This design comes from an exercise in tuning for small area, a short achievable clock period and few clock cycles on the open sky130 flow, not from production work. Only simulation tests tie the RTL to the original design; equivalence was not proved. The series may have gaps, and a smaller design here may also do less where the tests do not look.

run_1/wires.png
Scale bar: 200 µm. Two of the layers only.
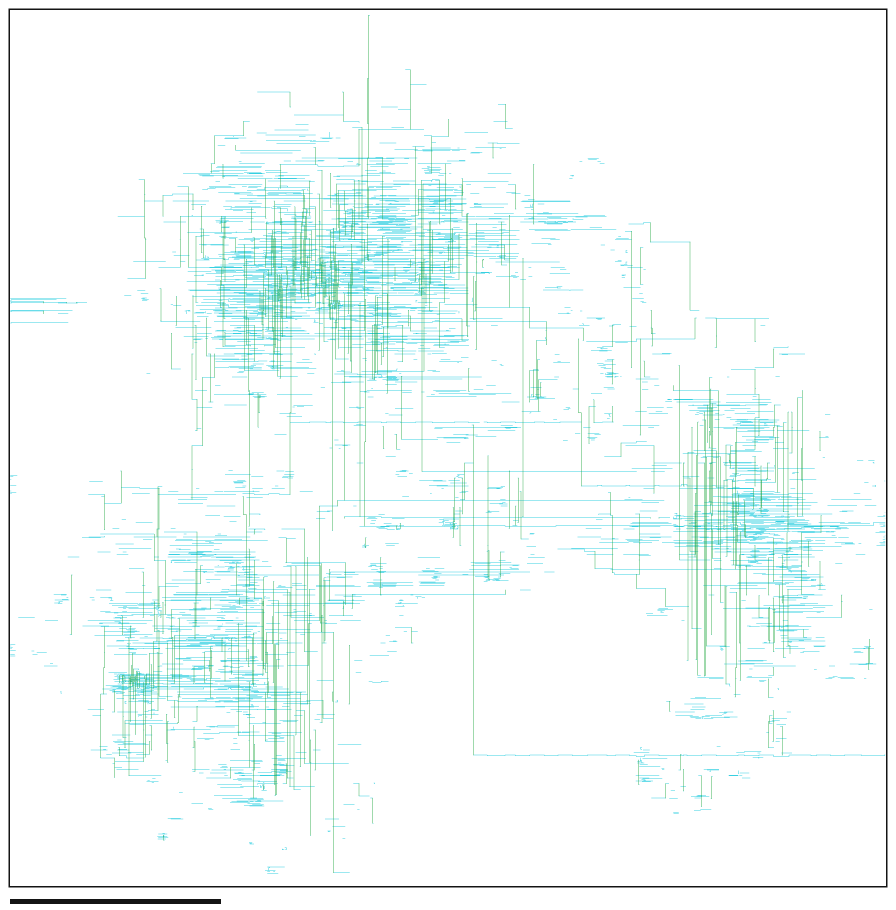
run_1/placement_by_type.png
Fill, decap, tap and diode cells in gray.
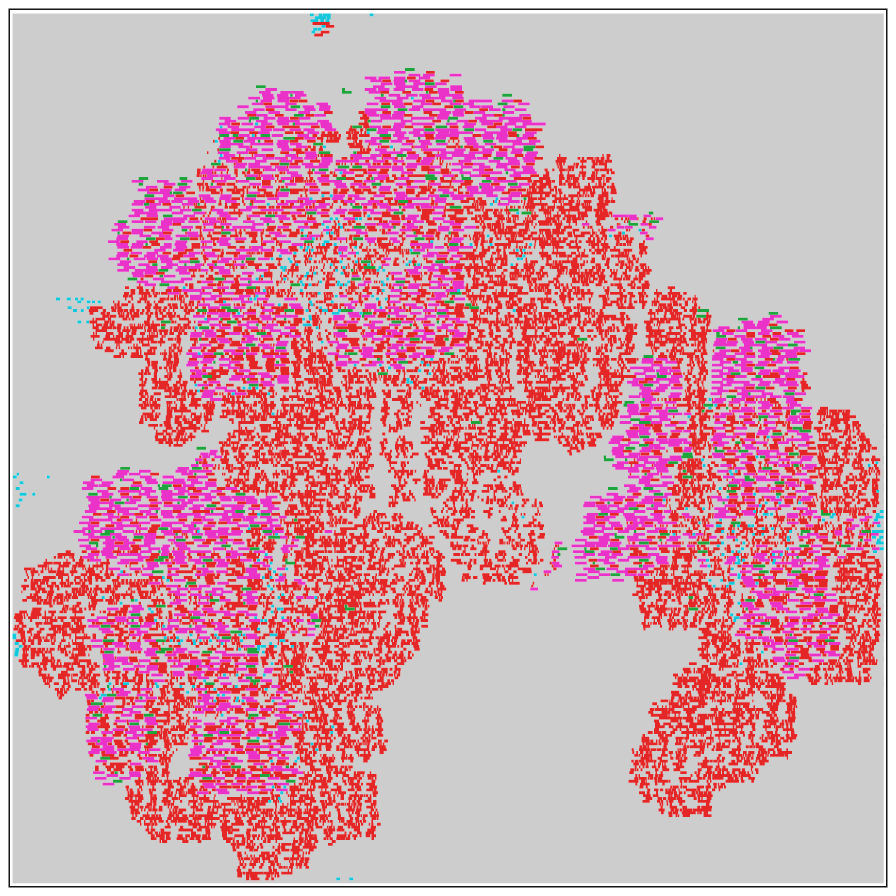
run_1/power_grid.png
Scale bar: 200 µm. Pins as bars on the die edge. Tap cells in gray.
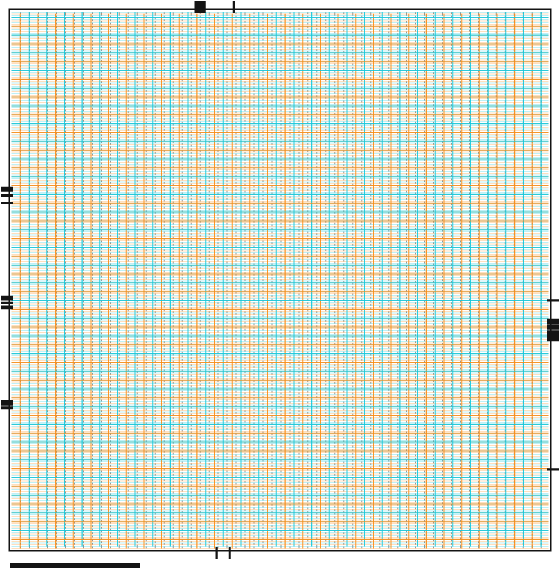
### design/flow/run.sh
#!/bin/bash
# synth_recipe.tcl (not shown) runs the flow's synth.tcl, then flattens the netlist and writes it again
# the make line also repeats each setting of config.mk as NAME=value (left out here)
make -C /OpenROAD-flow-scripts/flow DESIGN_CONFIG=/design/flow/config.mk WORK_HOME=/design/flow/orfs CLKGATE_MAP_FILE= SYNTH_SCRIPT=/design/flow/synth_recipe.tcl finish
### design/flow/config.mk
export PLATFORM = sky130hd
export DESIGN_NAME = PKC_TOP_serial
export DESIGN_NICKNAME = PKC_TOP_serial
export VERILOG_FILES = /design/flow/design.v
export SDC_FILE = /design/flow/constraint.sdc
export NUM_CORES = 4
export LEC_CHECK = 0
export CAP_MARGIN = 20
export CORE_MARGIN = 2
export CORE_UTILIZATION = 30
export SLEW_MARGIN = 20
### design/flow/constraint.sdc
create_clock -name core_clock -period 30.0 [get_ports {clk}]
set_input_delay 6.0000 -clock core_clock [delete_from_list [all_inputs] [get_ports {clk}]]
set_output_delay 6.0000 -clock core_clock [all_outputs]
set_load 0.01 [all_outputs]
### design/flow/design.v
`timescale 1ns / 1ps
module KeyGen(KeyGen_STATE, KeyGen_CNT, clk, reset, start, TRNG_ready, TRNG_in, Gaussian_ready, Gaussian_in, pub_key_a, pub_key_b, sec_key_s, key_ready);
parameter [13:0] p = 97; 
parameter N = 16;
parameter N_inv = 91;  
parameter logP = $clog2(p);  
parameter logN = $clog2(N);  
parameter IDLE = 0;
parameter RCV = 1; 
parameter STR_a = 2;         
parameter STR_s = 3;         
parameter STR_e = 4;        
parameter NTT_a = 5;         
parameter NTT_s = 6;         
parameter DOT_MUL_as = 7;    
parameter iNTT_as = 8;       
parameter iNWC_as = 9;       
parameter ADD_ase = 10;      
parameter KEY_OUT = 11;      
input clk, start, reset;
input TRNG_ready, Gaussian_ready;  
input [logP-1:0] TRNG_in;
input [logP-1:0] Gaussian_in;
output reg [logP-1:0] pub_key_a, pub_key_b; 
output reg [logP-1:0] sec_key_s;
output reg key_ready;
output [3:0] KeyGen_STATE;                                                                                                                                                                                                                                                                                                                                                                                                                                                                                                                                                                         
output [logN-1:0] KeyGen_CNT;   
reg [logP-1:0] reg_a [0:N-1];
reg [logP-1:0] reg_s [0:N-1];
reg [logP-1:0] reg_e [0:N-1];
reg [logP-1:0] temp;
reg [logP-1:0] reg_as [0:N-1];
reg [logP-1:0] reg_b [0:N-1];
reg [logP-1:0] phi [0:N-1];
reg [logP-1:0] iphi [0:N-1];     
reg [3:0] STATE;
reg [logN-1:0] CNT;
wire [logN:0] CNT_Add_One;
wire [logN-1:0] CNT_tmp;
reg a_ready, s_ready, e_ready, as_ready;
reg [2*logP-1:0] x;
wire [logN-1:0] TNC;
function [logN-1:0] BitReverse;
	input [logN-1:0] CNT;
	integer i;
	begin
		for (i=0; i<logN; i=i+1)		
			BitReverse[logN-1-i] = CNT[i];
	end
endfunction
assign KeyGen_STATE = STATE;
assign KeyGen_CNT = CNT;
assign TNC = BitReverse(CNT);
assign CNT_Add_One = CNT + 1;
assign CNT_tmp = CNT_Add_One[logN-1:0];
reg [logP-1:0] w [0:N-1];
reg [logP-1:0] iw [0:N-1];   
reg [logN:0] STAGE;          
wire [logN-1:0] k_sft; 
wire [logN-2:0] k;  
wire [logN-1:0] CNT_h;
wire [logP-1:0] VAR_a, VAR_s, VAR_as; 
assign CNT_h = CNT ^ (1 << STAGE);  
assign k_sft = (STAGE == 0) ? 0 : (CNT << (logN-STAGE)); 
assign k = k_sft[logN-1:1];
assign VAR_a = (CNT[STAGE]==0) ? (reg_a[CNT_h]*w[k])%p : 0;  
assign VAR_s = (CNT[STAGE]==0) ? (reg_s[CNT_h]*w[k])%p : 0;  
assign VAR_as = (CNT[STAGE]==0) ? (reg_as[CNT_h]*iw[k])%p : 0;  
always @ (posedge clk)
begin
    if(reset)
    begin
        pub_key_a <= 0; 
        pub_key_b <= 0;
        sec_key_s <= 0;
        key_ready <= 0;
        CNT <= 0;
        STAGE <= 0;
        STATE <= 0;
        a_ready <= 0;
        s_ready <= 0;
        e_ready <= 0;
        as_ready <= 0;
        x <= 0;
    end    
    else 
    case (STATE)
        IDLE:  
        begin
            if (start)
            begin
                if (N == 16)
                begin
                    phi[0] <= 1; phi[1] <= 28; phi[2] <= 8; phi[3] <= 30; phi[4] <= 64; phi[5] <= 46; phi[6] <= 27; phi[7] <= 77; 
                    phi[8] <= 22; phi[9] <= 34; phi[10] <= 79; phi[11] <= 78; phi[12] <= 50; phi[13] <= 42; phi[14] <= 12; phi[15] <= 45;
                    iphi[0] <= 1; iphi[1] <= 52; iphi[2] <= 85; iphi[3] <= 55; iphi[4] <= 47; iphi[5] <= 19; iphi[6] <= 18; iphi[7] <= 63; 
                    iphi[8] <= 75; iphi[9] <= 20; iphi[10] <= 70; iphi[11] <= 51; iphi[12] <= 33; iphi[13] <= 67; iphi[14] <= 89; iphi[15] <= 69;
                end
                if (N == 16)
                begin
                    w[0] <= 1; w[1] <= 8; w[2] <= 64; w[3] <= 27; w[4] <= 22; w[5] <= 79; w[6] <= 50; w[7] <= 12; 
                    iw[0] <= 1; iw[1] <= 85; iw[2] <= 47; iw[3] <= 18; iw[4] <= 75; iw[5] <= 70; iw[6] <= 33; iw[7] <= 89; 
                end
                STAGE <= 0;
                CNT <= 0;
                a_ready <= 0;
                s_ready <= 0;
                e_ready <= 0;
                as_ready <= 0;
                key_ready <= 0;
                STATE <= RCV;                           
            end
            else  
                STATE <= IDLE;
        end  
        RCV:  
        begin
            if (a_ready && s_ready && e_ready)  
            begin
                STAGE <= 0;
                CNT <= 0;
                STATE <= NTT_a;
            end
            else if (TRNG_ready && !a_ready)
                STATE <= STR_a;
            else if (Gaussian_ready && !s_ready)
                  STATE <= STR_s;
            else if (Gaussian_ready && !e_ready)
                STATE <= STR_e;
            else
                STATE <= RCV;
        end  
        STR_a:  
        begin
            if (CNT < N)
            begin
                reg_a[TNC] <= (TRNG_in * phi[CNT]) % p; 
                CNT <= CNT + 1'b1;
                if (CNT == N-1)
                begin
                    a_ready <= 1;
                    CNT <= 0;
                    STATE <= RCV;
                end
            end  
        end  
        STR_s:  
        begin
            if (CNT < N)
            begin
                reg_s[TNC] <= (Gaussian_in * phi[CNT]) % p; 
                CNT <= CNT + 1'b1;
                if (CNT == N-1)
                begin
                    s_ready <= 1;
                    CNT <= 0;
                    STATE <= RCV;
                end
            end  
        end  
        STR_e:  
        begin
            if (CNT < N)
            begin 
                reg_e[CNT] <= Gaussian_in; 
                CNT <= CNT + 1'b1;
                if (CNT == N-1)
                begin
                    e_ready <= 1;
                    CNT <= 0;
                    STATE <= RCV;
                end
            end  
        end  
        NTT_a:  
        begin
            if (STAGE < logN)
            begin
                if (CNT < N)
                begin
                    CNT <= CNT + 1'b1;
                    if (CNT == N-1)  
                        STAGE <= STAGE + 1'b1;
                    if (CNT[STAGE] == 0)
                    begin
                        reg_a[CNT_h] <= (reg_a[CNT] >= VAR_a) ? (reg_a[CNT] - VAR_a) : (p - VAR_a + reg_a[CNT]);  
                        reg_a[CNT]   <= (reg_a[CNT] + VAR_a < p) ? (reg_a[CNT] + VAR_a) : (reg_a[CNT] + VAR_a - p);  
                    end
                end  
            end  
            else if (STAGE == logN)  
            begin
                CNT <= 0;
                STAGE <= 0;
                STATE <= NTT_s;
            end  
        end  
        NTT_s:  
        begin
            if (STAGE < logN)
            begin
                if (CNT < N)
                begin
                    CNT <= CNT + 1'b1;
                    if (CNT == N-1)  
                        STAGE <= STAGE + 1'b1;
                    if (CNT[STAGE] == 0)
                    begin
                        reg_s[CNT_h] <= (reg_s[CNT] >= VAR_s) ? (reg_s[CNT] - VAR_s) : (p - VAR_s + reg_s[CNT]);  
                        reg_s[CNT]   <= (reg_s[CNT] + VAR_s < p) ? (reg_s[CNT] + VAR_s) : (reg_s[CNT] + VAR_s - p);  
                    end
                end  
            end  
            else if (STAGE == logN)  
            begin
                CNT <= 0;
                STAGE <= 0;
                STATE <= DOT_MUL_as;
            end  
        end  
        DOT_MUL_as:  
        begin
            if (CNT < N)
            begin  
                reg_as[TNC] <= (reg_a[CNT] * reg_s[CNT]) % p; 
                CNT <= CNT + 1'b1;
                if (CNT == N-1)
                begin
                    as_ready <= 1;
                    CNT <= 0;
                    STATE <= iNTT_as;
                end
            end  
        end  
        iNTT_as:  
        begin
            if (STAGE < logN)
            begin
                if (CNT < N)
                begin
                    CNT <= CNT + 1'b1;
                    if (CNT == N-1)  
                        STAGE <= STAGE + 1'b1;
                    if (CNT[STAGE] == 0)
                    begin
                        reg_as[CNT_h] <= (reg_as[CNT] >= VAR_as) ? (reg_as[CNT] - VAR_as) : (p - VAR_as + reg_as[CNT]);  
                        reg_as[CNT]   <= (reg_as[CNT] + VAR_as < p) ? (reg_as[CNT] + VAR_as) : (reg_as[CNT] + VAR_as - p);  
                    end
                end  
            end  
            else if (STAGE == logN)  
            begin
                CNT <= 0;
                STAGE <= 0;
                STATE <= iNWC_as;
            end  
        end  
        iNWC_as:  
        begin
            if (CNT < N)
            begin  
                reg_as[CNT] <= (reg_as[CNT] * N_inv * iphi[CNT]) % p;  
                CNT <= CNT + 1'b1;
                if (CNT == N-1)
                begin
                    STATE <= ADD_ase;
                end
            end  
        end  
        ADD_ase:  
        begin
            if (CNT < N)  
            begin  
                reg_b[CNT] <= (reg_as[CNT] + temp < p) ? (reg_as[CNT] + temp) : (reg_as[CNT] + temp - p);
                CNT <= CNT + 1'b1;
                if (CNT == N-1)
                begin
                    CNT <= 0;
                    key_ready <= 1;                    
                    STATE <= KEY_OUT;
                end
            end  
        end  
        KEY_OUT:  
        begin
            if (CNT < N)
            begin
                CNT <= CNT + 1'b1;
                pub_key_a <= reg_a[CNT];  
                pub_key_b <= reg_b[CNT];  
                sec_key_s <= reg_s[CNT];  
                if (CNT == N-1)
                begin
                    CNT <= 0;
                    STATE <= IDLE;
                end 
            end  
        end  
    endcase
end  
always @ (posedge clk)
begin
    temp <= reg_e[CNT_tmp]; 
end
endmodule
`timescale 1ns / 1ps
module Enc(Enc_STATE, Enc_CNT, clk, reset, start, Gaussian_ready, Gaussian_in, key_ready, pub_key_a, pub_key_b, message, msg_ready, cipher_c0, cipher_c1, cipher_ready);
parameter [13:0] p = 97; 
parameter N = 16;
parameter N_inv = 91;  
parameter [13:0] t = (p-1) / 2; 		 
parameter logP = $clog2(p);  
parameter logN = $clog2(N);  
parameter IDLE = 0;
parameter RCV = 1; 
parameter STR_r0 = 2;         
parameter STR_r1 = 3;        
parameter STR_r2 = 4;        
parameter NTT_r0 = 5;         
parameter ADD_r2tm = 6;       
parameter STR_ab = 7;         
parameter iNTT_ar0 = 8;       
parameter iNWC_ar0 = 9;       
parameter ADD_ar0r1 = 10;     
parameter NTT_b = 11;         
parameter DOT_MUL_br0 = 12;   
parameter iNTT_br0 = 13;      
parameter iNWC_br0 = 14;      
parameter ADD_br0r2tm = 15;     
parameter CIPHER_OUT = 16;    
input clk, start, reset;
input Gaussian_ready;  
input key_ready;  
input msg_ready;  
input [logP-1:0] pub_key_a;
input [logP-1:0] pub_key_b;
input [N-1:0] message;   
input [logP-1:0] Gaussian_in;
output reg [logP-1:0] cipher_c0, cipher_c1; 
output reg cipher_ready;
output [4:0] Enc_STATE;
output [logN-1:0] Enc_CNT;
reg [logP-1:0] reg_b [0:N-1];
reg [logP-1:0] reg_r0 [0:N-1];
reg [logP-1:0] reg_r1 [0:N-1];
reg [logP-1:0] temp;
reg [logP-1:0] reg_r2 [0:N-1];
reg [logP-1:0] reg_ar0 [0:N-1];
reg [logP-1:0] reg_br0 [0:N-1];
reg [logP-1:0] reg_c0 [0:N-1];
reg [logP-1:0] reg_c1 [0:N-1];
reg [logP-1:0] phi [0:N-1];
reg [logP-1:0] iphi [0:N-1];     
reg [4:0] STATE;
reg [logN-1:0] CNT;
wire [logN:0] CNT_Add_One;
wire [logN-1:0] CNT_tmp;
reg r0_ready, r1_ready, r2_ready, WAIT_key;
wire [logN-1:0] TNC;
function [logN-1:0] BitReverse;
	input [logN-1:0] CNT;
	integer i;
	begin
		for (i=0; i<logN; i=i+1)		
			BitReverse[logN-1-i] = CNT[i];
	end
endfunction
assign Enc_STATE = STATE; 
assign Enc_CNT = CNT;
assign TNC = BitReverse(CNT);
assign CNT_Add_One = CNT + 1;
assign CNT_tmp = CNT_Add_One[logN-1:0];
reg [logP-1:0] w [0:N-1];
reg [logP-1:0] iw [0:N-1];   
reg [logN:0] STAGE;          
wire [logN-1:0] k_sft; 
wire [logN-2:0] k;  
wire [logN-1:0] CNT_h;
wire [logP-1:0] VAR_r0, VAR_b, VAR_ar0, VAR_br0; 
assign CNT_h = CNT ^ (1 << STAGE);  
assign k_sft = (STAGE == 0) ? 0 : (CNT << (logN-STAGE)); 
assign k = k_sft[logN-1:1];
assign VAR_r0 = (CNT[STAGE]==0) ? (reg_r0[CNT_h]*w[k])%p : 0;  
assign VAR_b = (CNT[STAGE]==0) ? (reg_b[CNT_h]*w[k])%p : 0;  
assign VAR_ar0 = (CNT[STAGE]==0) ? (reg_ar0[CNT_h]*iw[k])%p : 0;  
assign VAR_br0 = (CNT[STAGE]==0) ? (reg_br0[CNT_h]*iw[k])%p : 0;  
always @ (posedge clk)
begin
    if(reset)
    begin
        cipher_c0 <= 0; 
        cipher_c1 <= 0;
        cipher_ready <= 0;
        CNT <= 0;
        STAGE <= 0;
        STATE <= 0;
        r0_ready <= 0;
        r1_ready <= 0;
        r2_ready <= 0;
        WAIT_key <= 0;
    end    
    else 
        case (STATE)
            IDLE:  
            begin
                if (start)
                begin
                    if (N == 16)
                    begin
                        phi[0] <= 1; phi[1] <= 28; phi[2] <= 8; phi[3] <= 30; phi[4] <= 64; phi[5] <= 46; phi[6] <= 27; phi[7] <= 77; 
                        phi[8] <= 22; phi[9] <= 34; phi[10] <= 79; phi[11] <= 78; phi[12] <= 50; phi[13] <= 42; phi[14] <= 12; phi[15] <= 45;
                        iphi[0] <= 1; iphi[1] <= 52; iphi[2] <= 85; iphi[3] <= 55; iphi[4] <= 47; iphi[5] <= 19; iphi[6] <= 18; iphi[7] <= 63; 
                        iphi[8] <= 75; iphi[9] <= 20; iphi[10] <= 70; iphi[11] <= 51; iphi[12] <= 33; iphi[13] <= 67; iphi[14] <= 89; iphi[15] <= 69;
                    end
                    if (N == 16)
                    begin
                        w[0] <= 1; w[1] <= 8; w[2] <= 64; w[3] <= 27; w[4] <= 22; w[5] <= 79; w[6] <= 50; w[7] <= 12; 
                        iw[0] <= 1; iw[1] <= 85; iw[2] <= 47; iw[3] <= 18; iw[4] <= 75; iw[5] <= 70; iw[6] <= 33; iw[7] <= 89; 
                    end
                    STAGE <= 0;
                    CNT <= 0;
                    r0_ready <= 0;
                    r1_ready <= 0;
                    r2_ready <= 0;
                    cipher_ready <= 0;
                    WAIT_key <= 0;  
                    STATE <= RCV;                           
                end
                else  
                    STATE <= IDLE;
            end  
            RCV:  
            begin
                if (key_ready && r0_ready && r1_ready && r2_ready && WAIT_key)
                begin
                    CNT <= 0;
                    STAGE <= 0;
                    STATE <= STR_ab;
                end
                else if (r0_ready && r1_ready && r2_ready && (!WAIT_key))  
                begin
                    STAGE <= 0;
                    CNT <= 0;
                    STATE <= NTT_r0;  
                end
                else if (Gaussian_ready && !r0_ready)
                    STATE <= STR_r0;
                else if (Gaussian_ready && !r1_ready)
                    STATE <= STR_r1;
                else if (Gaussian_ready && !r2_ready)
                    STATE <= STR_r2;
                else
                    STATE <= RCV;
            end  
            STR_r0:  
            begin
                if (CNT < N)
                begin
                    reg_r0[TNC] <= (Gaussian_in * phi[CNT]) % p; 
                    CNT <= CNT + 1'b1;
                    if (CNT == N-1)
                    begin
                        r0_ready <= 1;
                        CNT <= 0;
                        STATE <= RCV;
                    end
                end  
            end  
            STR_r1:  
            begin
                if (CNT < N)
                begin 
                    reg_r1[CNT] <= Gaussian_in; 
                    CNT <= CNT + 1'b1;
                    if (CNT == N-1)
                    begin
                        r1_ready <= 1;
                        CNT <= 0;
                        STATE <= RCV;
                    end
                end  
            end  
            STR_r2:  
            begin
                if (CNT < N)
                begin 
                    reg_r2[CNT] <= Gaussian_in; 
                    CNT <= CNT + 1'b1;
                    if (CNT == N-1)
                    begin
                        r2_ready <= 1;
                        CNT <= 0;
                        STATE <= RCV;
                    end
                end  
            end  
            NTT_r0:  
            begin
                if (STAGE < logN)
                begin
                    if (CNT < N)
                    begin
                        CNT <= CNT + 1'b1;
                        if (CNT == N-1)  
                            STAGE <= STAGE + 1'b1;
                        if (CNT[STAGE] == 0)
                        begin
                            reg_r0[CNT_h] <= (reg_r0[CNT] >= VAR_r0) ? (reg_r0[CNT] - VAR_r0) : (p - VAR_r0 + reg_r0[CNT]);  
                            reg_r0[CNT]   <= (reg_r0[CNT] + VAR_r0 < p) ? (reg_r0[CNT] + VAR_r0) : (reg_r0[CNT] + VAR_r0 - p);  
                        end
                    end  
                end  
                else if (STAGE == logN)  
                begin
                    CNT <= 0;
                    STAGE <= 0;
                    STATE <= ADD_r2tm;
                end  
            end  
            ADD_r2tm:  
            begin                
                if(msg_ready)    
                begin
                    if (CNT < N)
                    begin
                        reg_r2[CNT] <= (message[CNT] == 1) ? ((reg_r2[CNT] + t < p) ? (reg_r2[CNT] + t) : (reg_r2[CNT] + t - p)) : reg_r2[CNT];  
                        CNT <= CNT + 1'b1;
                        if (CNT == N-1)
                        begin
                            CNT <= 0;
                            STATE <= RCV;  
                            WAIT_key <= 1;  
                        end
                    end  
                end  
                else
                    STATE <= ADD_r2tm; 
            end  
            STR_ab:  
            begin
                if (CNT < N)
                begin
                    reg_b[TNC] <= (pub_key_b * phi[CNT]) % p;
                    reg_ar0[TNC] <= (pub_key_a * reg_r0[CNT]) % p;  
                    CNT <= CNT + 1'b1;
                    if (CNT == N-1)
                    begin
                        CNT <= 0;
                        STATE <= iNTT_ar0;
                    end
                end  
            end  
            iNTT_ar0:  
            begin
                if (STAGE < logN)
                begin
                    if (CNT < N)
                    begin
                        CNT <= CNT + 1'b1;
                        if (CNT == N-1)  
                        STAGE <= STAGE + 1'b1;
                        if (CNT[STAGE] == 0)
                        begin
                            reg_ar0[CNT_h] <= (reg_ar0[CNT] >= VAR_ar0) ? (reg_ar0[CNT] - VAR_ar0) : (p - VAR_ar0 + reg_ar0[CNT]);  
                            reg_ar0[CNT]   <= (reg_ar0[CNT] + VAR_ar0 < p) ? (reg_ar0[CNT] + VAR_ar0) : (reg_ar0[CNT] + VAR_ar0 - p);  
                        end
                    end  
                end  
                else if (STAGE == logN)  
                begin
                    CNT <= 0;
                    STAGE <= 0;
                    STATE <= iNWC_ar0;
                end  
            end  
            iNWC_ar0:  
            begin
                if (CNT < N)
                begin  
                    reg_ar0[CNT] <= (reg_ar0[CNT] * N_inv * iphi[CNT]) % p;  
                    CNT <= CNT + 1'b1;
                    if (CNT == N-1)
                    begin
                        CNT <= 0;
                        STATE <= ADD_ar0r1;
                    end
                end  
            end  
            ADD_ar0r1:  
            begin
                if (CNT < N)  
                begin  
                    reg_c1[CNT] <= (reg_ar0[CNT] + temp < p) ? (reg_ar0[CNT] + temp) : (reg_ar0[CNT] + temp - p);  
                    CNT <= CNT + 1'b1;
                    if (CNT == N-1)
                    begin
                       CNT <= 0;                    
                       STATE <= NTT_b;
                    end
                end  
            end  
            NTT_b:  
            begin
                if (STAGE < logN)
                begin
                    if (CNT < N)
                    begin
                        CNT <= CNT + 1'b1;
                        if (CNT == N-1)  
                            STAGE <= STAGE + 1'b1;
                        if (CNT[STAGE] == 0)
                        begin
                            reg_b[CNT_h] <= (reg_b[CNT] >= VAR_b) ? (reg_b[CNT] - VAR_b) : (p - VAR_b + reg_b[CNT]);  
                            reg_b[CNT]   <= (reg_b[CNT] + VAR_b < p) ? (reg_b[CNT] + VAR_b) : (reg_b[CNT] + VAR_b - p);  
                        end
                    end  
                end  
                else if (STAGE == logN)  
                begin
                    CNT <= 0;
                    STAGE <= 0;
                    STATE <= DOT_MUL_br0;
                end  
            end  
            DOT_MUL_br0:  
            begin
                if (CNT < N)
                begin  
                    reg_br0[TNC] <= (reg_b[CNT] * reg_r0[CNT]) % p; 
                    CNT <= CNT + 1'b1;
                    if (CNT == N-1)
                    begin
                        CNT <= 0;
                        STATE <= iNTT_br0;
                    end
                end  
            end  
            iNTT_br0:  
            begin
                if (STAGE < logN)
                begin
                    if (CNT < N)
                    begin
                        CNT <= CNT + 1'b1;
                        if (CNT == N-1)  
                            STAGE <= STAGE + 1'b1;
                        if (CNT[STAGE] == 0)
                        begin
                            reg_br0[CNT_h] <= (reg_br0[CNT] >= VAR_br0) ? (reg_br0[CNT] - VAR_br0) : (p - VAR_br0 + reg_br0[CNT]);  
                            reg_br0[CNT]   <= (reg_br0[CNT] + VAR_br0 < p) ? (reg_br0[CNT] + VAR_br0) : (reg_br0[CNT] + VAR_br0 - p);  
                        end
                    end  
                end  
                else if (STAGE == logN)  
                begin
                    CNT <= 0;
                    STAGE <= 0;
                    STATE <= iNWC_br0;
                end  
            end  
            iNWC_br0:  
            begin
                if (CNT < N)
                begin  
                    reg_br0[CNT] <= (reg_br0[CNT] * N_inv * iphi[CNT]) % p;  
                    CNT <= CNT + 1'b1;
                    if (CNT == N-1)
                    begin
                        CNT <= 0;
                        STATE <= ADD_br0r2tm;
                    end
                end  
            end  
            ADD_br0r2tm:  
            begin
                if (CNT < N)  
                begin  
                    reg_c0[CNT] <= (reg_br0[CNT] + reg_r2[CNT] < p) ? (reg_br0[CNT] + reg_r2[CNT]) : (reg_br0[CNT] + reg_r2[CNT] - p);  
                    CNT <= CNT + 1'b1;
                    if (CNT == N-1)
                    begin
                        CNT <= 0;
                        cipher_ready <= 1;                 
                        STATE <= CIPHER_OUT;
                    end
                end  
            end  
            CIPHER_OUT:  
            begin
                if (CNT < N)
                begin
                    CNT <= CNT + 1'b1;
                    cipher_c0 <= reg_c0[CNT];  
                    cipher_c1 <= reg_c1[CNT];  
                    if (CNT == N-1)
                    begin
                        CNT <= 0;
                        STATE <= IDLE;
                    end 
                end  
            end  
        endcase
end   
always @ (posedge clk)
begin
    temp <= reg_r1[CNT_tmp]; 
end
endmodule
`timescale 1ns / 1ps
module Dec(clk, reset, start, cipher_ready, c0_in, c1_in, sec_key_ready, sec_key_s, message_ready, message);
parameter [13:0] p = 97; 
parameter N = 16;
parameter N_inv = 91;  
parameter [13:0] t = (p-1) / 2; 		 
parameter [13:0] t_half = t/2;	     
parameter logP = $clog2(p);  
parameter logN = $clog2(N);  
parameter IDLE = 0;
parameter RCV = 1; 
parameter STR_s = 2;         
parameter STR_c0c1 = 3;    
parameter NTT_c1 = 4;        
parameter DOT_MUL_c1s = 5;   
parameter iNTT_c1s = 6;      
parameter iNWC_c1s = 7;      
parameter SUB_c0c1s = 8;     
parameter DIV_t = 9;     	 
parameter MSG_OUT = 10;      
input clk, start, reset;
input cipher_ready, sec_key_ready;  
input [logP-1:0] c0_in;
input [logP-1:0] c1_in;
input [logP-1:0] sec_key_s;
output reg [N-1:0] message;  
output reg message_ready;
reg [logP-1:0] reg_c0 [0:N-1];
reg [logP-1:0] reg_c1 [0:N-1];
reg [logP-1:0] reg_s [0:N-1];
reg [logP-1:0] reg_c1s [0:N-1];		 
reg [logP-1:0] reg_c0c1s [0:N-1]; 	 
reg [logP-1:0] temps;
reg [logP-1:0] tempc;
reg [logP-1:0] tempcs;
reg [3:0] STATE;
reg [logN-1:0] CNT;
wire [logN:0] CNT_Add_One;
wire [logN-1:0] CNT_tmp;
reg c0c1_ready, s_ready, c1s_ready;
function [logN-1:0] BitReverse;
	input [logN-1:0] CNT;
	integer i;
	begin
		for (i=0; i<logN; i=i+1)		
			BitReverse[logN-1-i] = CNT[i];
	end
endfunction
wire [logN-1:0] TNC;
assign TNC = BitReverse(CNT);
assign CNT_Add_One = CNT + 1;
assign CNT_tmp = CNT_Add_One[logN-1:0];
reg [logP-1:0] phi [0:N-1];
reg [logP-1:0] iphi [0:N-1];     
reg [logP-1:0] w [0:N-1];
reg [logP-1:0] iw [0:N-1];  	 
reg [logN:0] STAGE;         	 
wire [logN-1:0] k_sft; 
wire [logN-2:0] k; 				 
wire [logN-1:0] CNT_h;
wire [logP-1:0] VAR_c1, VAR_c1s; 
assign CNT_h = CNT ^ (1 << STAGE);  
assign k_sft = (STAGE == 0) ? 0 : (CNT << (logN-STAGE)); 
assign k = k_sft[logN-1:1];
assign VAR_c1 = (CNT[STAGE]==0) ? (reg_c1[CNT_h]*w[k])%p : 0;  
assign VAR_c1s = (CNT[STAGE]==0) ? (reg_c1s[CNT_h]*iw[k])%p : 0;  
always @ (posedge clk)
begin
    if(reset)
    begin
    	message <= 0;
        message_ready <= 0;
        CNT <= 0;
        STAGE <= 0;
        STATE <= 0;
        c0c1_ready <= 0; 
        s_ready <= 0;
        c1s_ready <= 0;
    end    
    else 
    case (STATE)
        IDLE:  
        begin
            if (start)
            begin
                if (N == 16)
                begin
                    phi[0] <= 1; phi[1] <= 28; phi[2] <= 8; phi[3] <= 30; phi[4] <= 64; phi[5] <= 46; phi[6] <= 27; phi[7] <= 77; 
                    phi[8] <= 22; phi[9] <= 34; phi[10] <= 79; phi[11] <= 78; phi[12] <= 50; phi[13] <= 42; phi[14] <= 12; phi[15] <= 45;
                    iphi[0] <= 1; iphi[1] <= 52; iphi[2] <= 85; iphi[3] <= 55; iphi[4] <= 47; iphi[5] <= 19; iphi[6] <= 18; iphi[7] <= 63; 
                    iphi[8] <= 75; iphi[9] <= 20; iphi[10] <= 70; iphi[11] <= 51; iphi[12] <= 33; iphi[13] <= 67; iphi[14] <= 89; iphi[15] <= 69;
                end
                if (N == 16)
                begin
                    w[0] <= 1; w[1] <= 8; w[2] <= 64; w[3] <= 27; w[4] <= 22; w[5] <= 79; w[6] <= 50; w[7] <= 12; 
                    iw[0] <= 1; iw[1] <= 85; iw[2] <= 47; iw[3] <= 18; iw[4] <= 75; iw[5] <= 70; iw[6] <= 33; iw[7] <= 89; 
                end
                STAGE <= 0;
                CNT <= 0;
        		c0c1_ready <= 0; 
        		s_ready <= 0;
        		c1s_ready <= 0;
        		message <= 0;
                message_ready <= 0;
                STATE <= RCV;                           
            end
            else  
                STATE <= IDLE;
        end  
        RCV:  
        begin
            if (c0c1_ready && s_ready)  
            begin
                STAGE <= 0;
                CNT <= 0;
                STATE <= NTT_c1;
            end
            else if (sec_key_ready && !s_ready)
                STATE <= STR_s;
            else if (cipher_ready && !c0c1_ready)
                STATE <= STR_c0c1;
            else
                STATE <= RCV;
        end  
        STR_s:  
        begin
            if (CNT < N)
            begin
                reg_s[CNT] <= sec_key_s; 
                CNT <= CNT + 1'b1;
                if (CNT == N-1)
                begin
                    s_ready <= 1;
                    CNT <= 0;
                    STATE <= RCV;
                end
            end  
        end  
        STR_c0c1:  
        begin
            if (CNT < N)
            begin
            	reg_c0[CNT] <= c0_in;
                reg_c1[TNC] <= (c1_in * phi[CNT]) % p; 
                CNT <= CNT + 1'b1;
                if (CNT == N-1)
                begin
                    c0c1_ready <= 1;
                    CNT <= 0;
                    STATE <= RCV;
                end
            end  
        end  
        NTT_c1:  
        begin
            if (STAGE < logN)
            begin
                if (CNT < N)
                begin
                    CNT <= CNT + 1'b1;
                    if (CNT == N-1)  
                        STAGE <= STAGE + 1'b1;
                    if (CNT[STAGE] == 0)
                    begin
                        reg_c1[CNT_h] <= (reg_c1[CNT] >= VAR_c1) ? (reg_c1[CNT] - VAR_c1) : (p - VAR_c1 + reg_c1[CNT]);  
                        reg_c1[CNT]   <= (reg_c1[CNT] + VAR_c1 < p) ? (reg_c1[CNT] + VAR_c1) : (reg_c1[CNT] + VAR_c1 - p);  
                    end
                end  
            end  
            else if (STAGE == logN)  
            begin
                CNT <= 0;
                STAGE <= 0;
                STATE <= DOT_MUL_c1s;
            end  
        end  
        DOT_MUL_c1s:  
        begin
            if (CNT < N)
            begin  
                reg_c1s[TNC] <= (reg_c1[CNT] * reg_s[CNT]) % p;  
                CNT <= CNT + 1'b1;
                if (CNT == N-1)
                begin
                    CNT <= 0;
                    STATE <= iNTT_c1s;
                end
            end  
        end  
        iNTT_c1s:  
        begin
            if (STAGE < logN)
            begin
                if (CNT < N)
                begin
                    CNT <= CNT + 1'b1;
                    if (CNT == N-1)  
                        STAGE <= STAGE + 1'b1;
                    if (CNT[STAGE] == 0)
                    begin
                        reg_c1s[CNT_h] <= (reg_c1s[CNT] >= VAR_c1s) ? (reg_c1s[CNT] - VAR_c1s) : (p - VAR_c1s + reg_c1s[CNT]);  
                        reg_c1s[CNT]   <= (reg_c1s[CNT] + VAR_c1s < p) ? (reg_c1s[CNT] + VAR_c1s) : (reg_c1s[CNT] + VAR_c1s - p);  
                    end
                end  
            end  
            else if (STAGE == logN)  
            begin
                CNT <= 0;
                STAGE <= 0;
                STATE <= iNWC_c1s;
            end  
        end  
        iNWC_c1s:  
        begin
            if (CNT < N)
            begin  
                reg_c1s[CNT] <= (reg_c1s[CNT] * N_inv * iphi[CNT]) % p;  
                CNT <= CNT + 1'b1;
                if (CNT == N-1)
                begin
                	c1s_ready <= 1;
                    CNT <= 0;
                    STATE <= SUB_c0c1s;
                end
            end  
        end  
        SUB_c0c1s:  
        begin
            if (CNT < N)  
            begin  
                reg_c0c1s[CNT] <= tempc - reg_c1s[CNT] + ((tempc >= reg_c1s[CNT]) ? 0 : p);  
                CNT <= CNT + 1'b1;
                if (CNT == N-1)
                begin
                    CNT <= 0;                 
                    STATE <= DIV_t;
                end
            end  
        end  
        DIV_t:
        begin
            if (CNT < N)  
            begin  
                CNT <= CNT + 1'b1;
                message[CNT] <= (((tempcs >= t) ? (tempcs - t) : (t - tempcs)) < t_half) ? 1 : 0;
                if (CNT == N-1)
                begin
                    CNT <= 0; 
                    message_ready <= 1;                
                    STATE <= IDLE;
                end
            end  
       	end  
    endcase
end  
always @ (posedge clk)
begin
    temps <= reg_s[CNT_tmp];
    tempc <= reg_c0[CNT_tmp];
    tempcs <= reg_c0c1s[CNT_tmp]; 
end
endmodule
`timescale 1ns / 1ps
module PKC_TOP_serial(  clk, reset, start,                                                               
                        KeyGen_TRNG_in, KeyGen_Gaussian_in, KeyGen_TRNG_take, KeyGen_Gaussian_take,      
                        Enc_Gaussian_in, Enc_Gaussian_take, message,                                     
                        dec_msg_ready, dec_message                                                       
                      );
parameter [13:0] p = 97; 
parameter N = 16;
parameter N_inv = 91;  
parameter logP = $clog2(p);  
parameter logN = $clog2(N);  
input clk, start, reset;
input [logP-1:0] KeyGen_TRNG_in, KeyGen_Gaussian_in;
input [logP-1:0] Enc_Gaussian_in;
input [N-1:0] message;
output [N-1:0] dec_message; 
output dec_msg_ready;
output KeyGen_TRNG_take, KeyGen_Gaussian_take, Enc_Gaussian_take;
wire key_ready, cipher_ready;
wire [logP-1:0] pub_key_a, pub_key_b, sec_key_s;
wire [logP-1:0] cipher_c0, cipher_c1;
wire [3:0] KeyGen_STATE;
wire [4:0] Enc_STATE;
wire [logN-1:0] KeyGen_CNT, Enc_CNT;
wire KeyGen_TRNG_ready = 1'b1;
wire KeyGen_Gaussian_ready = 1'b1;
wire Enc_Gaussian_ready = 1'b1;
wire msg_ready = 1'b1;
assign KeyGen_TRNG_take     = (KeyGen_STATE == 4'd2);
assign KeyGen_Gaussian_take = (KeyGen_STATE == 4'd3) || (KeyGen_STATE == 4'd4);
assign Enc_Gaussian_take    = (Enc_STATE == 5'd2) || (Enc_STATE == 5'd3) || (Enc_STATE == 5'd4);
KeyGen Alice_KeyGen (KeyGen_STATE, KeyGen_CNT, clk, reset, start, KeyGen_TRNG_ready, KeyGen_TRNG_in, KeyGen_Gaussian_ready, KeyGen_Gaussian_in, pub_key_a, pub_key_b, sec_key_s, key_ready);
Enc Bob_Enc (Enc_STATE, Enc_CNT, clk, reset, start, Enc_Gaussian_ready, Enc_Gaussian_in, key_ready, pub_key_a, pub_key_b, message, msg_ready, cipher_c0, cipher_c1, cipher_ready);
Dec Alice_Dec (clk, reset, start, cipher_ready, cipher_c0, cipher_c1, key_ready, sec_key_s, dec_msg_ready, dec_message);
endmodule
==> flow_summary.json, run 1 <==
{
  "outcome": "no timing/DRC/antenna violations",
  "cpMostUsedCell": "inv_1",
  "portBuffers": 59,
  "route.detailed.drc": 0,
  "fin_nets": 22500,
  "place_area_um2": 216000,
  "fmaxAchievable_mhz": 38.0,
  "cts_buffers": 238,
  "yosys.area.top_type": "edfxtp_1",
  "syn_nets": 22800,
  "grtUsageTotal": 0.171,
  "synth-seq-cells": 2159,
  "yosysWarnings": 351,
  "synth-edff-count": 2016,
  "cts_setup_buffers": 0,
  "seq_area_frac_synth": 0.310,
  "n_fill_cell": 68800,
  "stdcell_count": 29700,
  "ant_nets": 0,
  "path_clk_slew_ns": 0.06,
  "hold_viol": 0,
  "end_kind": "register",
  "crit_arrival_ns": 26.95,
  "min_period_over_period": 0.877,
  "wl_per_cell_um": 20.7,
  "grt_max_degree": 96,
  "cp_max_fo": 31,
  "cts_resized": 0,
  "grt_setup_unrepaired": "no",
  "place_congestion": 0.935,
  "slew_headroom": 0.104,
  "die-area_um2": 689000,
  "drv_cap": 0,
  "worst_r2r_path_depth": 82,
  "grt.overflow.total": 0,
  "ys.flop_type": "edfxtp_1",
  "seqCellArea_um2": 63400,
  "hold_buffers": 0,
  "netlist_instances": 20700,
  "cts_tree": "yes",
  "start_kind": "register",
  "clk_latency_ns": 1.04,
  "slowest_stage": "mux2i_1",
  "path_class": "reg2reg",
  "period_minus_slack_ns": 26.30,
  "synth.avg_cell_area_um2": 9.89,
  "required_ns": 30.66,
  "rrSetupSlack_ns": 3.70,
  "htreeDepth": 4,
  "skew_ns": 0.171,
  "antenna_found_initial": 26,
  "r2r-end": "Alice_Dec.reg_c1s[2][0]",
  "dr_total_vias": 165000,
  "tightest_slew_ns": 1.33,
  "finalSetupTns_ns": 0,
  "cp_slowest_stage_delay_ns": 0.81,
  "setup_slack_ns": 3.70,
  "synth_area_leaders": "edfxtp_1 30%, mux4_2 10%, ha_1 7.6%, fa_1 7.5%, nand2_1 3.9%",
  "grt_pass1_vias": 160000,
  "finalWirelength_um": 616000,
  "drt_iter0_markers": 16300,
  "clkSinkCount": 2159,
  "area_delta_synth_final_pct": 9.56,
  "ioPinCount": 60,
  "via_per_inst": 5.54,
  "grt_pass1_wl_um": 948000,
  "dp_slack_ns": 3.87,
  "async_reset_ff_frac": 0,
  "start_util": 0.301,
  "synth.distinct_cells": 159,
  "final_layout_size_suffix_gt1_frac": 0.111
}
Testbench counts for the RTL of run 1, summed over its fixed seeds: cycles 51,200.
Back to the opening pictures, wires.png:
green -> metal 4  # wire length 24.1 mm
cyan -> metal 3  # wire length 52.2 mm

Back to the opening pictures, placement_by_type.png:
cyan -> remaining buffers and delay cells  # cells 425, share of their area 1.6%
green -> clock drivers and dummy loads  # cells 441, share of their area 3.7%
magenta -> sequential cells  # cells 2,159, share of their area 30%
red -> combinational and other logic  # cells 17,650, share of their area 65%
Core Area: 681,000 µm²
Final Cell Area: 224,000 µm²
std cell rows: 303
Seq area share: 0.283

Back to the opening pictures, power_grid.png:
cyan -> VDD
orange -> VSS
met4 straps = 60
rows = 303
met1 rails = 304
signal pins = 60
die width: 830 µm
Die Span Y: 830 µm

-- run 1: Yosys cell counts, types with 88 or more instances --
cell type,number
xnor2_1,901
nor3_1,386
o21ai_0,813
or2_2,131
fa_1,769
nand4_1,116
ha_1,1250
mux4_2,950
o21ai_1,109
nor2_1,1973
dfxtp_1,143
and2_1,538
buf_1,141
nor2b_1,139
inv_1,1509
edfxtp_1,2016
clkbuf_1,670
a21o_1,242
nand2_1,2139
o211ai_1,171
a221oi_1,88
o31ai_1,104
or3_1,128
o21bai_1,151
o21a_1,118
a21oi_1,1149
a211oi_1,186
nor4_1,100
nand3_1,370
xor2_1,350
o22ai_1,180
nand2b_1,202
a31oi_1,288
mux2i_1,513
and3_1,142
-- run 1: placed cells by master, fill, tap and decap left out, types with 66 or more instances in the layout --
master     instances
a211oi_1         180
a21boi_0          77
a21o_1           242
a21oi_1         1138
a221oi_1          87
a22oi_1           83
a31oi_1          288
and2_1           538
and3_1           142
buf_4            363
clkbuf_16        238
dfxtp_1          126
edfxtp_1        2016
fa_1             769
ha_1            1248
inv_1           1509
mux2_2            66
mux2i_1          513
mux4_2           950
nand2_1         2139
nand2b_1         202
nand3_1          370
nand4_1          116
nor2_1          1959
nor2b_1          137
nor3_1           382
nor4_1            94
o211ai_1         171
o21a_1           118
o21ai_0          750
o21ai_1          151
o21bai_1         149
o221ai_1          66
o22ai_1          176
o31ai_1          100
or2_2            131
or3_1            127
xnor2_1          876
xor2_1           344
-- run 1: through the flow --
| step | hold WS [ns] | util |
|---|---|---|
| CTS | 0.479 | 0.329 |
| global placement | 0.458 | 0.318 |
| detailed placement | 0.465 | 0.318 |
| global route | 0.492 | 0.330 |
| floorplan | 0.435 | - |
| finish | 0.472 | 0.330 |
-- run 1: worst min path at each step --
stage,from,end,slack (ns),depth (start not counted)
detailed placement,Alice_KeyGen.e_ready,Alice_KeyGen.e_ready,0.46,2
finish,Alice_Dec.message[6],Alice_Dec.message[6],0.47,2
floorplan,Bob_Enc.cipher_ready,Bob_Enc.cipher_ready,0.44,2
CTS,Alice_Dec.message[6],Alice_Dec.message[6],0.48,2
global route,Alice_Dec.message[2],Alice_Dec.message[2],0.49,2
global placement,Alice_KeyGen.e_ready,Alice_KeyGen.e_ready,0.46,2
-- run 1: area by class of cell --
type	instances	area share
diodes	13	0.000145
clock buffers	292	0.0280
clock inverters	149	0.00699
inverters	1513	0.0253
multi-input cells	16100	0.592
flip-flops and latches	2159	0.283
well taps	8997	0.0502
repair buffers	425	0.0149
-- run 1: routing by layer --
metal	vias up	part of all wire	global-route usage
met5	-	0.00025	0
met4	24	0.039	0.0584
met3	1169	0.085	0.0308
met2	6383	0.46	0.279
met1	81400	0.42	0.229
li1	75600	-	-
-- run 1: kinds of logic after synthesis --
family	synth area share
fa+ha+maj	0.155
simple gates	0.151
mux	0.134
buf+inv	0.0451
flops	0.310
compound gates	0.151
xor+xnor	0.0545
-- run 1: worst max-delay path, delay by kind of cell (launching register included) --
family / cells / cell delay [ns]
flops: 1 / 0.73
xor+xnor: 5 / 1.46
compound gates: 29 / 8.44
mux: 5 / 2.36
fa+ha+maj: 12 / 4.95
simple gates: 23 / 6.59
buf+inv: 8 / 1.38
run_1/clk_routes.png
Scale bar: 200 µm.
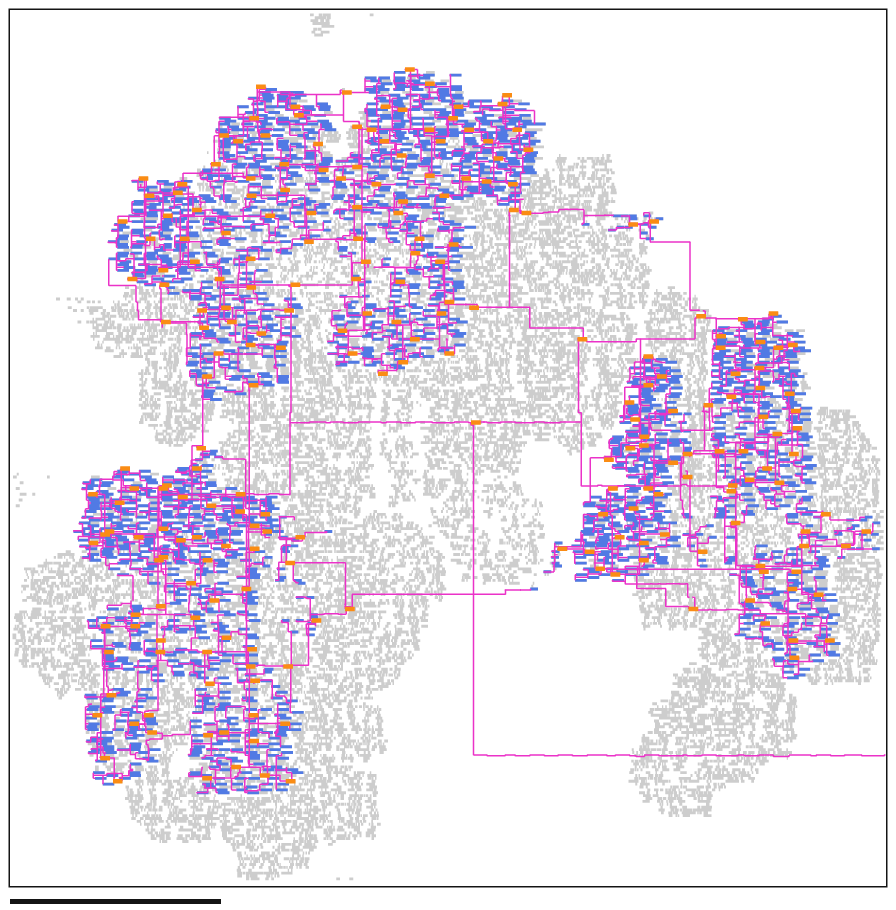

==> run 2: a larger rewrite; changed files in full <==
==> design/flow/design.v <==
`timescale 1ns / 1ps
`timescale 1ns / 1ps
`timescale 1ns / 1ps
`timescale 1ns / 1ps
module PKC_TOP_serial(  clk, reset, start,                                                               
                        KeyGen_TRNG_in, KeyGen_Gaussian_in, KeyGen_TRNG_take, KeyGen_Gaussian_take,      
                        Enc_Gaussian_in, Enc_Gaussian_take, message,                                     
                        dec_msg_ready, dec_message                                                       
                      );
parameter N = 16;
input clk, start, reset;
input [6:0] KeyGen_TRNG_in, KeyGen_Gaussian_in;
input [6:0] Enc_Gaussian_in;
input [N-1:0] message;
output reg [N-1:0] dec_message;
output reg dec_msg_ready;
output reg KeyGen_TRNG_take, KeyGen_Gaussian_take, Enc_Gaussian_take;
function [6:0] red;
    input [10:0] v;
    reg [6:0] k;
    begin
        case (v[10:5])
            6'd0: k = 7'd0;
            6'd1: k = 7'd0;
            6'd2: k = 7'd0;
            6'd3: k = 7'd0;
            6'd4: k = 7'd97;
            6'd5: k = 7'd97;
            6'd6: k = 7'd97;
            6'd7: k = 7'd66;
            6'd8: k = 7'd66;
            6'd9: k = 7'd66;
            6'd10: k = 7'd35;
            6'd11: k = 7'd35;
            6'd12: k = 7'd35;
            6'd13: k = 7'd4;
            6'd14: k = 7'd4;
            6'd15: k = 7'd4;
            6'd16: k = 7'd101;
            6'd17: k = 7'd101;
            6'd18: k = 7'd101;
            6'd19: k = 7'd70;
            6'd20: k = 7'd70;
            6'd21: k = 7'd70;
            6'd22: k = 7'd39;
            6'd23: k = 7'd39;
            6'd24: k = 7'd39;
            6'd25: k = 7'd8;
            6'd26: k = 7'd8;
            6'd27: k = 7'd8;
            6'd28: k = 7'd105;
            6'd29: k = 7'd105;
            6'd30: k = 7'd105;
            6'd31: k = 7'd74;
            6'd32: k = 7'd74;
            6'd33: k = 7'd74;
            6'd34: k = 7'd43;
            6'd35: k = 7'd43;
            6'd36: k = 7'd43;
            6'd37: k = 7'd12;
            6'd38: k = 7'd12;
            6'd39: k = 7'd12;
            6'd40: k = 7'd109;
            6'd41: k = 7'd109;
            6'd42: k = 7'd109;
            6'd43: k = 7'd78;
            6'd44: k = 7'd78;
            6'd45: k = 7'd78;
            6'd46: k = 7'd47;
            6'd47: k = 7'd47;
            6'd48: k = 7'd47;
            6'd49: k = 7'd16;
            6'd50: k = 7'd16;
            6'd51: k = 7'd16;
            6'd52: k = 7'd113;
            6'd53: k = 7'd113;
            6'd54: k = 7'd113;
            6'd55: k = 7'd82;
            6'd56: k = 7'd82;
            6'd57: k = 7'd82;
            6'd58: k = 7'd51;
            6'd59: k = 7'd51;
            6'd60: k = 7'd51;
            6'd61: k = 7'd20;
            6'd62: k = 7'd20;
            6'd63: k = 7'd20;
            default: k = 7'd0;
        endcase
        red = v[6:0] - k;
    end
endfunction
function [6:0] neg;
    input [6:0] x;
    begin
        neg = (x <= 7'd97) ? (7'd97 - x) : (8'd194 - x);
    end
endfunction
function [6:0] mulpow;
    input [6:0] x;
    input integer b;
    reg [13:0] pr;
    begin
        pr = x * ((1 << b) % 97);
        mulpow = pr % 97;
    end
endfunction
reg run;
reg [5:0] t;
wire ph1  = run && (t < 6'd16);
wire ph2  = run && (t >= 6'd17) && (t <= 6'd32);
wire ph3  = run && (t >= 6'd33) && (t <= 6'd48);
wire first = (t == 6'd17) || (t == 6'd33);    
wire cap   = (t == 6'd32);                      
wire fin   = run && (t == 6'd49);
always @(posedge clk) begin
    if (reset) begin
        run <= 1'b0;
        t <= 6'd0;
        dec_msg_ready <= 1'b0;
        KeyGen_TRNG_take <= 1'b0;
        KeyGen_Gaussian_take <= 1'b0;
        Enc_Gaussian_take <= 1'b0;
    end else if (start) begin
        run <= 1'b1;
        t <= 6'd0;
        dec_msg_ready <= 1'b0;
        KeyGen_TRNG_take <= 1'b1;
        KeyGen_Gaussian_take <= 1'b1;
        Enc_Gaussian_take <= 1'b1;
    end else if (run) begin
        t <= t + 1'b1;
        if (t == 6'd15) KeyGen_TRNG_take <= 1'b0;
        if (t == 6'd31) KeyGen_Gaussian_take <= 1'b0;
        if (t == 6'd47) Enc_Gaussian_take <= 1'b0;
        if (t == 6'd49) begin
            run <= 1'b0;
            dec_msg_ready <= 1'b1;
        end
    end
end
reg [6:0] gq, rq;    
reg mbit;            
always @(posedge clk) begin
    gq <= KeyGen_Gaussian_in;
    rq <= Enc_Gaussian_in;
    mbit <= message[t[3:0]];
end
reg [6:0] Y1 [0:N-1];
reg [6:0] Y2 [0:N-1];
reg [6:0] ACC1 [0:N-1];
reg [6:0] ACC2 [0:N-1];
reg [6:0] Sbuf [0:N-1];
reg [6:0] Rbuf [0:N-1];
wire [6:0] s_j = Sbuf[0];
wire [6:0] r_j = Rbuf[0];
wire [6:0] X1 [0:6];
wire [6:0] X2 [0:6];
genvar b, p;
generate
    for (b = 0; b < 7; b = b + 1) begin : g_mul
        wire [6:0] sm = mulpow(s_j, b);
        wire [6:0] rm = mulpow(r_j, b);
        assign X1[b] = ph3 ? rm : sm;
        assign X2[b] = ph3 ? (7'd97 - sm) : rm;
    end
endgenerate
wire [7:0] inj1 = ph3 ? ({1'b0, ~rq} + (mbit ? 8'd116 : 8'd67)) : {1'b0, gq};
wire [6:0] inj2 = ph3 ? 7'd0 : rq;
wire [6:0] res1 [0:N-1];
wire [6:0] res2 [0:N-1];
generate
    for (p = 0; p < N; p = p + 1) begin : g_lane
        reg [10:0] v1, v2;
        integer k;
        always @(*) begin
            v1 = first ? 11'd0 : {4'd0, ACC1[p]};
            v2 = first ? 11'd0 : {4'd0, ACC2[p]};
            for (k = 0; k < 7; k = k + 1) begin
                if (Y1[p][k]) v1 = v1 + X1[k];
                if (Y2[p][k]) v2 = v2 + X2[k];
            end
            if (p == 0) begin
                v1 = v1 + inj1;
                v2 = v2 + inj2;
            end
        end
        if (p == 0) begin : g_wrap
            assign res1[N-1] = neg(red(v1));
            assign res2[N-1] = neg(red(v2));
        end else begin : g_mid
            assign res1[p-1] = red(v1);
            assign res2[p-1] = red(v2);
        end
    end
endgenerate
integer i;
always @(posedge clk) begin
    for (i = 0; i < N; i = i + 1) begin
        if (ph1) begin
            Y1[i] <= (i == N-1) ? KeyGen_TRNG_in : Y1[(i+1) % N];
            Y2[i] <= (i == N-1) ? KeyGen_TRNG_in : Y2[(i+1) % N];
            Sbuf[i] <= (i == N-1) ? KeyGen_Gaussian_in : Sbuf[(i+1) % N];
            Rbuf[i] <= (i == N-1) ? Enc_Gaussian_in : Rbuf[(i+1) % N];
        end
        if (ph2 || ph3) begin
            Sbuf[i] <= Sbuf[(i+1) % N];
            Rbuf[i] <= Rbuf[(i+1) % N];
            ACC1[i] <= res1[i];
            ACC2[i] <= res2[i];
        end
        if (cap) begin
            Y1[i] <= res1[i];
            Y2[i] <= res2[i];
        end
    end
end
always @(posedge clk) begin
    if (fin)
        for (i = 0; i < N; i = i + 1)
            dec_message[i] <= dec(ACC1[i], ACC2[i]);
end
function dec;
    input [6:0] x, y;
    reg [7:0] d;
    begin
        d = x + y;
        dec = (d >= 8'd25 && d <= 8'd71) || (d >= 8'd122 && d <= 8'd168) || (d >= 8'd219);
    end
endfunction
endmodule
run_2/clk_routes.png
Scale bar: 200 µm.
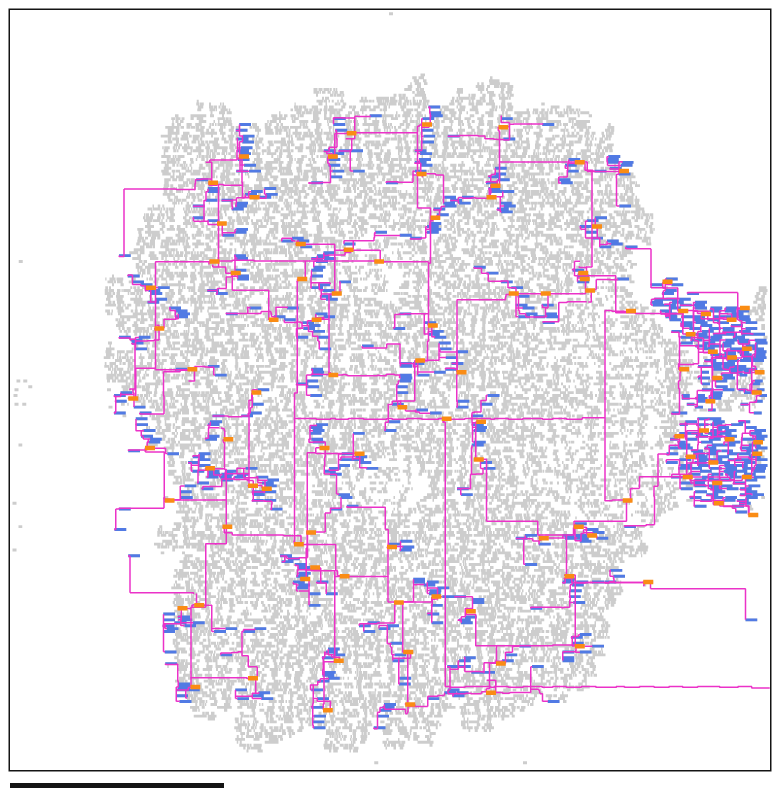
magenta -> clock wires  # length 15,100 µm
blue -> flip-flops  # count 714
orange -> clock drivers  # count 104
routed clock nets = 105

run_2/placement.png
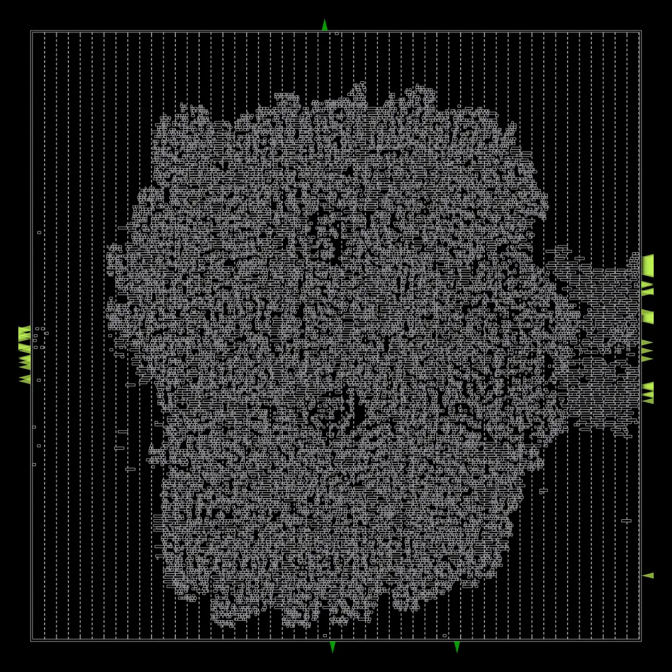
Filler cells: 52.0k
fin cells: 25.6k
std cell rows: 259
layout sequential cell count: 714

==> run 2 against run 1 <==
Still clean on timing, DRC and antenna. Non-clock buffer count shrank 145. Critical path depth decreased by 6. Maximum frequency rose by 32%. Critical path type unchanged. Largest cell class unchanged. Highest routed layer unchanged.
==> flow_summary.json, run 2 <==
{
  "final_cell_mix": "1,952 x ha_1, 1,691 x a21oi_1, 1,635 x inv_1, 1,567 x o21ai_0, 1,523 x nand2_1",
  "finalSetupTns_ns": 0,
  "synth_area_leaders": "ha_1 16%, edfxtp_1 14%, xnor2_1 7.2%, a21oi_1 5.8%, o21ai_0 5.3%",
  "grtUsageTotal": 0.211,
  "via_per_inst": 5.56,
  "netlist_top_cells_count": "1,952 x ha_1, 1,730 x a21oi_1, 1,637 x inv_1",
  "grt_setup_unrepaired": "no",
  "place_hpwl_um": 409000,
  "die_width_um": 709,
  "synth.avg_cell_area_um2": 7.84,
  "cts_resized": 0,
  "report.final.setup_viol": 0,
  "yosys.area.top_type": "ha_1",
  "path_clk_slew_ns": 0.07,
  "cts_buffers": 104,
  "async_reset_ff_frac": 0,
  "drt_iter0_markers": 13800,
  "clkSinkCount": 714,
  "whs_ns": 0.409,
  "die-area_um2": 503000,
  "min_period_over_period": 0.666,
  "hold_viol": 0,
  "grt_pass1_wl_um": 814000,
  "wl_per_cell_um": 21.8,
  "cts_tree": "yes",
  "synth_area_um2": 149000,
  "grt_max_degree": 122,
  "setup_slack_ns": 10.01,
  "synth_most_common_cell": "ha_1",
  "cp_max_fo": 35,
  "hold_buffers": 0,
  "grt_pass1_vias": 130000,
  "fmaxAchievable_mhz": 50.0,
  "firstDrtPassIters": 6,
  "finalWirelength_um": 557000,
  "cts_buffer_depth": 4,
  "path_class": "reg2reg",
  "skew_ns": 0.111,
  "cts_root_buf": "clkbuf_16",
  "drv_cap": 0,
  "yosysWarnings": 7,
  "ioPinCount": 60,
  "outcome": "no timing/DRC/antenna violations",
  "cts_setup_buffers": 0,
  "cp_slowest_stage_delay_ns": 0.71,
  "crit_arrival_ns": 20.65,
  "fin_nets": 21100,
  "period_minus_slack_ns": 19.99,
  "syn_nets": 21300,
  "synth-seq-cells": 714,
  "start_kind": "register",
  "synth-edff-count": 688,
  "maxSlewViolCount": 0,
  "slowest_stage": "xnor2_1",
  "area_delta_synth_final_pct": 8.82,
  "dr_total_vias": 142000,
  "yosysTopAreaCellShare": 0.164,
  "netlist_instances": 19000,
  "cpMostUsedCell": "inv_1",
  "grt.overflow.total": 0,
  "final_layout_size_suffix_gt1_frac": 0.0709,
  "fin_util": 0.327,
  "die_h_um": 709,
  "placeableCoreArea_um2": 496000,
  "clk_latency_ns": 0.91,
  "route.detailed.drc": 0,
  "ant_nets": 0,
  "ys.flop_type": "edfxtp_1",
  "start_util": 0.301,
  "required_ns": 30.66,
  "tightest_slew_ns": 1.17,
  "place_congestion": 0.940,
  "hold_class": "reg2reg",
  "final_common_cell": "ha_1",
  "end_kind": "register",
  "htreeDepth": 3,
  "seq_area_frac_synth": 0.142,
  "antenna_found_initial": 35,
  "slew_headroom": 0.212,
  "portBuffers": 59,
  "synth.distinct_cells": 140,
  "dp_slack_ns": 10.53
}
Testbench counts for the RTL of run 2, summed over its fixed seeds: cycles 3,264.
## run 2: final cells by class
type                       count  area [µm²]
antenna                       12        30.0
clock buffer                 125        2790
clock inverter                61         661
fill                       52000      334000
inverter                    1676        6300
multi-input combinational  16100      121000
sequential                   714       21200
tap                         6655        8330
timing repair buffer         280        2320
## run 2: worst paths after layout
kind	startpoint	endpoint	slack (ns)	depth (start not counted)
setup reg to reg	Sbuf[0][1]	Y2[15][4]	10.01	76
hold / removal	Sbuf[12][3]	Sbuf[11][3]	0.41	0
hold reg to reg	Sbuf[12][3]	Sbuf[11][3]	0.41	0
setup / recovery	Sbuf[0][1]	Y2[15][4]	10.01	76
## run 2: cells by family (layout without fill, tap and decap cells)
| kind of cell | count (synthesis) | in the layout | synth area share |
|---|---|---|---|
| AOI/OAI and AO/OA | 6156 | 6156 | 0.262 |
| xor gates and xnor gates | 1674 | 1674 | 0.104 |
| adders and majority gates | 2280 | 2280 | 0.204 |
| buffers and inverters | 2249 | 2142 | 0.0574 |
| DFF | 714 | 714 | 0.142 |
| muxes | 943 | 943 | 0.0689 |
| other | 0 | 12 | 0 |
| and+or+nand+nor | 5008 | 5008 | 0.161 |
## run 2: critical path, delay by kind of cell, from the launching register on
family	cells	cell delay (ns)
XOR/XNOR	3	1.31
AO/OA/AOI/OAI	26	6.21
flip-flops	1	0.60
buffers and inverters	13	3.28
multiplexers	2	0.62
adder cells (fa/ha/maj)	9	2.91
AND/OR/NAND/NOR	23	4.72
## run 2: metal layers
layer  global-route usage  wire length, µm
met4                0.112            34300
met1                0.283           238000
met5                    0               13
met2                0.326           236000
met3               0.0321            48400
## run 2: stage by stage
stage	cells	cell area (µm²)
2_1_floorplan	19000	149000
3_3_place_gp	25400	159000
3_5_place_dp	25400	159000
4_1_cts	25600	162000
5_1_grt	25600	162000
6_report	25600	162000
run_2/placement_by_type.png
Fill, decap, tap and diode cells in gray.
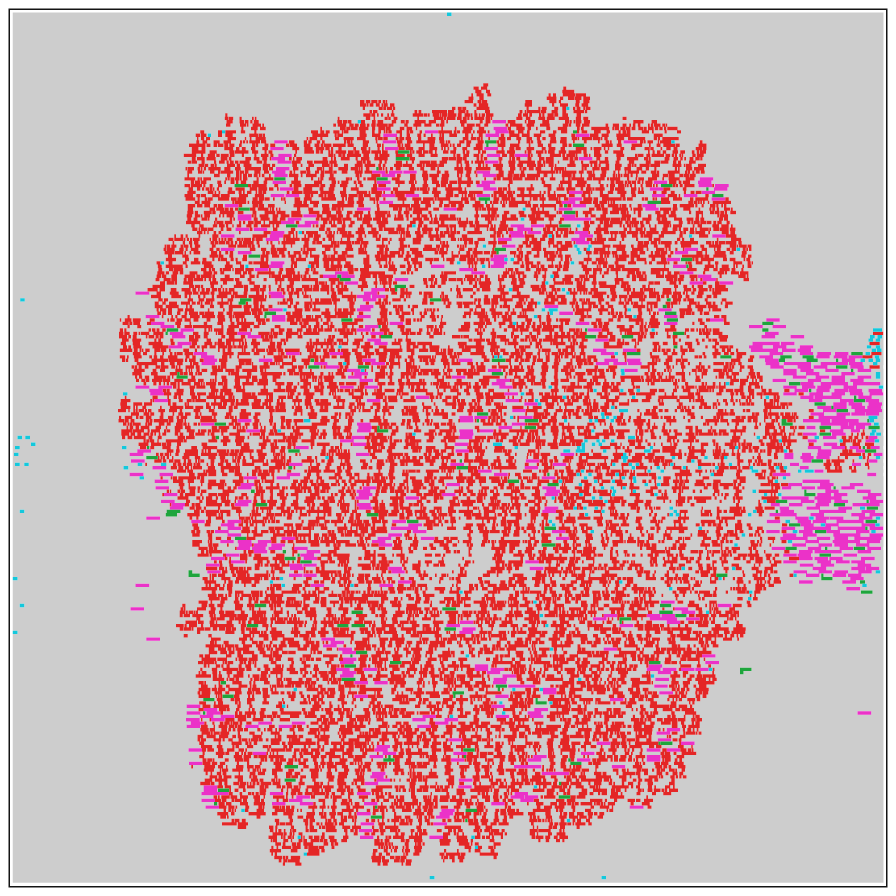

--- run 3 (changed files replaced; the others as in run 2) ---
==> design/flow/design.v <==
`timescale 1ns / 1ps
`timescale 1ns / 1ps
`timescale 1ns / 1ps
`timescale 1ns / 1ps
module PKC_TOP_serial(  clk, reset, start,                                                               
                        KeyGen_TRNG_in, KeyGen_Gaussian_in, KeyGen_TRNG_take, KeyGen_Gaussian_take,      
                        Enc_Gaussian_in, Enc_Gaussian_take, message,                                     
                        dec_msg_ready, dec_message                                                       
                      );
parameter N = 16;
input clk, start, reset;
input [6:0] KeyGen_TRNG_in, KeyGen_Gaussian_in;
input [6:0] Enc_Gaussian_in;
input [N-1:0] message;
output reg [N-1:0] dec_message;
output reg dec_msg_ready;
output reg KeyGen_TRNG_take, KeyGen_Gaussian_take, Enc_Gaussian_take;
function [6:0] red;
    input [12:0] v;
    reg [6:0] k;
    begin
        case (v[12:5])
            8'd0: k = 7'd0;
            8'd1: k = 7'd0;
            8'd2: k = 7'd0;
            8'd3: k = 7'd0;
            8'd4: k = 7'd97;
            8'd5: k = 7'd97;
            8'd6: k = 7'd97;
            8'd7: k = 7'd66;
            8'd8: k = 7'd66;
            8'd9: k = 7'd66;
            8'd10: k = 7'd35;
            8'd11: k = 7'd35;
            8'd12: k = 7'd35;
            8'd13: k = 7'd4;
            8'd14: k = 7'd4;
            8'd15: k = 7'd4;
            8'd16: k = 7'd101;
            8'd17: k = 7'd101;
            8'd18: k = 7'd101;
            8'd19: k = 7'd70;
            8'd20: k = 7'd70;
            8'd21: k = 7'd70;
            8'd22: k = 7'd39;
            8'd23: k = 7'd39;
            8'd24: k = 7'd39;
            8'd25: k = 7'd8;
            8'd26: k = 7'd8;
            8'd27: k = 7'd8;
            8'd28: k = 7'd105;
            8'd29: k = 7'd105;
            8'd30: k = 7'd105;
            8'd31: k = 7'd74;
            8'd32: k = 7'd74;
            8'd33: k = 7'd74;
            8'd34: k = 7'd43;
            8'd35: k = 7'd43;
            8'd36: k = 7'd43;
            8'd37: k = 7'd12;
            8'd38: k = 7'd12;
            8'd39: k = 7'd12;
            8'd40: k = 7'd109;
            8'd41: k = 7'd109;
            8'd42: k = 7'd109;
            8'd43: k = 7'd78;
            8'd44: k = 7'd78;
            8'd45: k = 7'd78;
            8'd46: k = 7'd47;
            8'd47: k = 7'd47;
            8'd48: k = 7'd47;
            8'd49: k = 7'd16;
            8'd50: k = 7'd16;
            8'd51: k = 7'd16;
            8'd52: k = 7'd113;
            8'd53: k = 7'd113;
            8'd54: k = 7'd113;
            8'd55: k = 7'd82;
            8'd56: k = 7'd82;
            8'd57: k = 7'd82;
            8'd58: k = 7'd51;
            8'd59: k = 7'd51;
            8'd60: k = 7'd51;
            8'd61: k = 7'd20;
            8'd62: k = 7'd20;
            8'd63: k = 7'd20;
            8'd64: k = 7'd117;
            8'd65: k = 7'd117;
            8'd66: k = 7'd117;
            8'd67: k = 7'd86;
            8'd68: k = 7'd86;
            8'd69: k = 7'd86;
            8'd70: k = 7'd55;
            8'd71: k = 7'd55;
            8'd72: k = 7'd55;
            8'd73: k = 7'd24;
            8'd74: k = 7'd24;
            8'd75: k = 7'd24;
            8'd76: k = 7'd121;
            8'd77: k = 7'd121;
            8'd78: k = 7'd121;
            8'd79: k = 7'd90;
            8'd80: k = 7'd90;
            8'd81: k = 7'd90;
            8'd82: k = 7'd59;
            8'd83: k = 7'd59;
            8'd84: k = 7'd59;
            8'd85: k = 7'd28;
            8'd86: k = 7'd28;
            8'd87: k = 7'd28;
            8'd88: k = 7'd125;
            8'd89: k = 7'd125;
            8'd90: k = 7'd125;
            8'd91: k = 7'd94;
            8'd92: k = 7'd94;
            8'd93: k = 7'd94;
            8'd94: k = 7'd63;
            8'd95: k = 7'd63;
            8'd96: k = 7'd63;
            8'd97: k = 7'd32;
            8'd98: k = 7'd32;
            8'd99: k = 7'd32;
            8'd100: k = 7'd32;
            8'd101: k = 7'd1;
            8'd102: k = 7'd1;
            8'd103: k = 7'd1;
            8'd104: k = 7'd98;
            8'd105: k = 7'd98;
            8'd106: k = 7'd98;
            8'd107: k = 7'd67;
            8'd108: k = 7'd67;
            8'd109: k = 7'd67;
            8'd110: k = 7'd36;
            8'd111: k = 7'd36;
            8'd112: k = 7'd36;
            8'd113: k = 7'd5;
            8'd114: k = 7'd5;
            8'd115: k = 7'd5;
            8'd116: k = 7'd102;
            8'd117: k = 7'd102;
            8'd118: k = 7'd102;
            8'd119: k = 7'd71;
            8'd120: k = 7'd71;
            8'd121: k = 7'd71;
            8'd122: k = 7'd40;
            8'd123: k = 7'd40;
            8'd124: k = 7'd40;
            8'd125: k = 7'd9;
            8'd126: k = 7'd9;
            8'd127: k = 7'd9;
            8'd128: k = 7'd106;
            8'd129: k = 7'd106;
            8'd130: k = 7'd106;
            8'd131: k = 7'd75;
            8'd132: k = 7'd75;
            8'd133: k = 7'd75;
            8'd134: k = 7'd44;
            8'd135: k = 7'd44;
            8'd136: k = 7'd44;
            8'd137: k = 7'd13;
            8'd138: k = 7'd13;
            8'd139: k = 7'd13;
            8'd140: k = 7'd110;
            8'd141: k = 7'd110;
            8'd142: k = 7'd110;
            8'd143: k = 7'd79;
            8'd144: k = 7'd79;
            8'd145: k = 7'd79;
            8'd146: k = 7'd48;
            8'd147: k = 7'd48;
            8'd148: k = 7'd48;
            8'd149: k = 7'd17;
            8'd150: k = 7'd17;
            8'd151: k = 7'd17;
            8'd152: k = 7'd114;
            8'd153: k = 7'd114;
            8'd154: k = 7'd114;
            8'd155: k = 7'd83;
            8'd156: k = 7'd83;
            8'd157: k = 7'd83;
            8'd158: k = 7'd52;
            8'd159: k = 7'd52;
            8'd160: k = 7'd52;
            8'd161: k = 7'd21;
            8'd162: k = 7'd21;
            8'd163: k = 7'd21;
            8'd164: k = 7'd118;
            8'd165: k = 7'd118;
            8'd166: k = 7'd118;
            8'd167: k = 7'd87;
            8'd168: k = 7'd87;
            8'd169: k = 7'd87;
            8'd170: k = 7'd56;
            8'd171: k = 7'd56;
            8'd172: k = 7'd56;
            8'd173: k = 7'd25;
            8'd174: k = 7'd25;
            8'd175: k = 7'd25;
            8'd176: k = 7'd122;
            8'd177: k = 7'd122;
            8'd178: k = 7'd122;
            8'd179: k = 7'd91;
            8'd180: k = 7'd91;
            8'd181: k = 7'd91;
            8'd182: k = 7'd60;
            8'd183: k = 7'd60;
            8'd184: k = 7'd60;
            8'd185: k = 7'd29;
            8'd186: k = 7'd29;
            8'd187: k = 7'd29;
            8'd188: k = 7'd126;
            8'd189: k = 7'd126;
            8'd190: k = 7'd126;
            8'd191: k = 7'd95;
            8'd192: k = 7'd95;
            8'd193: k = 7'd95;
            8'd194: k = 7'd64;
            8'd195: k = 7'd64;
            8'd196: k = 7'd64;
            8'd197: k = 7'd64;
            8'd198: k = 7'd33;
            8'd199: k = 7'd33;
            8'd200: k = 7'd33;
            8'd201: k = 7'd2;
            8'd202: k = 7'd2;
            8'd203: k = 7'd2;
            8'd204: k = 7'd99;
            8'd205: k = 7'd99;
            8'd206: k = 7'd99;
            8'd207: k = 7'd68;
            8'd208: k = 7'd68;
            8'd209: k = 7'd68;
            8'd210: k = 7'd37;
            8'd211: k = 7'd37;
            8'd212: k = 7'd37;
            8'd213: k = 7'd6;
            8'd214: k = 7'd6;
            8'd215: k = 7'd6;
            8'd216: k = 7'd103;
            8'd217: k = 7'd103;
            8'd218: k = 7'd103;
            8'd219: k = 7'd72;
            8'd220: k = 7'd72;
            8'd221: k = 7'd72;
            8'd222: k = 7'd41;
            8'd223: k = 7'd41;
            8'd224: k = 7'd41;
            8'd225: k = 7'd10;
            8'd226: k = 7'd10;
            8'd227: k = 7'd10;
            8'd228: k = 7'd107;
            8'd229: k = 7'd107;
            8'd230: k = 7'd107;
            8'd231: k = 7'd76;
            8'd232: k = 7'd76;
            8'd233: k = 7'd76;
            8'd234: k = 7'd45;
            8'd235: k = 7'd45;
            8'd236: k = 7'd45;
            8'd237: k = 7'd14;
            8'd238: k = 7'd14;
            8'd239: k = 7'd14;
            8'd240: k = 7'd111;
            8'd241: k = 7'd111;
            8'd242: k = 7'd111;
            8'd243: k = 7'd80;
            8'd244: k = 7'd80;
            8'd245: k = 7'd80;
            8'd246: k = 7'd49;
            8'd247: k = 7'd49;
            8'd248: k = 7'd49;
            8'd249: k = 7'd18;
            8'd250: k = 7'd18;
            8'd251: k = 7'd18;
            8'd252: k = 7'd115;
            8'd253: k = 7'd115;
            8'd254: k = 7'd115;
            8'd255: k = 7'd84;
            default: k = 7'd0;
        endcase
        red = v[6:0] - k;
    end
endfunction
reg run;
reg [5:0] t;
always @(posedge clk) begin
    if (reset) begin
        run <= 1'b0;
        t <= 6'd0;
        dec_msg_ready <= 1'b0;
        KeyGen_TRNG_take <= 1'b0;
        KeyGen_Gaussian_take <= 1'b0;
        Enc_Gaussian_take <= 1'b0;
    end else if (start) begin
        run <= 1'b1;
        t <= 6'd0;
        dec_msg_ready <= 1'b0;
        KeyGen_TRNG_take <= 1'b1;
        KeyGen_Gaussian_take <= 1'b1;
        Enc_Gaussian_take <= 1'b1;
    end else if (run) begin
        t <= t + 1'b1;
        if (t == 6'd15) KeyGen_TRNG_take <= 1'b0;
        if (t == 6'd31) KeyGen_Gaussian_take <= 1'b0;
        if (t == 6'd47) Enc_Gaussian_take <= 1'b0;
        if (t == 6'd49) begin
            run <= 1'b0;
            dec_msg_ready <= 1'b1;
        end
    end
end
wire [5:0] tn  = (reset || start) ? 6'd0 : (run ? t + 1'b1 : t);
wire       rn  = reset ? 1'b0 : (start ? 1'b1 : (run && (t != 6'd49)));
reg ld;        
reg ph2;       
reg ph3;       
reg cap;       
reg clr;       
reg fin;
reg ph2n, ph3n;    
always @(posedge clk) begin
    ld   <= rn && (tn < 6'd16);
    ph2  <= rn && (tn >= 6'd17) && (tn <= 6'd32);
    ph3  <= rn && (tn >= 6'd33) && (tn <= 6'd48);
    cap  <= rn && (tn == 6'd32);
    clr  <= rn && ((tn == 6'd16) || (tn == 6'd32));
    fin  <= rn && (tn == 6'd49);
    ph2n <= rn && (tn >= 6'd16) && (tn <= 6'd31);
    ph3n <= rn && (tn >= 6'd32) && (tn <= 6'd47);
end
reg mbit;                
reg [6:0] inj1;
reg [7:0] inj2;
always @(posedge clk) begin
    mbit <= message[t[3:0] + 4'd1];
    inj1 <= ph2n ? KeyGen_Gaussian_in : 7'd0;
    inj2 <= ph2n ? {1'b0, Enc_Gaussian_in} :
            ph3n ? ({1'b0, ~Enc_Gaussian_in} + (mbit ? 8'd116 : 8'd67)) : 8'd0;
end
reg [6:0] Y1 [0:N-1];
reg [6:0] Y2 [0:N-1];
reg [6:0] ACC1 [0:N-1];
reg [6:0] ACC2 [0:N-1];
reg [6:0] Sbuf [0:N-1];
reg [6:0] Rbuf [0:N-1];
wire [6:0] xs = Sbuf[0];
wire [6:0] xr = Rbuf[0];
wire [8:0] xs3 = xs + {xs, 1'b0};
wire [8:0] xr3 = xr + {xr, 1'b0};
reg [6:0] MS [0:9];
reg [6:0] MR [0:9];
always @(posedge clk) begin
    MS[0] <= red(xs);        MR[0] <= red(xr);
    MS[1] <= red(xs << 1);   MR[1] <= red(xr << 1);
    MS[2] <= red(xs3);       MR[2] <= red(xr3);
    MS[3] <= red(xs << 2);   MR[3] <= red(xr << 2);
    MS[4] <= red(xs << 3);   MR[4] <= red(xr << 3);
    MS[5] <= red(xs3 << 2);  MR[5] <= red(xr3 << 2);
    MS[6] <= red(xs << 4);   MR[6] <= red(xr << 4);
    MS[7] <= red(xs << 5);   MR[7] <= red(xr << 5);
    MS[8] <= red(xs3 << 4);  MR[8] <= red(xr3 << 4);
    MS[9] <= red(xs << 6);   MR[9] <= red(xr << 6);
end
wire [6:0] res1 [0:N-1];
wire [6:0] res2 [0:N-1];
function [6:0] sel;    
    input [1:0] d;
    input [6:0] m1, m2, m3;
    begin
        sel = ({7{d == 2'd1}} & m1) | ({7{d == 2'd2}} & m2) | ({7{d == 2'd3}} & m3);
    end
endfunction
function [6:0] ng;       
    input [6:0] v;
    input n;
    begin
        ng = v ^ {7{n}};
    end
endfunction
genvar p;
generate
    for (p = 0; p < N; p = p + 1) begin : g_lane
        localparam L15 = (p == N-1);
        wire [6:0] y1 = Y1[p];
        wire [6:0] y2 = Y2[p];
        wire n = L15 && ph3;                                         
        wire [6:0] k15 = L15 ? (ph3 ? 7'd44 : 7'd67) : 7'd0;          
        wire [6:0] s10 = sel(y1[1:0], MS[0], MS[1], MS[2]), s11 = sel(y1[3:2], MS[3], MS[4], MS[5]);
        wire [6:0] s12 = sel(y1[5:4], MS[6], MS[7], MS[8]), s13 = {7{y1[6]}} & MS[9];
        wire [6:0] s20 = sel(y2[1:0], MR[0], MR[1], MR[2]), s21 = sel(y2[3:2], MR[3], MR[4], MR[5]);
        wire [6:0] s22 = sel(y2[5:4], MR[6], MR[7], MR[8]), s23 = {7{y2[6]}} & MR[9];
        wire [9:0] v1 = ng(ACC1[p], L15) + ng(s10, n) + ng(s11, n) + ng(s12, n) + ng(s13, n)
                           + ((p == 0) ? inj1 : 7'd0) + k15;
        wire [9:0] v2 = ng(ACC2[p], L15) + ng(s20, n) + ng(s21, n) + ng(s22, n) + ng(s23, n)
                           + ((p == 0) ? inj2 : 8'd0) + k15;
        if (p == 0) begin : g_wrap
            assign res1[N-1] = red(v1);
            assign res2[N-1] = red(v2);
        end else begin : g_mid
            assign res1[p-1] = red(v1);
            assign res2[p-1] = red(v2);
        end
    end
endgenerate
integer i;
always @(posedge clk) begin
    for (i = 0; i < N; i = i + 1) begin
        ACC1[i] <= clr ? 7'd0 : res1[i];
        ACC2[i] <= clr ? 7'd0 : res2[i];
        Sbuf[i] <= (i == N-1) ? (ld ? KeyGen_Gaussian_in : Sbuf[0]) : Sbuf[(i+1) % N];
        Rbuf[i] <= (i == N-1) ? (ld ? Enc_Gaussian_in : Rbuf[0]) : Rbuf[(i+1) % N];
        if (ld) begin
            Y1[i] <= (i == N-1) ? KeyGen_TRNG_in : Y1[(i+1) % N];
            Y2[i] <= (i == N-1) ? KeyGen_TRNG_in : Y2[(i+1) % N];
        end else if (cap) begin
            Y1[i] <= res2[i];
            Y2[i] <= res1[i];
        end
    end
end
function dec;
    input [6:0] c0, cs;
    reg [6:0] d;
    begin
        d = red(c0 + {1'b0, ~cs} + 9'd67);    
        dec = (d >= 7'd25 && d <= 7'd71) || (d >= 7'd122);
    end
endfunction
always @(posedge clk) begin
    if (fin)
        for (i = 0; i < N; i = i + 1)
            dec_message[i] <= (i == N-1) ? dec(ACC1[i], ACC2[i]) : dec(ACC2[i], ACC1[i]);
end
endmodule
==> design/flow/config.mk <==
export PLATFORM = sky130hd
export DESIGN_NAME = PKC_TOP_serial
export DESIGN_NICKNAME = PKC_TOP_serial
export VERILOG_FILES = /design/flow/design.v
export SDC_FILE = /design/flow/constraint.sdc
export NUM_CORES = 4
export LEC_CHECK = 0
export ABC_AREA = 1
export CAP_MARGIN = 20
export CORE_MARGIN = 2
export CORE_UTILIZATION = 45
export SLEW_MARGIN = 20
run_3/placement_by_type.png
Fill, decap, tap and diode cells in gray.
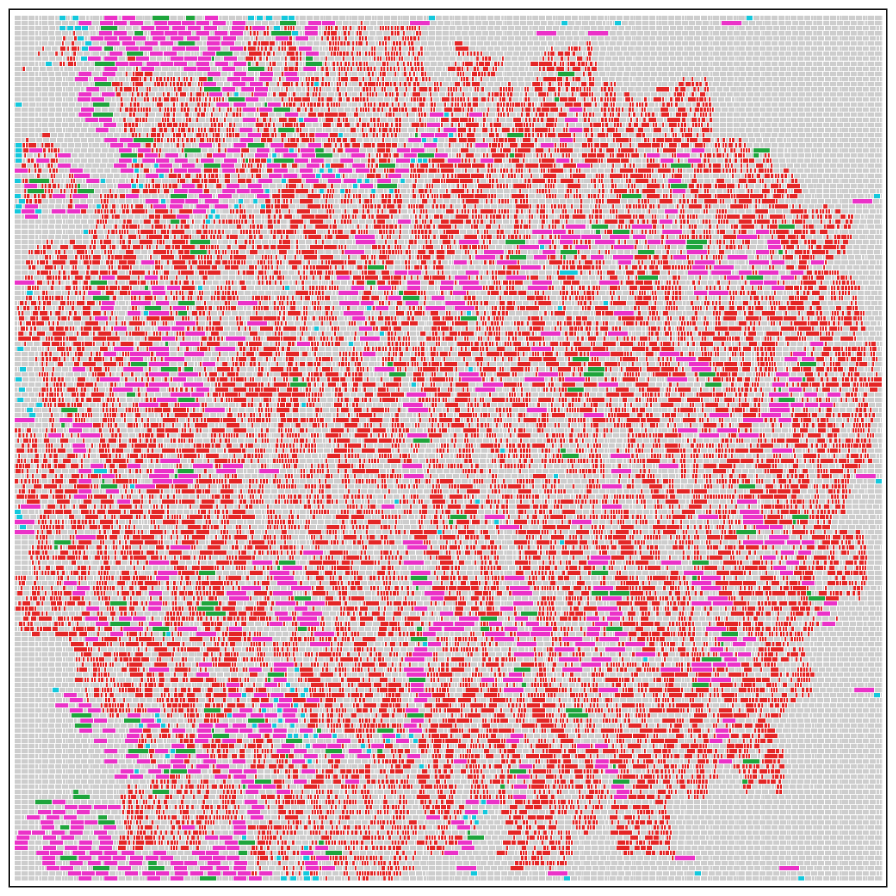
red -> combinational and other logic  # cells 12,447, share of their area 74%
magenta -> sequential cells  # cells 916, share of their area 21%
green -> clock drivers and dummy loads  # cells 201, share of their area 4.0%
cyan -> remaining buffers and delay cells  # cells 179, share of their area 1.5%

==> run 3 against run 2 <==
Synthesized cell count is 28% lower. Via count decreased by 36%. First-iteration DRC count fell by 17%. Routed wire length decreased by 34%. Largest cell class unchanged. Utilization rose by 16 points. Register-to-register slack improved by 12 ns. Flip-flop and latch count increased by 202. Global-route usage is 12 points higher. Design area decreased by 36%. Clock-buffer cell count increased by 7. Clock skew decreased by 0.024 ns.
==> flow_summary.json, run 3 <==
{
  "synth_area_um2": 96900,
  "fin_nets": 15300,
  "grtUsageTotal": 0.330,
  "fin_area_um2": 104000,
  "wl_per_cell_um": 22.1,
  "stdcell_count": 16600,
  "die_h_um": 468,
  "cp_slowest_stage_delay_ns": 1.22,
  "yosysWarnings": 9,
  "synth-edff-count": 240,
  "worst-path-stages": 30,
  "period_minus_slack_ns": 8.17,
  "syn_nets": 15400,
  "worst-path-buf-inv": 3,
  "start_util": 0.452,
  "cpMostUsedCell": "nand2_1",
  "drt_iter0_markers": 11500,
  "dp_slack_ns": 21.97,
  "multi_input_area_um2": 64400,
  "rows": 170,
  "cts_buffer_depth": 3,
  "tightest_slew_ns": 1.29,
  "cts_tree": "yes",
  "report.final.setup_viol": 0,
  "whs_ns": 0.320,
  "finalSetupTns_ns": 0,
  "fin_util": 0.487,
  "synth_area_leaders": "fa_1 15%, nand2_1 15%, dfxtp_1 14%, ha_1 11%, inv_1 10%",
  "grt_setup_unrepaired": "no",
  "cp_max_fo": 10,
  "die_width_um": 468,
  "min_period_over_period": 0.272,
  "cts_setup_buffers": 0,
  "hold_viol": 0,
  "setup_slack_ns": 21.83,
  "grt.overflow.total": 0,
  "grt.met2_usage": 0.478,
  "crit_arrival_ns": 8.76,
  "path_delay_family": "adder cells",
  "die-area_um2": 219000,
  "route.detailed.drc": 0,
  "clk_latency_ns": 0.83,
  "maxSlewViolCount": 0,
  "grt_pass1_vias": 84100,
  "ant_nets": 0,
  "place_congestion": 1.01,
  "htreeDepth": 3,
  "yosys.area.top_type": "fa_1",
  "grt_pass1_wl_um": 535000,
  "start_kind": "register",
  "ys.flop_type": "dfxtp_1",
  "synth_most_common_cell": "nand2_1",
  "n_fill_cell": 21700,
  "final_cell_mix": "3,858 x nand2_1, 2,667 x inv_1, 911 x nand3_1, 869 x ha_1, 829 x nor2_1",
  "finalWirelength_um": 368000,
  "grt_max_degree": 184,
  "placeableCoreArea_um2": 214000,
  "synth.avg_cell_area_um2": 7.03,
  "outcome": "no timing/DRC/antenna violations",
  "hold_depth": 0,
  "path_class": "reg2reg",
  "slowest_stage": "clkinv_1",
  "grt_use_met3": 0.129,
  "drv_cap": 0,
  "firstDrtPassIters": 9,
  "use_met1": 0.419,
  "cts_root_buf": "clkbuf_16",
  "slew_headroom": 0.137,
  "cts_resized": 0,
  "seq_area_frac_synth": 0.214,
  "path_clk_slew_ns": 0.09,
  "skew_ns": 0.0872,
  "end_kind": "register",
  "clkSinkCount": 916,
  "hold_buffers": 0,
  "cts_buffers": 107,
  "portBuffers": 59,
  "final_layout_size_suffix_gt1_frac": 0.0337,
  "async_reset_ff_frac": 0,
  "seqCellArea_um2": 20800,
  "hold_class": "reg2reg",
  "synth.distinct_cells": 67,
  "netlist_top_cells_count": "3,858 x nand2_1, 2,675 x inv_1, 911 x nand3_1",
  "final_common_cell": "nand2_1",
  "area_delta_synth_final_pct": 7.81,
  "grt.busiest_layer": "met2",
  "place_hpwl_um": 261000,
  "antenna_found_initial": 24,
  "ioPinCount": 60,
  "via_per_inst": 5.50,
  "required_ns": 30.59,
  "post-place-cells": 16400,
  "fmaxAchievable_mhz": 122,
  "yosysTopAreaCellShare": 0.151,
  "worst_r2r_path_depth": 30,
  "synth-seq-cells": 916,
  "place_area_um2": 100000,
  "netlist_instances": 13800
}
Testbench counts for the RTL of run 3, summed over its fixed seeds: cycles 3,264.
run_3/power_grid.png
Scale bar: 100 µm. Pins as bars on the die edge. Tap cells in gray.
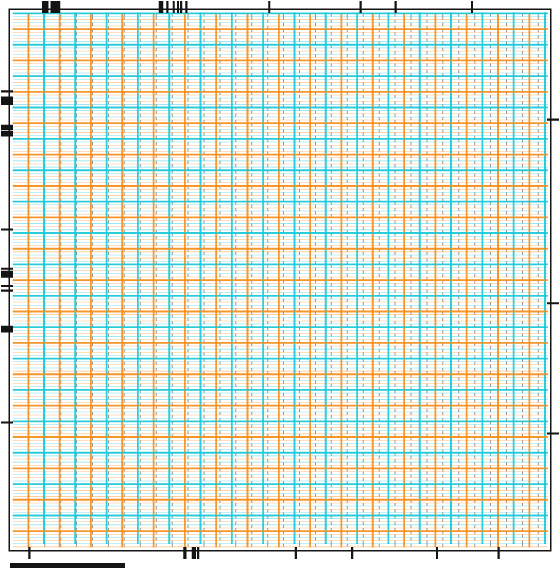
cyan -> VDD
orange -> VSS
tap cells = 2,838
signal pins = 60
rows = 170
met5 straps = 34
met4 straps = 34

[run 3: changes by cell type in the layout (fill, tap and decap cells not counted), sizes merged, moves of 522 or more]
cell	before	now
mux2	607	1
ha	1952	869
a21oi	1735	536
a21o	579	24
dfxtp	26	676
nand2	1527	3874
xnor2	1235	210
inv	1654	2687
nand3	231	914
o21ai	1619	647
nor2	1357	835
[run 3: per-layer routing]
layer  routed length, µm  vias up
met5                 660        -
met4               23800       24
met3               50000     1297
met2              149000     5229
met1              144000    41800
li1                    -    43000
[run 3: worst register-to-register path, delay by kind of cell, from the launching register on]
kind            cells  cell delay [ns]
fa+ha+maj           7             2.79
xor+xnor            1             0.33
compound gates      6             1.11
buf+inv             3             1.36
flops               1             0.98
simple gates       13             1.39
[run 3: area by class of cell]
type | instances | share of cell area
clock inverters | 69 | 0.00956
flip-flops and latches | 916 | 0.199
multi-input cells | 9754 | 0.616
well taps | 2838 | 0.0340
diodes | 33 | 0.000791
clock buffers | 132 | 0.0290
repair buffers | 179 | 0.0146
inverters | 2693 | 0.0968
[run 3: final timing paths]
kind         slack [ns]         end       start
max               21.83   Y2[15][6]    MS[7][2]
min                0.32  Sbuf[2][2]  Sbuf[3][2]
max reg2reg       21.83   Y2[15][6]    MS[7][2]
min reg2reg        0.32  Sbuf[2][2]  Sbuf[3][2]
[run 3: logic make-up after synthesis]
family | share of synthesized area
XOR/XNOR | 0.0508
flip-flops | 0.214
buffers and inverters | 0.122
AO/OA/AOI/OAI | 0.107
multiplexers | 0.000116
AND/OR/NAND/NOR | 0.243
adder cells (fa/ha/maj) | 0.263
run_3/wires.png
Scale bar: 100 µm. Two of the layers only.
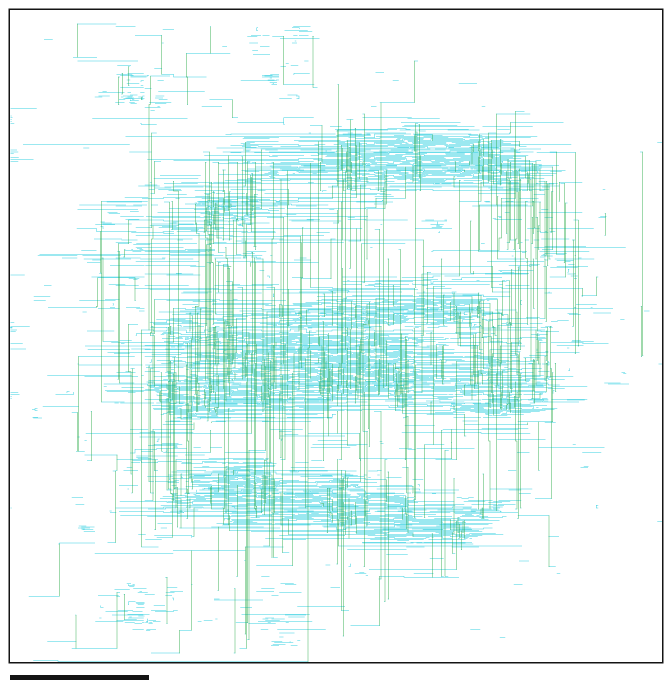

==> run 4: changes to the inputs <==
--- a/design/flow/design.v
+++ b/design/flow/design.v
@@ -422,6 +422,264 @@
     input [6:0] c0, cs;
-    reg [6:0] d;
+    reg [7:0] u;
     begin
-        d = red(c0 + {1'b0, ~cs} + 9'd67);    
-        dec = (d >= 7'd25 && d <= 7'd71) || (d >= 7'd122);
+        u = {1'b0, c0} - {1'b0, cs};          
+        case (u)
+            8'd0: dec = 1'b0;
+            8'd1: dec = 1'b0;
+            8'd2: dec = 1'b0;
+            8'd3: dec = 1'b0;
+            8'd4: dec = 1'b0;
+            8'd5: dec = 1'b0;
+            8'd6: dec = 1'b0;
+            8'd7: dec = 1'b0;
+            8'd8: dec = 1'b0;
+            8'd9: dec = 1'b0;
+            8'd10: dec = 1'b0;
+            8'd11: dec = 1'b0;
+            8'd12: dec = 1'b0;
+            8'd13: dec = 1'b0;
+            8'd14: dec = 1'b0;
+            8'd15: dec = 1'b0;
+            8'd16: dec = 1'b0;
+            8'd17: dec = 1'b0;
+            8'd18: dec = 1'b0;
+            8'd19: dec = 1'b0;
+            8'd20: dec = 1'b0;
+            8'd21: dec = 1'b0;
+            8'd22: dec = 1'b0;
+            8'd23: dec = 1'b0;
+            8'd24: dec = 1'b0;
+            8'd25: dec = 1'b1;
+            8'd26: dec = 1'b1;
+            8'd27: dec = 1'b1;
+            8'd28: dec = 1'b1;
+            8'd29: dec = 1'b1;
+            8'd30: dec = 1'b1;
+            8'd31: dec = 1'b1;
+            8'd32: dec = 1'b1;
+            8'd33: dec = 1'b1;
+            8'd34: dec = 1'b1;
+            8'd35: dec = 1'b1;
+            8'd36: dec = 1'b1;
+            8'd37: dec = 1'b1;
+            8'd38: dec = 1'b1;
+            8'd39: dec = 1'b1;
+            8'd40: dec = 1'b1;
+            8'd41: dec = 1'b1;
+            8'd42: dec = 1'b1;
+            8'd43: dec = 1'b1;
+            8'd44: dec = 1'b1;
+            8'd45: dec = 1'b1;
+            8'd46: dec = 1'b1;
+            8'd47: dec = 1'b1;
+            8'd48: dec = 1'b1;
+            8'd49: dec = 1'b1;
+            8'd50: dec = 1'b1;
+            8'd51: dec = 1'b1;
+            8'd52: dec = 1'b1;
+            8'd53: dec = 1'b1;
+            8'd54: dec = 1'b1;
+            8'd55: dec = 1'b1;
+            8'd56: dec = 1'b1;
+            8'd57: dec = 1'b1;
+            8'd58: dec = 1'b1;
+            8'd59: dec = 1'b1;
+            8'd60: dec = 1'b1;
+            8'd61: dec = 1'b1;
+            8'd62: dec = 1'b1;
+            8'd63: dec = 1'b1;
+            8'd64: dec = 1'b1;
+            8'd65: dec = 1'b1;
+            8'd66: dec = 1'b1;
+            8'd67: dec = 1'b1;
+            8'd68: dec = 1'b1;
+            8'd69: dec = 1'b1;
+            8'd70: dec = 1'b1;
+            8'd71: dec = 1'b1;
+            8'd72: dec = 1'b0;
+            8'd73: dec = 1'b0;
+            8'd74: dec = 1'b0;
+            8'd75: dec = 1'b0;
+            8'd76: dec = 1'b0;
+            8'd77: dec = 1'b0;
+            8'd78: dec = 1'b0;
+            8'd79: dec = 1'b0;
+            8'd80: dec = 1'b0;
+            8'd81: dec = 1'b0;
+            8'd82: dec = 1'b0;
+            8'd83: dec = 1'b0;
+            8'd84: dec = 1'b0;
+            8'd85: dec = 1'b0;
+            8'd86: dec = 1'b0;
+            8'd87: dec = 1'b0;
+            8'd88: dec = 1'b0;
+            8'd89: dec = 1'b0;
+            8'd90: dec = 1'b0;
+            8'd91: dec = 1'b0;
+            8'd92: dec = 1'b0;
+            8'd93: dec = 1'b0;
+            8'd94: dec = 1'b0;
+            8'd95: dec = 1'b0;
+            8'd96: dec = 1'b0;
+            8'd97: dec = 1'b0;
+            8'd98: dec = 1'b0;
+            8'd99: dec = 1'b0;
+            8'd100: dec = 1'b0;
+            8'd101: dec = 1'b0;
+            8'd102: dec = 1'b0;
+            8'd103: dec = 1'b0;
+            8'd104: dec = 1'b0;
+            8'd105: dec = 1'b0;
+            8'd106: dec = 1'b0;
+            8'd107: dec = 1'b0;
+            8'd108: dec = 1'b0;
+            8'd109: dec = 1'b0;
+            8'd110: dec = 1'b0;
+            8'd111: dec = 1'b0;
+            8'd112: dec = 1'b0;
+            8'd113: dec = 1'b0;
+            8'd114: dec = 1'b0;
+            8'd115: dec = 1'b0;
+            8'd116: dec = 1'b0;
+            8'd117: dec = 1'b0;
+            8'd118: dec = 1'b0;
+            8'd119: dec = 1'b0;
+            8'd120: dec = 1'b0;
+            8'd121: dec = 1'b0;
+            8'd122: dec = 1'b1;
+            8'd123: dec = 1'b1;
+            8'd124: dec = 1'b1;
+            8'd125: dec = 1'b1;
+            8'd126: dec = 1'b1;
+            8'd127: dec = 1'b1;
+            8'd128: dec = 1'b1;
+            8'd129: dec = 1'b1;
+            8'd130: dec = 1'b1;
+            8'd131: dec = 1'b1;
+            8'd132: dec = 1'b1;
+            8'd133: dec = 1'b1;
+            8'd134: dec = 1'b0;
+            8'd135: dec = 1'b0;
+            8'd136: dec = 1'b0;
+            8'd137: dec = 1'b0;
+            8'd138: dec = 1'b0;
+            8'd139: dec = 1'b0;
+            8'd140: dec = 1'b0;
+            8'd141: dec = 1'b0;
+            8'd142: dec = 1'b0;
+            8'd143: dec = 1'b0;
+            8'd144: dec = 1'b0;
+            8'd145: dec = 1'b0;
+            8'd146: dec = 1'b0;
+            8'd147: dec = 1'b0;
+            8'd148: dec = 1'b0;
+            8'd149: dec = 1'b0;
+            8'd150: dec = 1'b0;
+            8'd151: dec = 1'b0;
+            8'd152: dec = 1'b0;
+            8'd153: dec = 1'b0;
+            8'd154: dec = 1'b0;
+            8'd155: dec = 1'b0;
+            8'd156: dec = 1'b0;
+            8'd157: dec = 1'b0;
+            8'd158: dec = 1'b0;
+            8'd159: dec = 1'b0;
+            8'd160: dec = 1'b0;
+            8'd161: dec = 1'b0;
+            8'd162: dec = 1'b0;
+            8'd163: dec = 1'b0;
+            8'd164: dec = 1'b0;
+            8'd165: dec = 1'b0;
+            8'd166: dec = 1'b0;
+            8'd167: dec = 1'b0;
+            8'd168: dec = 1'b0;
+            8'd169: dec = 1'b0;
+            8'd170: dec = 1'b0;
+            8'd171: dec = 1'b0;
+            8'd172: dec = 1'b0;
+            8'd173: dec = 1'b0;
+            8'd174: dec = 1'b0;
+            8'd175: dec = 1'b0;
+            8'd176: dec = 1'b0;
+            8'd177: dec = 1'b0;
+            8'd178: dec = 1'b0;
+            8'd179: dec = 1'b0;
+            8'd180: dec = 1'b0;
+            8'd181: dec = 1'b0;
+            8'd182: dec = 1'b0;
+            8'd183: dec = 1'b0;
+            8'd184: dec = 1'b1;
+            8'd185: dec = 1'b1;
+            8'd186: dec = 1'b1;
+            8'd187: dec = 1'b1;
+            8'd188: dec = 1'b1;
+            8'd189: dec = 1'b1;
+            8'd190: dec = 1'b1;
+            8'd191: dec = 1'b1;
+            8'd192: dec = 1'b1;
+            8'd193: dec = 1'b1;
+            8'd194: dec = 1'b1;
+            8'd195: dec = 1'b1;
+            8'd196: dec = 1'b1;
+            8'd197: dec = 1'b1;
+            8'd198: dec = 1'b1;
+            8'd199: dec = 1'b1;
+            8'd200: dec = 1'b1;
+            8'd201: dec = 1'b1;
+            8'd202: dec = 1'b1;
+            8'd203: dec = 1'b1;
+            8'd204: dec = 1'b1;
+            8'd205: dec = 1'b1;
+            8'd206: dec = 1'b1;
+            8'd207: dec = 1'b1;
+            8'd208: dec = 1'b1;
+            8'd209: dec = 1'b1;
+            8'd210: dec = 1'b1;
+            8'd211: dec = 1'b1;
+            8'd212: dec = 1'b1;
+            8'd213: dec = 1'b1;
+            8'd214: dec = 1'b1;
+            8'd215: dec = 1'b1;
+            8'd216: dec = 1'b1;
+            8'd217: dec = 1'b1;
+            8'd218: dec = 1'b1;
+            8'd219: dec = 1'b1;
+            8'd220: dec = 1'b1;
+            8'd221: dec = 1'b1;
+            8'd222: dec = 1'b1;
+            8'd223: dec = 1'b1;
+            8'd224: dec = 1'b1;
+            8'd225: dec = 1'b1;
+            8'd226: dec = 1'b1;
+            8'd227: dec = 1'b1;
+            8'd228: dec = 1'b1;
+            8'd229: dec = 1'b1;
+            8'd230: dec = 1'b1;
+            8'd231: dec = 1'b0;
+            8'd232: dec = 1'b0;
+            8'd233: dec = 1'b0;
+            8'd234: dec = 1'b0;
+            8'd235: dec = 1'b0;
+            8'd236: dec = 1'b0;
+            8'd237: dec = 1'b0;
+            8'd238: dec = 1'b0;
+            8'd239: dec = 1'b0;
+            8'd240: dec = 1'b0;
+            8'd241: dec = 1'b0;
+            8'd242: dec = 1'b0;
+            8'd243: dec = 1'b0;
+            8'd244: dec = 1'b0;
+            8'd245: dec = 1'b0;
+            8'd246: dec = 1'b0;
+            8'd247: dec = 1'b0;
+            8'd248: dec = 1'b0;
+            8'd249: dec = 1'b0;
+            8'd250: dec = 1'b0;
+            8'd251: dec = 1'b0;
+            8'd252: dec = 1'b0;
+            8'd253: dec = 1'b0;
+            8'd254: dec = 1'b0;
+            8'd255: dec = 1'b0;
+            default: dec = 1'b0;
+        endcase
     end
==> design/flow/flow/run.sh (new file) <==
#!/bin/bash
# Layout flow: the standard layout (standard.sh), with one change: the I/O ports are
# buffered with buf_4 cells (ORFS's BUFFER_PORTS_ARGS) instead of ORFS's default choice, the
# lowest-drive buffer, which on sky130hd is a slow delay cell (clkdlybuf4s50_1) that adds about
# half a nanosecond to every path to an output. Everything else, including synthesis and the
# constraints, is the standard flow's. Each step's full output goes to a log file of its own.
set -euo pipefail
bash standard.sh synth > synth.log 2>&1
bash standard.sh "BUFFER_PORTS_ARGS=-buffer_cell sky130_fd_sc_hd__buf_4" finish > layout.log 2>&1
==> design/flow/standard.sh (new file) <==
#!/bin/bash
# synth_recipe.tcl (not shown) runs the flow's synth.tcl, then flattens the netlist and writes it again
# the make line also repeats each setting of config.mk as NAME=value (left out here)
make -C /OpenROAD-flow-scripts/flow DESIGN_CONFIG=/design/flow/config.mk WORK_HOME=/design/flow/orfs CLKGATE_MAP_FILE= SYNTH_SCRIPT=/design/flow/synth_recipe.tcl "${@:-finish}"
--- a/design/flow/config.mk
+++ b/design/flow/config.mk
@@ -11,2 +11,2 @@
 export CORE_UTILIZATION = 45
-export SLEW_MARGIN = 20
+export SLEW_MARGIN = 60
removed: design/flow/run.sh
run_4/wires.png
Scale bar: 100 µm. Two of the layers only.
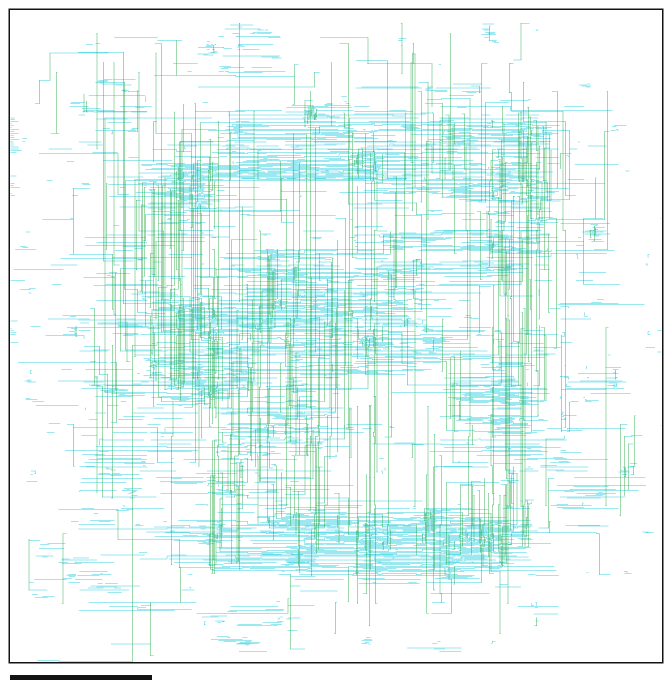
cyan -> metal 3  # wire length 50.0 mm
green -> metal 4  # wire length 28.2 mm

run_4/placement.png
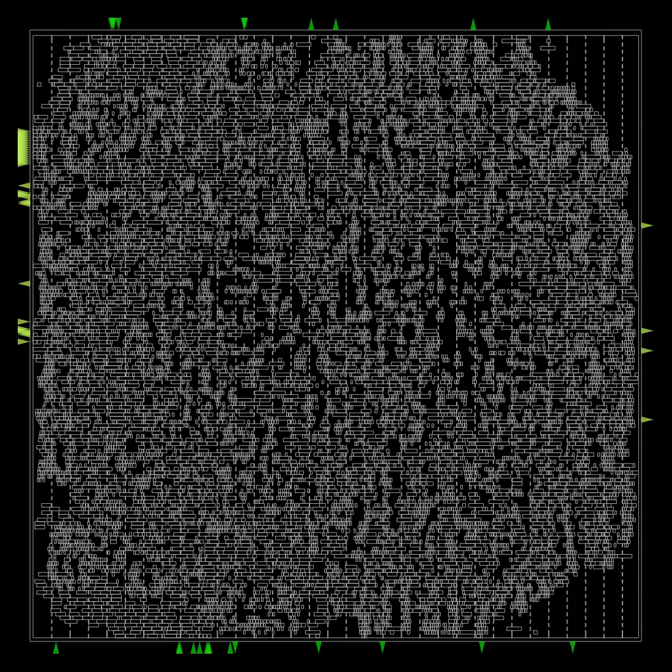
Core Area: 205,000 µm²
layout sequential cell count: 916
std cell rows: 166

==> run 4 against run 3 <==
Maximum frequency up 10%. Via count down 0.96%. First-iteration DRC count up 6.1%. Synthesized area down 4.1%. Global-route usage up 3.8 points. Synthesized cell count down 4.0%.
==> flow_summary.json, run 4 <==
{
  "synth-seq-cells": 916,
  "worst-path-buf-inv": 1,
  "r2r-end": "Y1[12][4]",
  "rr_startpoint": "MR[7][1]",
  "route.detailed.drc": 0,
  "cp_slowest_stage_delay_ns": 0.43,
  "syn_nets": 14700,
  "finalSetupTns_ns": 0,
  "fin_util": 0.491,
  "via_per_inst": 5.69,
  "grt.overflow.total": 0,
  "ioPinCount": 60,
  "cts_root_buf": "clkbuf_16",
  "skew_ns": 0.0872,
  "synth.avg_cell_area_um2": 7.03,
  "multi_input_area_um2": 60800,
  "synth_area_leaders": "fa_1 15%, nand2_1 15%, dfxtp_1 15%, inv_1 10%, ha_1 9.5%",
  "die_h_um": 458,
  "netlist_top_cells_count": "3,650 x nand2_1, 2,575 x inv_1, 929 x nor2_1",
  "cts_tree": "yes",
  "path_class": "reg2out",
  "path_delay_family": "flip-flops",
  "synth_area_um2": 92900,
  "fin_nets": 14500,
  "yosysTopAreaCellShare": 0.154,
  "cts_resized": 0,
  "outcome": "no timing/DRC/antenna violations",
  "place_congestion": 1.03,
  "final_cell_mix": "3,649 x nand2_1, 2,555 x inv_1, 926 x nor2_1, 787 x nand3_1, 713 x fa_1",
  "worstHoldStart": "Sbuf[8][4]",
  "yosys.area.top_type": "fa_1",
  "period_minus_slack_ns": 7.40,
  "fmaxAchievable_mhz": 135,
  "worst_r2r_path_depth": 30,
  "htreeDepth": 3,
  "met3_length_um": 50000,
  "seq_area_frac_synth": 0.223,
  "slew_headroom": 0.532,
  "cp_max_fo": 1,
  "place_hpwl_um": 287000,
  "post-place-cells": 15600,
  "die-area_um2": 210000,
  "clk_latency_ns": 0.84,
  "end_kind": "primary output",
  "grtUsageTotal": 0.368
}
Testbench counts for the RTL of run 4, summed over its fixed seeds: cycles 3,264.
## run 4: cell type report
cell class | instances | share of cell area
inverter | 2599 | 0.0972
clock inverter | 74 | 0.00806
sequential | 916 | 0.209
clock buffer | 142 | 0.0311
timing repair buffer | 167 | 0.0160
multi-input combinational | 9284 | 0.604
antenna | 22 | 0.000547
tap | 2688 | 0.0334
## run 4: kinds of logic after synthesis
logic type                 share of synthesized area
and+or+nand+nor                                0.244
muxes                                       0.000337
adders and majority gates                      0.249
DFF                                            0.223
xor gates and xnor gates                      0.0465
buffers and inverters                          0.124
AOI/OAI and AO/OA                              0.112
## run 4: worst max-delay path by stage
stage                        from             end  cells past startpoint
6_report           dec_message[4]  dec_message[4]                      1
5_1_grt                  MS[4][0]       Y2[12][6]                     32
4_1_cts            dec_message[4]  dec_message[4]                      1
3_5_place_dp   Enc_Gaussian_in[0]         inj2[6]                     12
3_3_place_gp             MR[5][0]        Y1[7][6]                     31
2_1_floorplan  Enc_Gaussian_in[0]         inj2[6]                     11
## run 4: metal layers
metal  vias to the layer above  global-route usage
met5                         -             0.00551
met4                        10               0.221
met3                      1301               0.124
met2                      5614               0.537
met1                     42400               0.470
li1                      41100                   -
## run 4: through the flow
step / hold slack [ns] / cell area (µm²) / setup WS, ns
after floorplan: 0.310 / 92900 / 22.62
after global placement: 0.310 / 95700 / 22.10
after detailed placement: 0.312 / 96300 / 22.36
after CTS: 0.320 / 100000 / 22.52
after global routing: 0.323 / 101000 / 22.39
final: 0.324 / 101000 / 22.60
run_4/clk_routes.png
Scale bar: 100 µm.
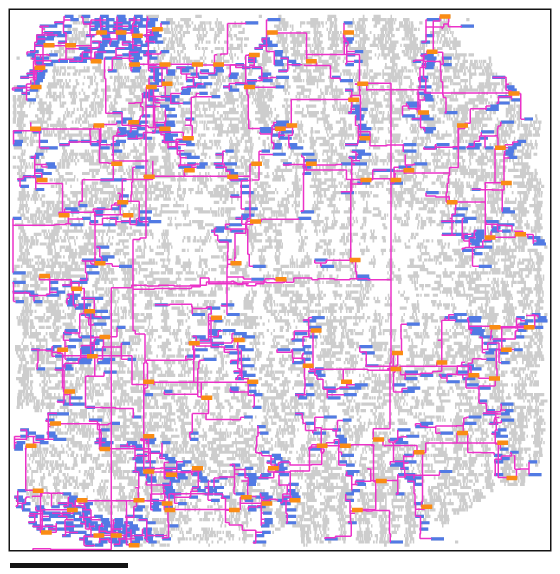

==> run 5: changes to the inputs <==
--- a/design/flow/design.v
+++ b/design/flow/design.v
@@ -314,4 +314,2 @@
 reg ld;        
-reg ph2;       
-reg ph3;       
 reg cap;       
@@ -322,6 +320,4 @@
     ld   <= rn && (tn < 6'd16);
-    ph2  <= rn && (tn >= 6'd17) && (tn <= 6'd32);
-    ph3  <= rn && (tn >= 6'd33) && (tn <= 6'd48);
-    cap  <= rn && (tn == 6'd32);
-    clr  <= rn && ((tn == 6'd16) || (tn == 6'd32));
+    cap  <= rn && ((tn == 6'd16) || (tn == 6'd32));
+    clr  <= rn && ((tn == 6'd0) || (tn == 6'd16) || (tn == 6'd32));
     fin  <= rn && (tn == 6'd49);
@@ -331,8 +327,9 @@
 reg mbit;                
-reg [6:0] inj1;
+reg [7:0] inj1;
 reg [7:0] inj2;
+wire [7:0] na = {1'b0, ~KeyGen_TRNG_in} + 8'd67;
 always @(posedge clk) begin
     mbit <= message[t[3:0] + 4'd1];
-    inj1 <= ph2n ? KeyGen_Gaussian_in : 7'd0;
-    inj2 <= ph2n ? {1'b0, Enc_Gaussian_in} :
+    inj1 <= ld ? na : (ph2n ? {1'b0, KeyGen_Gaussian_in} : 8'd0);
+    inj2 <= ld ? na : ph2n ? {1'b0, Enc_Gaussian_in} :
             ph3n ? ({1'b0, ~Enc_Gaussian_in} + (mbit ? 8'd116 : 8'd67)) : 8'd0;
@@ -345,4 +342,4 @@
 reg [6:0] Rbuf [0:N-1];
-wire [6:0] xs = Sbuf[0];
-wire [6:0] xr = Rbuf[0];
+wire [6:0] xs = ld ? 7'd0 : Sbuf[0];
+wire [6:0] xr = ld ? 7'd0 : Rbuf[0];
 wire [8:0] xs3 = xs + {xs, 1'b0};
@@ -385,4 +382,4 @@
         wire [6:0] y2 = Y2[p];
-        wire n = L15 && ph3;                                         
-        wire [6:0] k15 = L15 ? (ph3 ? 7'd44 : 7'd67) : 7'd0;          
+        wire n = L15;                                                
+        wire [6:0] k15 = L15 ? 7'd44 : 7'd0;                         
         wire [6:0] s10 = sel(y1[1:0], MS[0], MS[1], MS[2]), s11 = sel(y1[3:2], MS[3], MS[4], MS[5]);
@@ -392,3 +389,3 @@
         wire [9:0] v1 = ng(ACC1[p], L15) + ng(s10, n) + ng(s11, n) + ng(s12, n) + ng(s13, n)
-                           + ((p == 0) ? inj1 : 7'd0) + k15;
+                           + ((p == 0) ? inj1 : 8'd0) + k15;
         wire [9:0] v2 = ng(ACC2[p], L15) + ng(s20, n) + ng(s21, n) + ng(s22, n) + ng(s23, n)
@@ -411,6 +408,3 @@
         Rbuf[i] <= (i == N-1) ? (ld ? Enc_Gaussian_in : Rbuf[0]) : Rbuf[(i+1) % N];
-        if (ld) begin
-            Y1[i] <= (i == N-1) ? KeyGen_TRNG_in : Y1[(i+1) % N];
-            Y2[i] <= (i == N-1) ? KeyGen_TRNG_in : Y2[(i+1) % N];
-        end else if (cap) begin
+        if (cap) begin
             Y1[i] <= res2[i];
run_5/clk_routes.png
Scale bar: 100 µm.
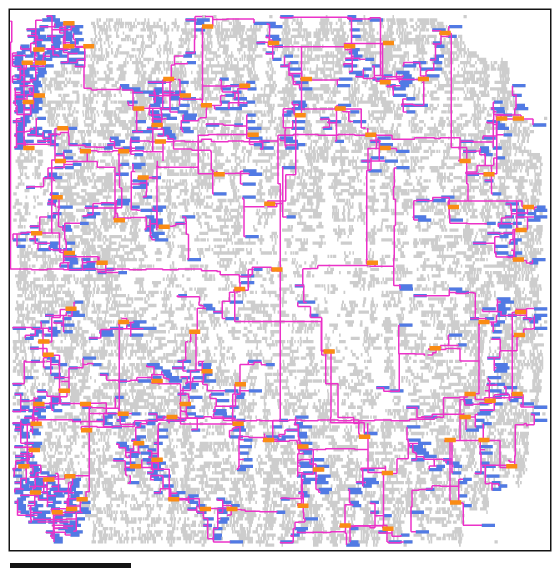
orange -> clock drivers  # count 105
blue -> flip-flops  # count 862
magenta -> clock wires  # length 14,300 µm
routed clock nets = 106
Clock Latency Late Sink: 0.83 ns

run_5/placement.png
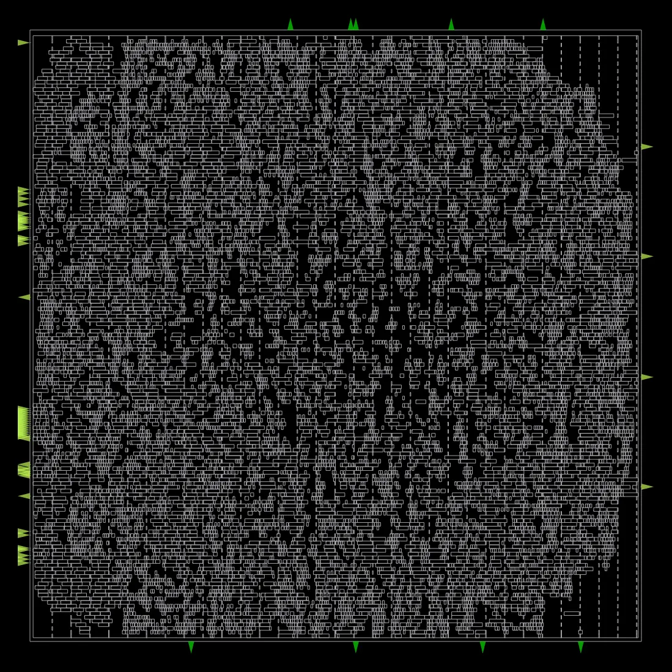
post-layout util: 0.494
std cell rows: 162

==> run 5 against run 4 <==
Worst hold slack got worse by 0.0060 ns. Routed wire length fell by 4.0%. Critical endpoint is now Y2[0][6]. Register-to-register slack got worse by 0.17 ns. First-iteration DRC count fell by 7.0%. Flip-flop and latch count fell by 54. Worst setup slack got worse by 0.057 ns. Design area fell by 4.1%.
==> flow_summary.json, run 5 <==
{
  "outcome": "no timing/DRC/antenna violations",
  "hold_depth": 0,
  "synth.distinct_cells": 69,
  "grt_pass1_vias": 80000,
  "required_ns": 30.56,
  "n_fill_cell": 19300,
  "seq_area_frac_synth": 0.222,
  "period_minus_slack_ns": 7.46,
  "syn_nets": 13700,
  "area_delta_synth_final_pct": 8.96,
  "hold_class": "reg2reg",
  "finalWirelength_um": 382000,
  "worstHoldStart": "Rbuf[13][2]",
  "tightest_slew_ns": 0.699,
  "yosysTopAreaCellShare": 0.161,
  "async_reset_ff_frac": 0,
  "maxSlewViolCount": 0,
  "dr_total_vias": 85700,
  "synth_area_um2": 88500,
  "grtUsageTotal": 0.375,
  "synth.avg_cell_area_um2": 7.23,
  "cp_slowest_stage_delay_ns": 0.65,
  "firstDrtPassIters": 9,
  "synth-edff-count": 240,
  "final_layout_size_suffix_gt1_frac": 0.0590,
  "min_to": "Rbuf[12][2]",
  "fin_nets": 13700,
  "min_period_over_period": 0.249,
  "fin_area_um2": 96500,
  "synth_most_common_cell": "nand2_1",
  "cts_buffers": 105,
  "slowest_stage": "clkinv_1",
  "drt_iter0_markers": 11400,
  "yosysWarnings": 9,
  "grt_max_degree": 71,
  "report.final.setup_viol": 0,
  "cts_root_buf": "clkbuf_16",
  "end_kind": "register",
  "wl_per_cell_um": 25.5,
  "cts_setup_buffers": 0,
  "portBuffers": 59,
  "ioPinCount": 60,
  "netlist_top_cells_count": "3,127 x nand2_1, 2,599 x inv_1, 726 x ha_1",
  "grt.overflow.total": 0,
  "route.detailed.drc": 0,
  "netlist_instances": 12200,
  "cp_max_fo": 9,
  "die_h_um": 448,
  "drv_cap": 0,
  "grt_setup_unrepaired": "no",
  "cts_buffer_depth": 3,
  "grt_pass1_wl_um": 541000,
  "start_kind": "register",
  "hold_viol": 0,
  "crit_arrival_ns": 8.01,
  "die_width_um": 448,
  "hold_buffers": 0,
  "cts_tree": "yes",
  "start_util": 0.454,
  "place_area_um2": 92400,
  "htreeDepth": 3,
  "place_hpwl_um": 274000,
  "synth_area_leaders": "fa_1 16%, dfxtp_1 14%, nand2_1 13%, inv_1 11%, ha_1 10%",
  "clkSinkCount": 862,
  "skew_ns": 0.0789,
  "via_per_inst": 5.72,
  "cts_resized": 0,
  "yosys.area.top_type": "fa_1",
  "fmaxAchievable_mhz": 134,
  "synth-seq-cells": 862,
  "slew_headroom": 0.533,
  "worst_r2r_path_depth": 31,
  "whs_ns": 0.318,
  "die-area_um2": 200000,
  "finalSetupTns_ns": 0,
  "rr_startpoint": "MS[8][0]",
  "ant_nets": 0,
  "placeableCoreArea_um2": 195000,
  "antenna_found_initial": 28,
  "place_congestion": 1.07,
  "r2r-end": "Y2[0][6]",
  "rrSetupSlack_ns": 22.54,
  "final_cell_mix": "3,123 x nand2_1, 2,574 x inv_1, 726 x ha_1, 713 x fa_1, 676 x a21oi_1",
  "path_class": "reg2reg",
  "final_common_cell": "nand2_1",
  "ys.flop_type": "dfxtp_1",
  "path_clk_slew_ns": 0.07
}
Testbench counts for the RTL of run 5, summed over its fixed seeds: cycles 3,264.
[run 5: cell count changes in the layout (fill, tap and decap cells not counted), sizes merged, moves of 72 or more]
cell / delta
nand2: -538
or2: +72
a21oi: +155
nand3: -138
nor2: -242
o21ai: -206
o221ai: +152
[run 5: worst max-delay path, delay by kind of cell, from the launching register on]
family | cells | cell delay [ns]
simple gates | 9 | 1.11
buf+inv | 5 | 1.28
xor+xnor | 1 | 0.28
flops | 1 | 0.31
fa+ha+maj | 7 | 2.91
compound gates | 9 | 1.30
[run 5: cells by family after synthesis]
group | after synthesis | synth area share
AOI/OAI and AO/OA | 1840 | 0.127
xor gates and xnor gates | 408 | 0.0405
adders and majority gates | 1439 | 0.264
buffers and inverters | 2944 | 0.127
DFF | 862 | 0.222
muxes | 4 | 0.000452
and+or+nand+nor | 4741 | 0.219
[run 5: final cells by class]
type	count	area, µm²	area share
antenna	28	70.1	0.000726
clock buffer	127	2880	0.0298
clock inverter	71	856	0.00887
inverter	2646	9990	0.104
multi-input combinational	8432	57900	0.600
sequential	862	19900	0.206
tap	2624	3280	0.0340
timing repair buffer	182	1630	0.0169
[run 5: how the worst max path moves through the flow]
stage / from / to / slack (ns) / cells past startpoint
after floorplan: Enc_Gaussian_in[0] / inj2[6] / 22.72 / 10
after global placement: MS[5][0] / Y2[0][6] / 22.33 / 30
after detailed placement: Enc_Gaussian_in[0] / inj2[6] / 22.48 / 11
after CTS: dec_message[3] / dec_message[3] / 22.58 / 1
after global routing: MS[3][1] / Y2[6][6] / 22.39 / 35
final: MS[8][0] / Y2[0][6] / 22.54 / 31
[run 5: through the flow]
| stage | setup WS (ns) | instances |
|---|---|---|
| CTS | 22.58 | 14900 |
| finish | 22.54 | 15000 |
| global placement | 22.33 | 14700 |
| floorplan | 22.72 | 12200 |
| detailed placement | 22.48 | 14700 |
| global route | 22.39 | 14900 |
[run 5: metal layers]
metal / global-route usage / vias to the layer above / wire length, µm / part of all wire
met5: 0.00611 / - / 269 / 0.00070
met4: 0.234 / 26 / 29400 / 0.077
met3: 0.136 / 1413 / 48200 / 0.13
met2: 0.539 / 5218 / 155000 / 0.41
met1: 0.476 / 40400 / 149000 / 0.39
li1: - / 38700 / - / -

==> screenshots <==
Supply network.
picture 1
Scale bar: 100 µm. Pins as bars on the die edge. Tap cells in gray.
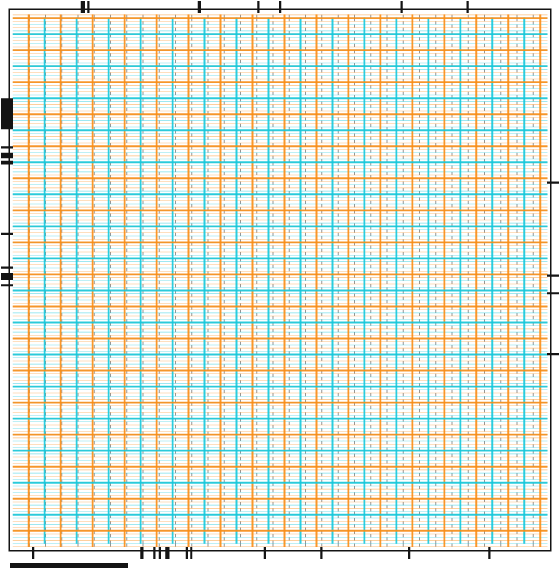
picture 2
Scale bar: 200 µm. Pins as bars on the die edge. Tap cells in gray.
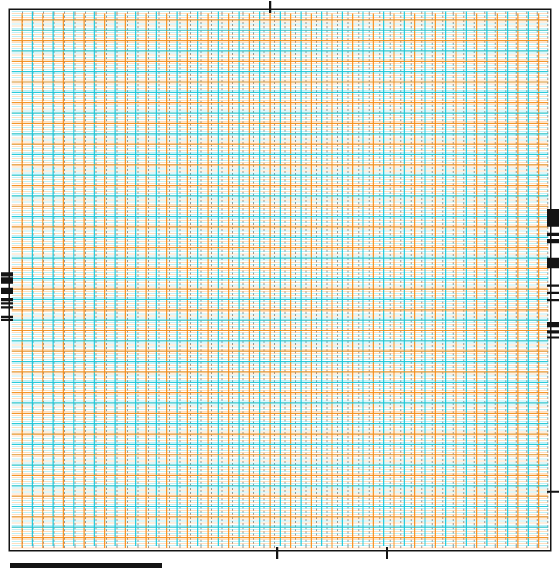
picture 3
Scale bar: 100 µm. Pins as bars on the die edge. Tap cells in gray.
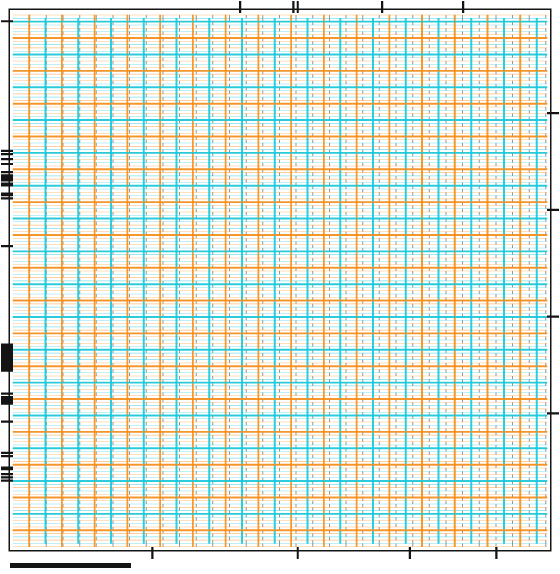
run 5 -> picture 3
run 2 -> picture 2
run 4 -> picture 1
The one with the largest die is picture 2.

==> separate check: timing with driven ports <==
No port has a modelled driver above. Below, the same layouts with a new extraction and two added sets of constraints. Step 1 sets driving cells, clkbuf_16 on the clock port and buf_2 on the other inputs (assumed; they add their load-dependent delay and slew). Step 2 times the ports against the registers' clock, not the clock port: input delays grow and output delays shrink by t, the midpoint of the rising clock arrivals with the driver on. Three values: ideal ports, drivers, drivers and shift; two values: the first two.
run | t (ns) | setup slack, ns | hold slack, ns | worst setup path at the end | cell pins on the clock port's net
run 1 | 1.087 | 3.705 / 3.705 / 3.705 | 0.472 / 0.472 / 0.472 | register to register | 1
run 2 | 0.963 | 10.013 / 10.013 / 10.013 | 0.409 / 0.409 / 0.409 | register to register | 1
run 3 | 0.873 | 21.826 / 21.826 / 21.826 | 0.320 / 0.320 / 0.320 | register to register | 1
run 4 | 0.899 | 22.602 / 22.498 / 22.340 | 0.324 / 0.324 / 0.324 | input to register | 1
run 5 | 0.885 | 22.545 / 22.518 / 22.499 | 0.318 / 0.318 / 0.318 | input to register | 1
After both steps setup and hold are still met in every run listed. For run 4, which loses most, drivers alone change the setup slack by -0.104 ns; drivers and shift together by -0.262 ns.
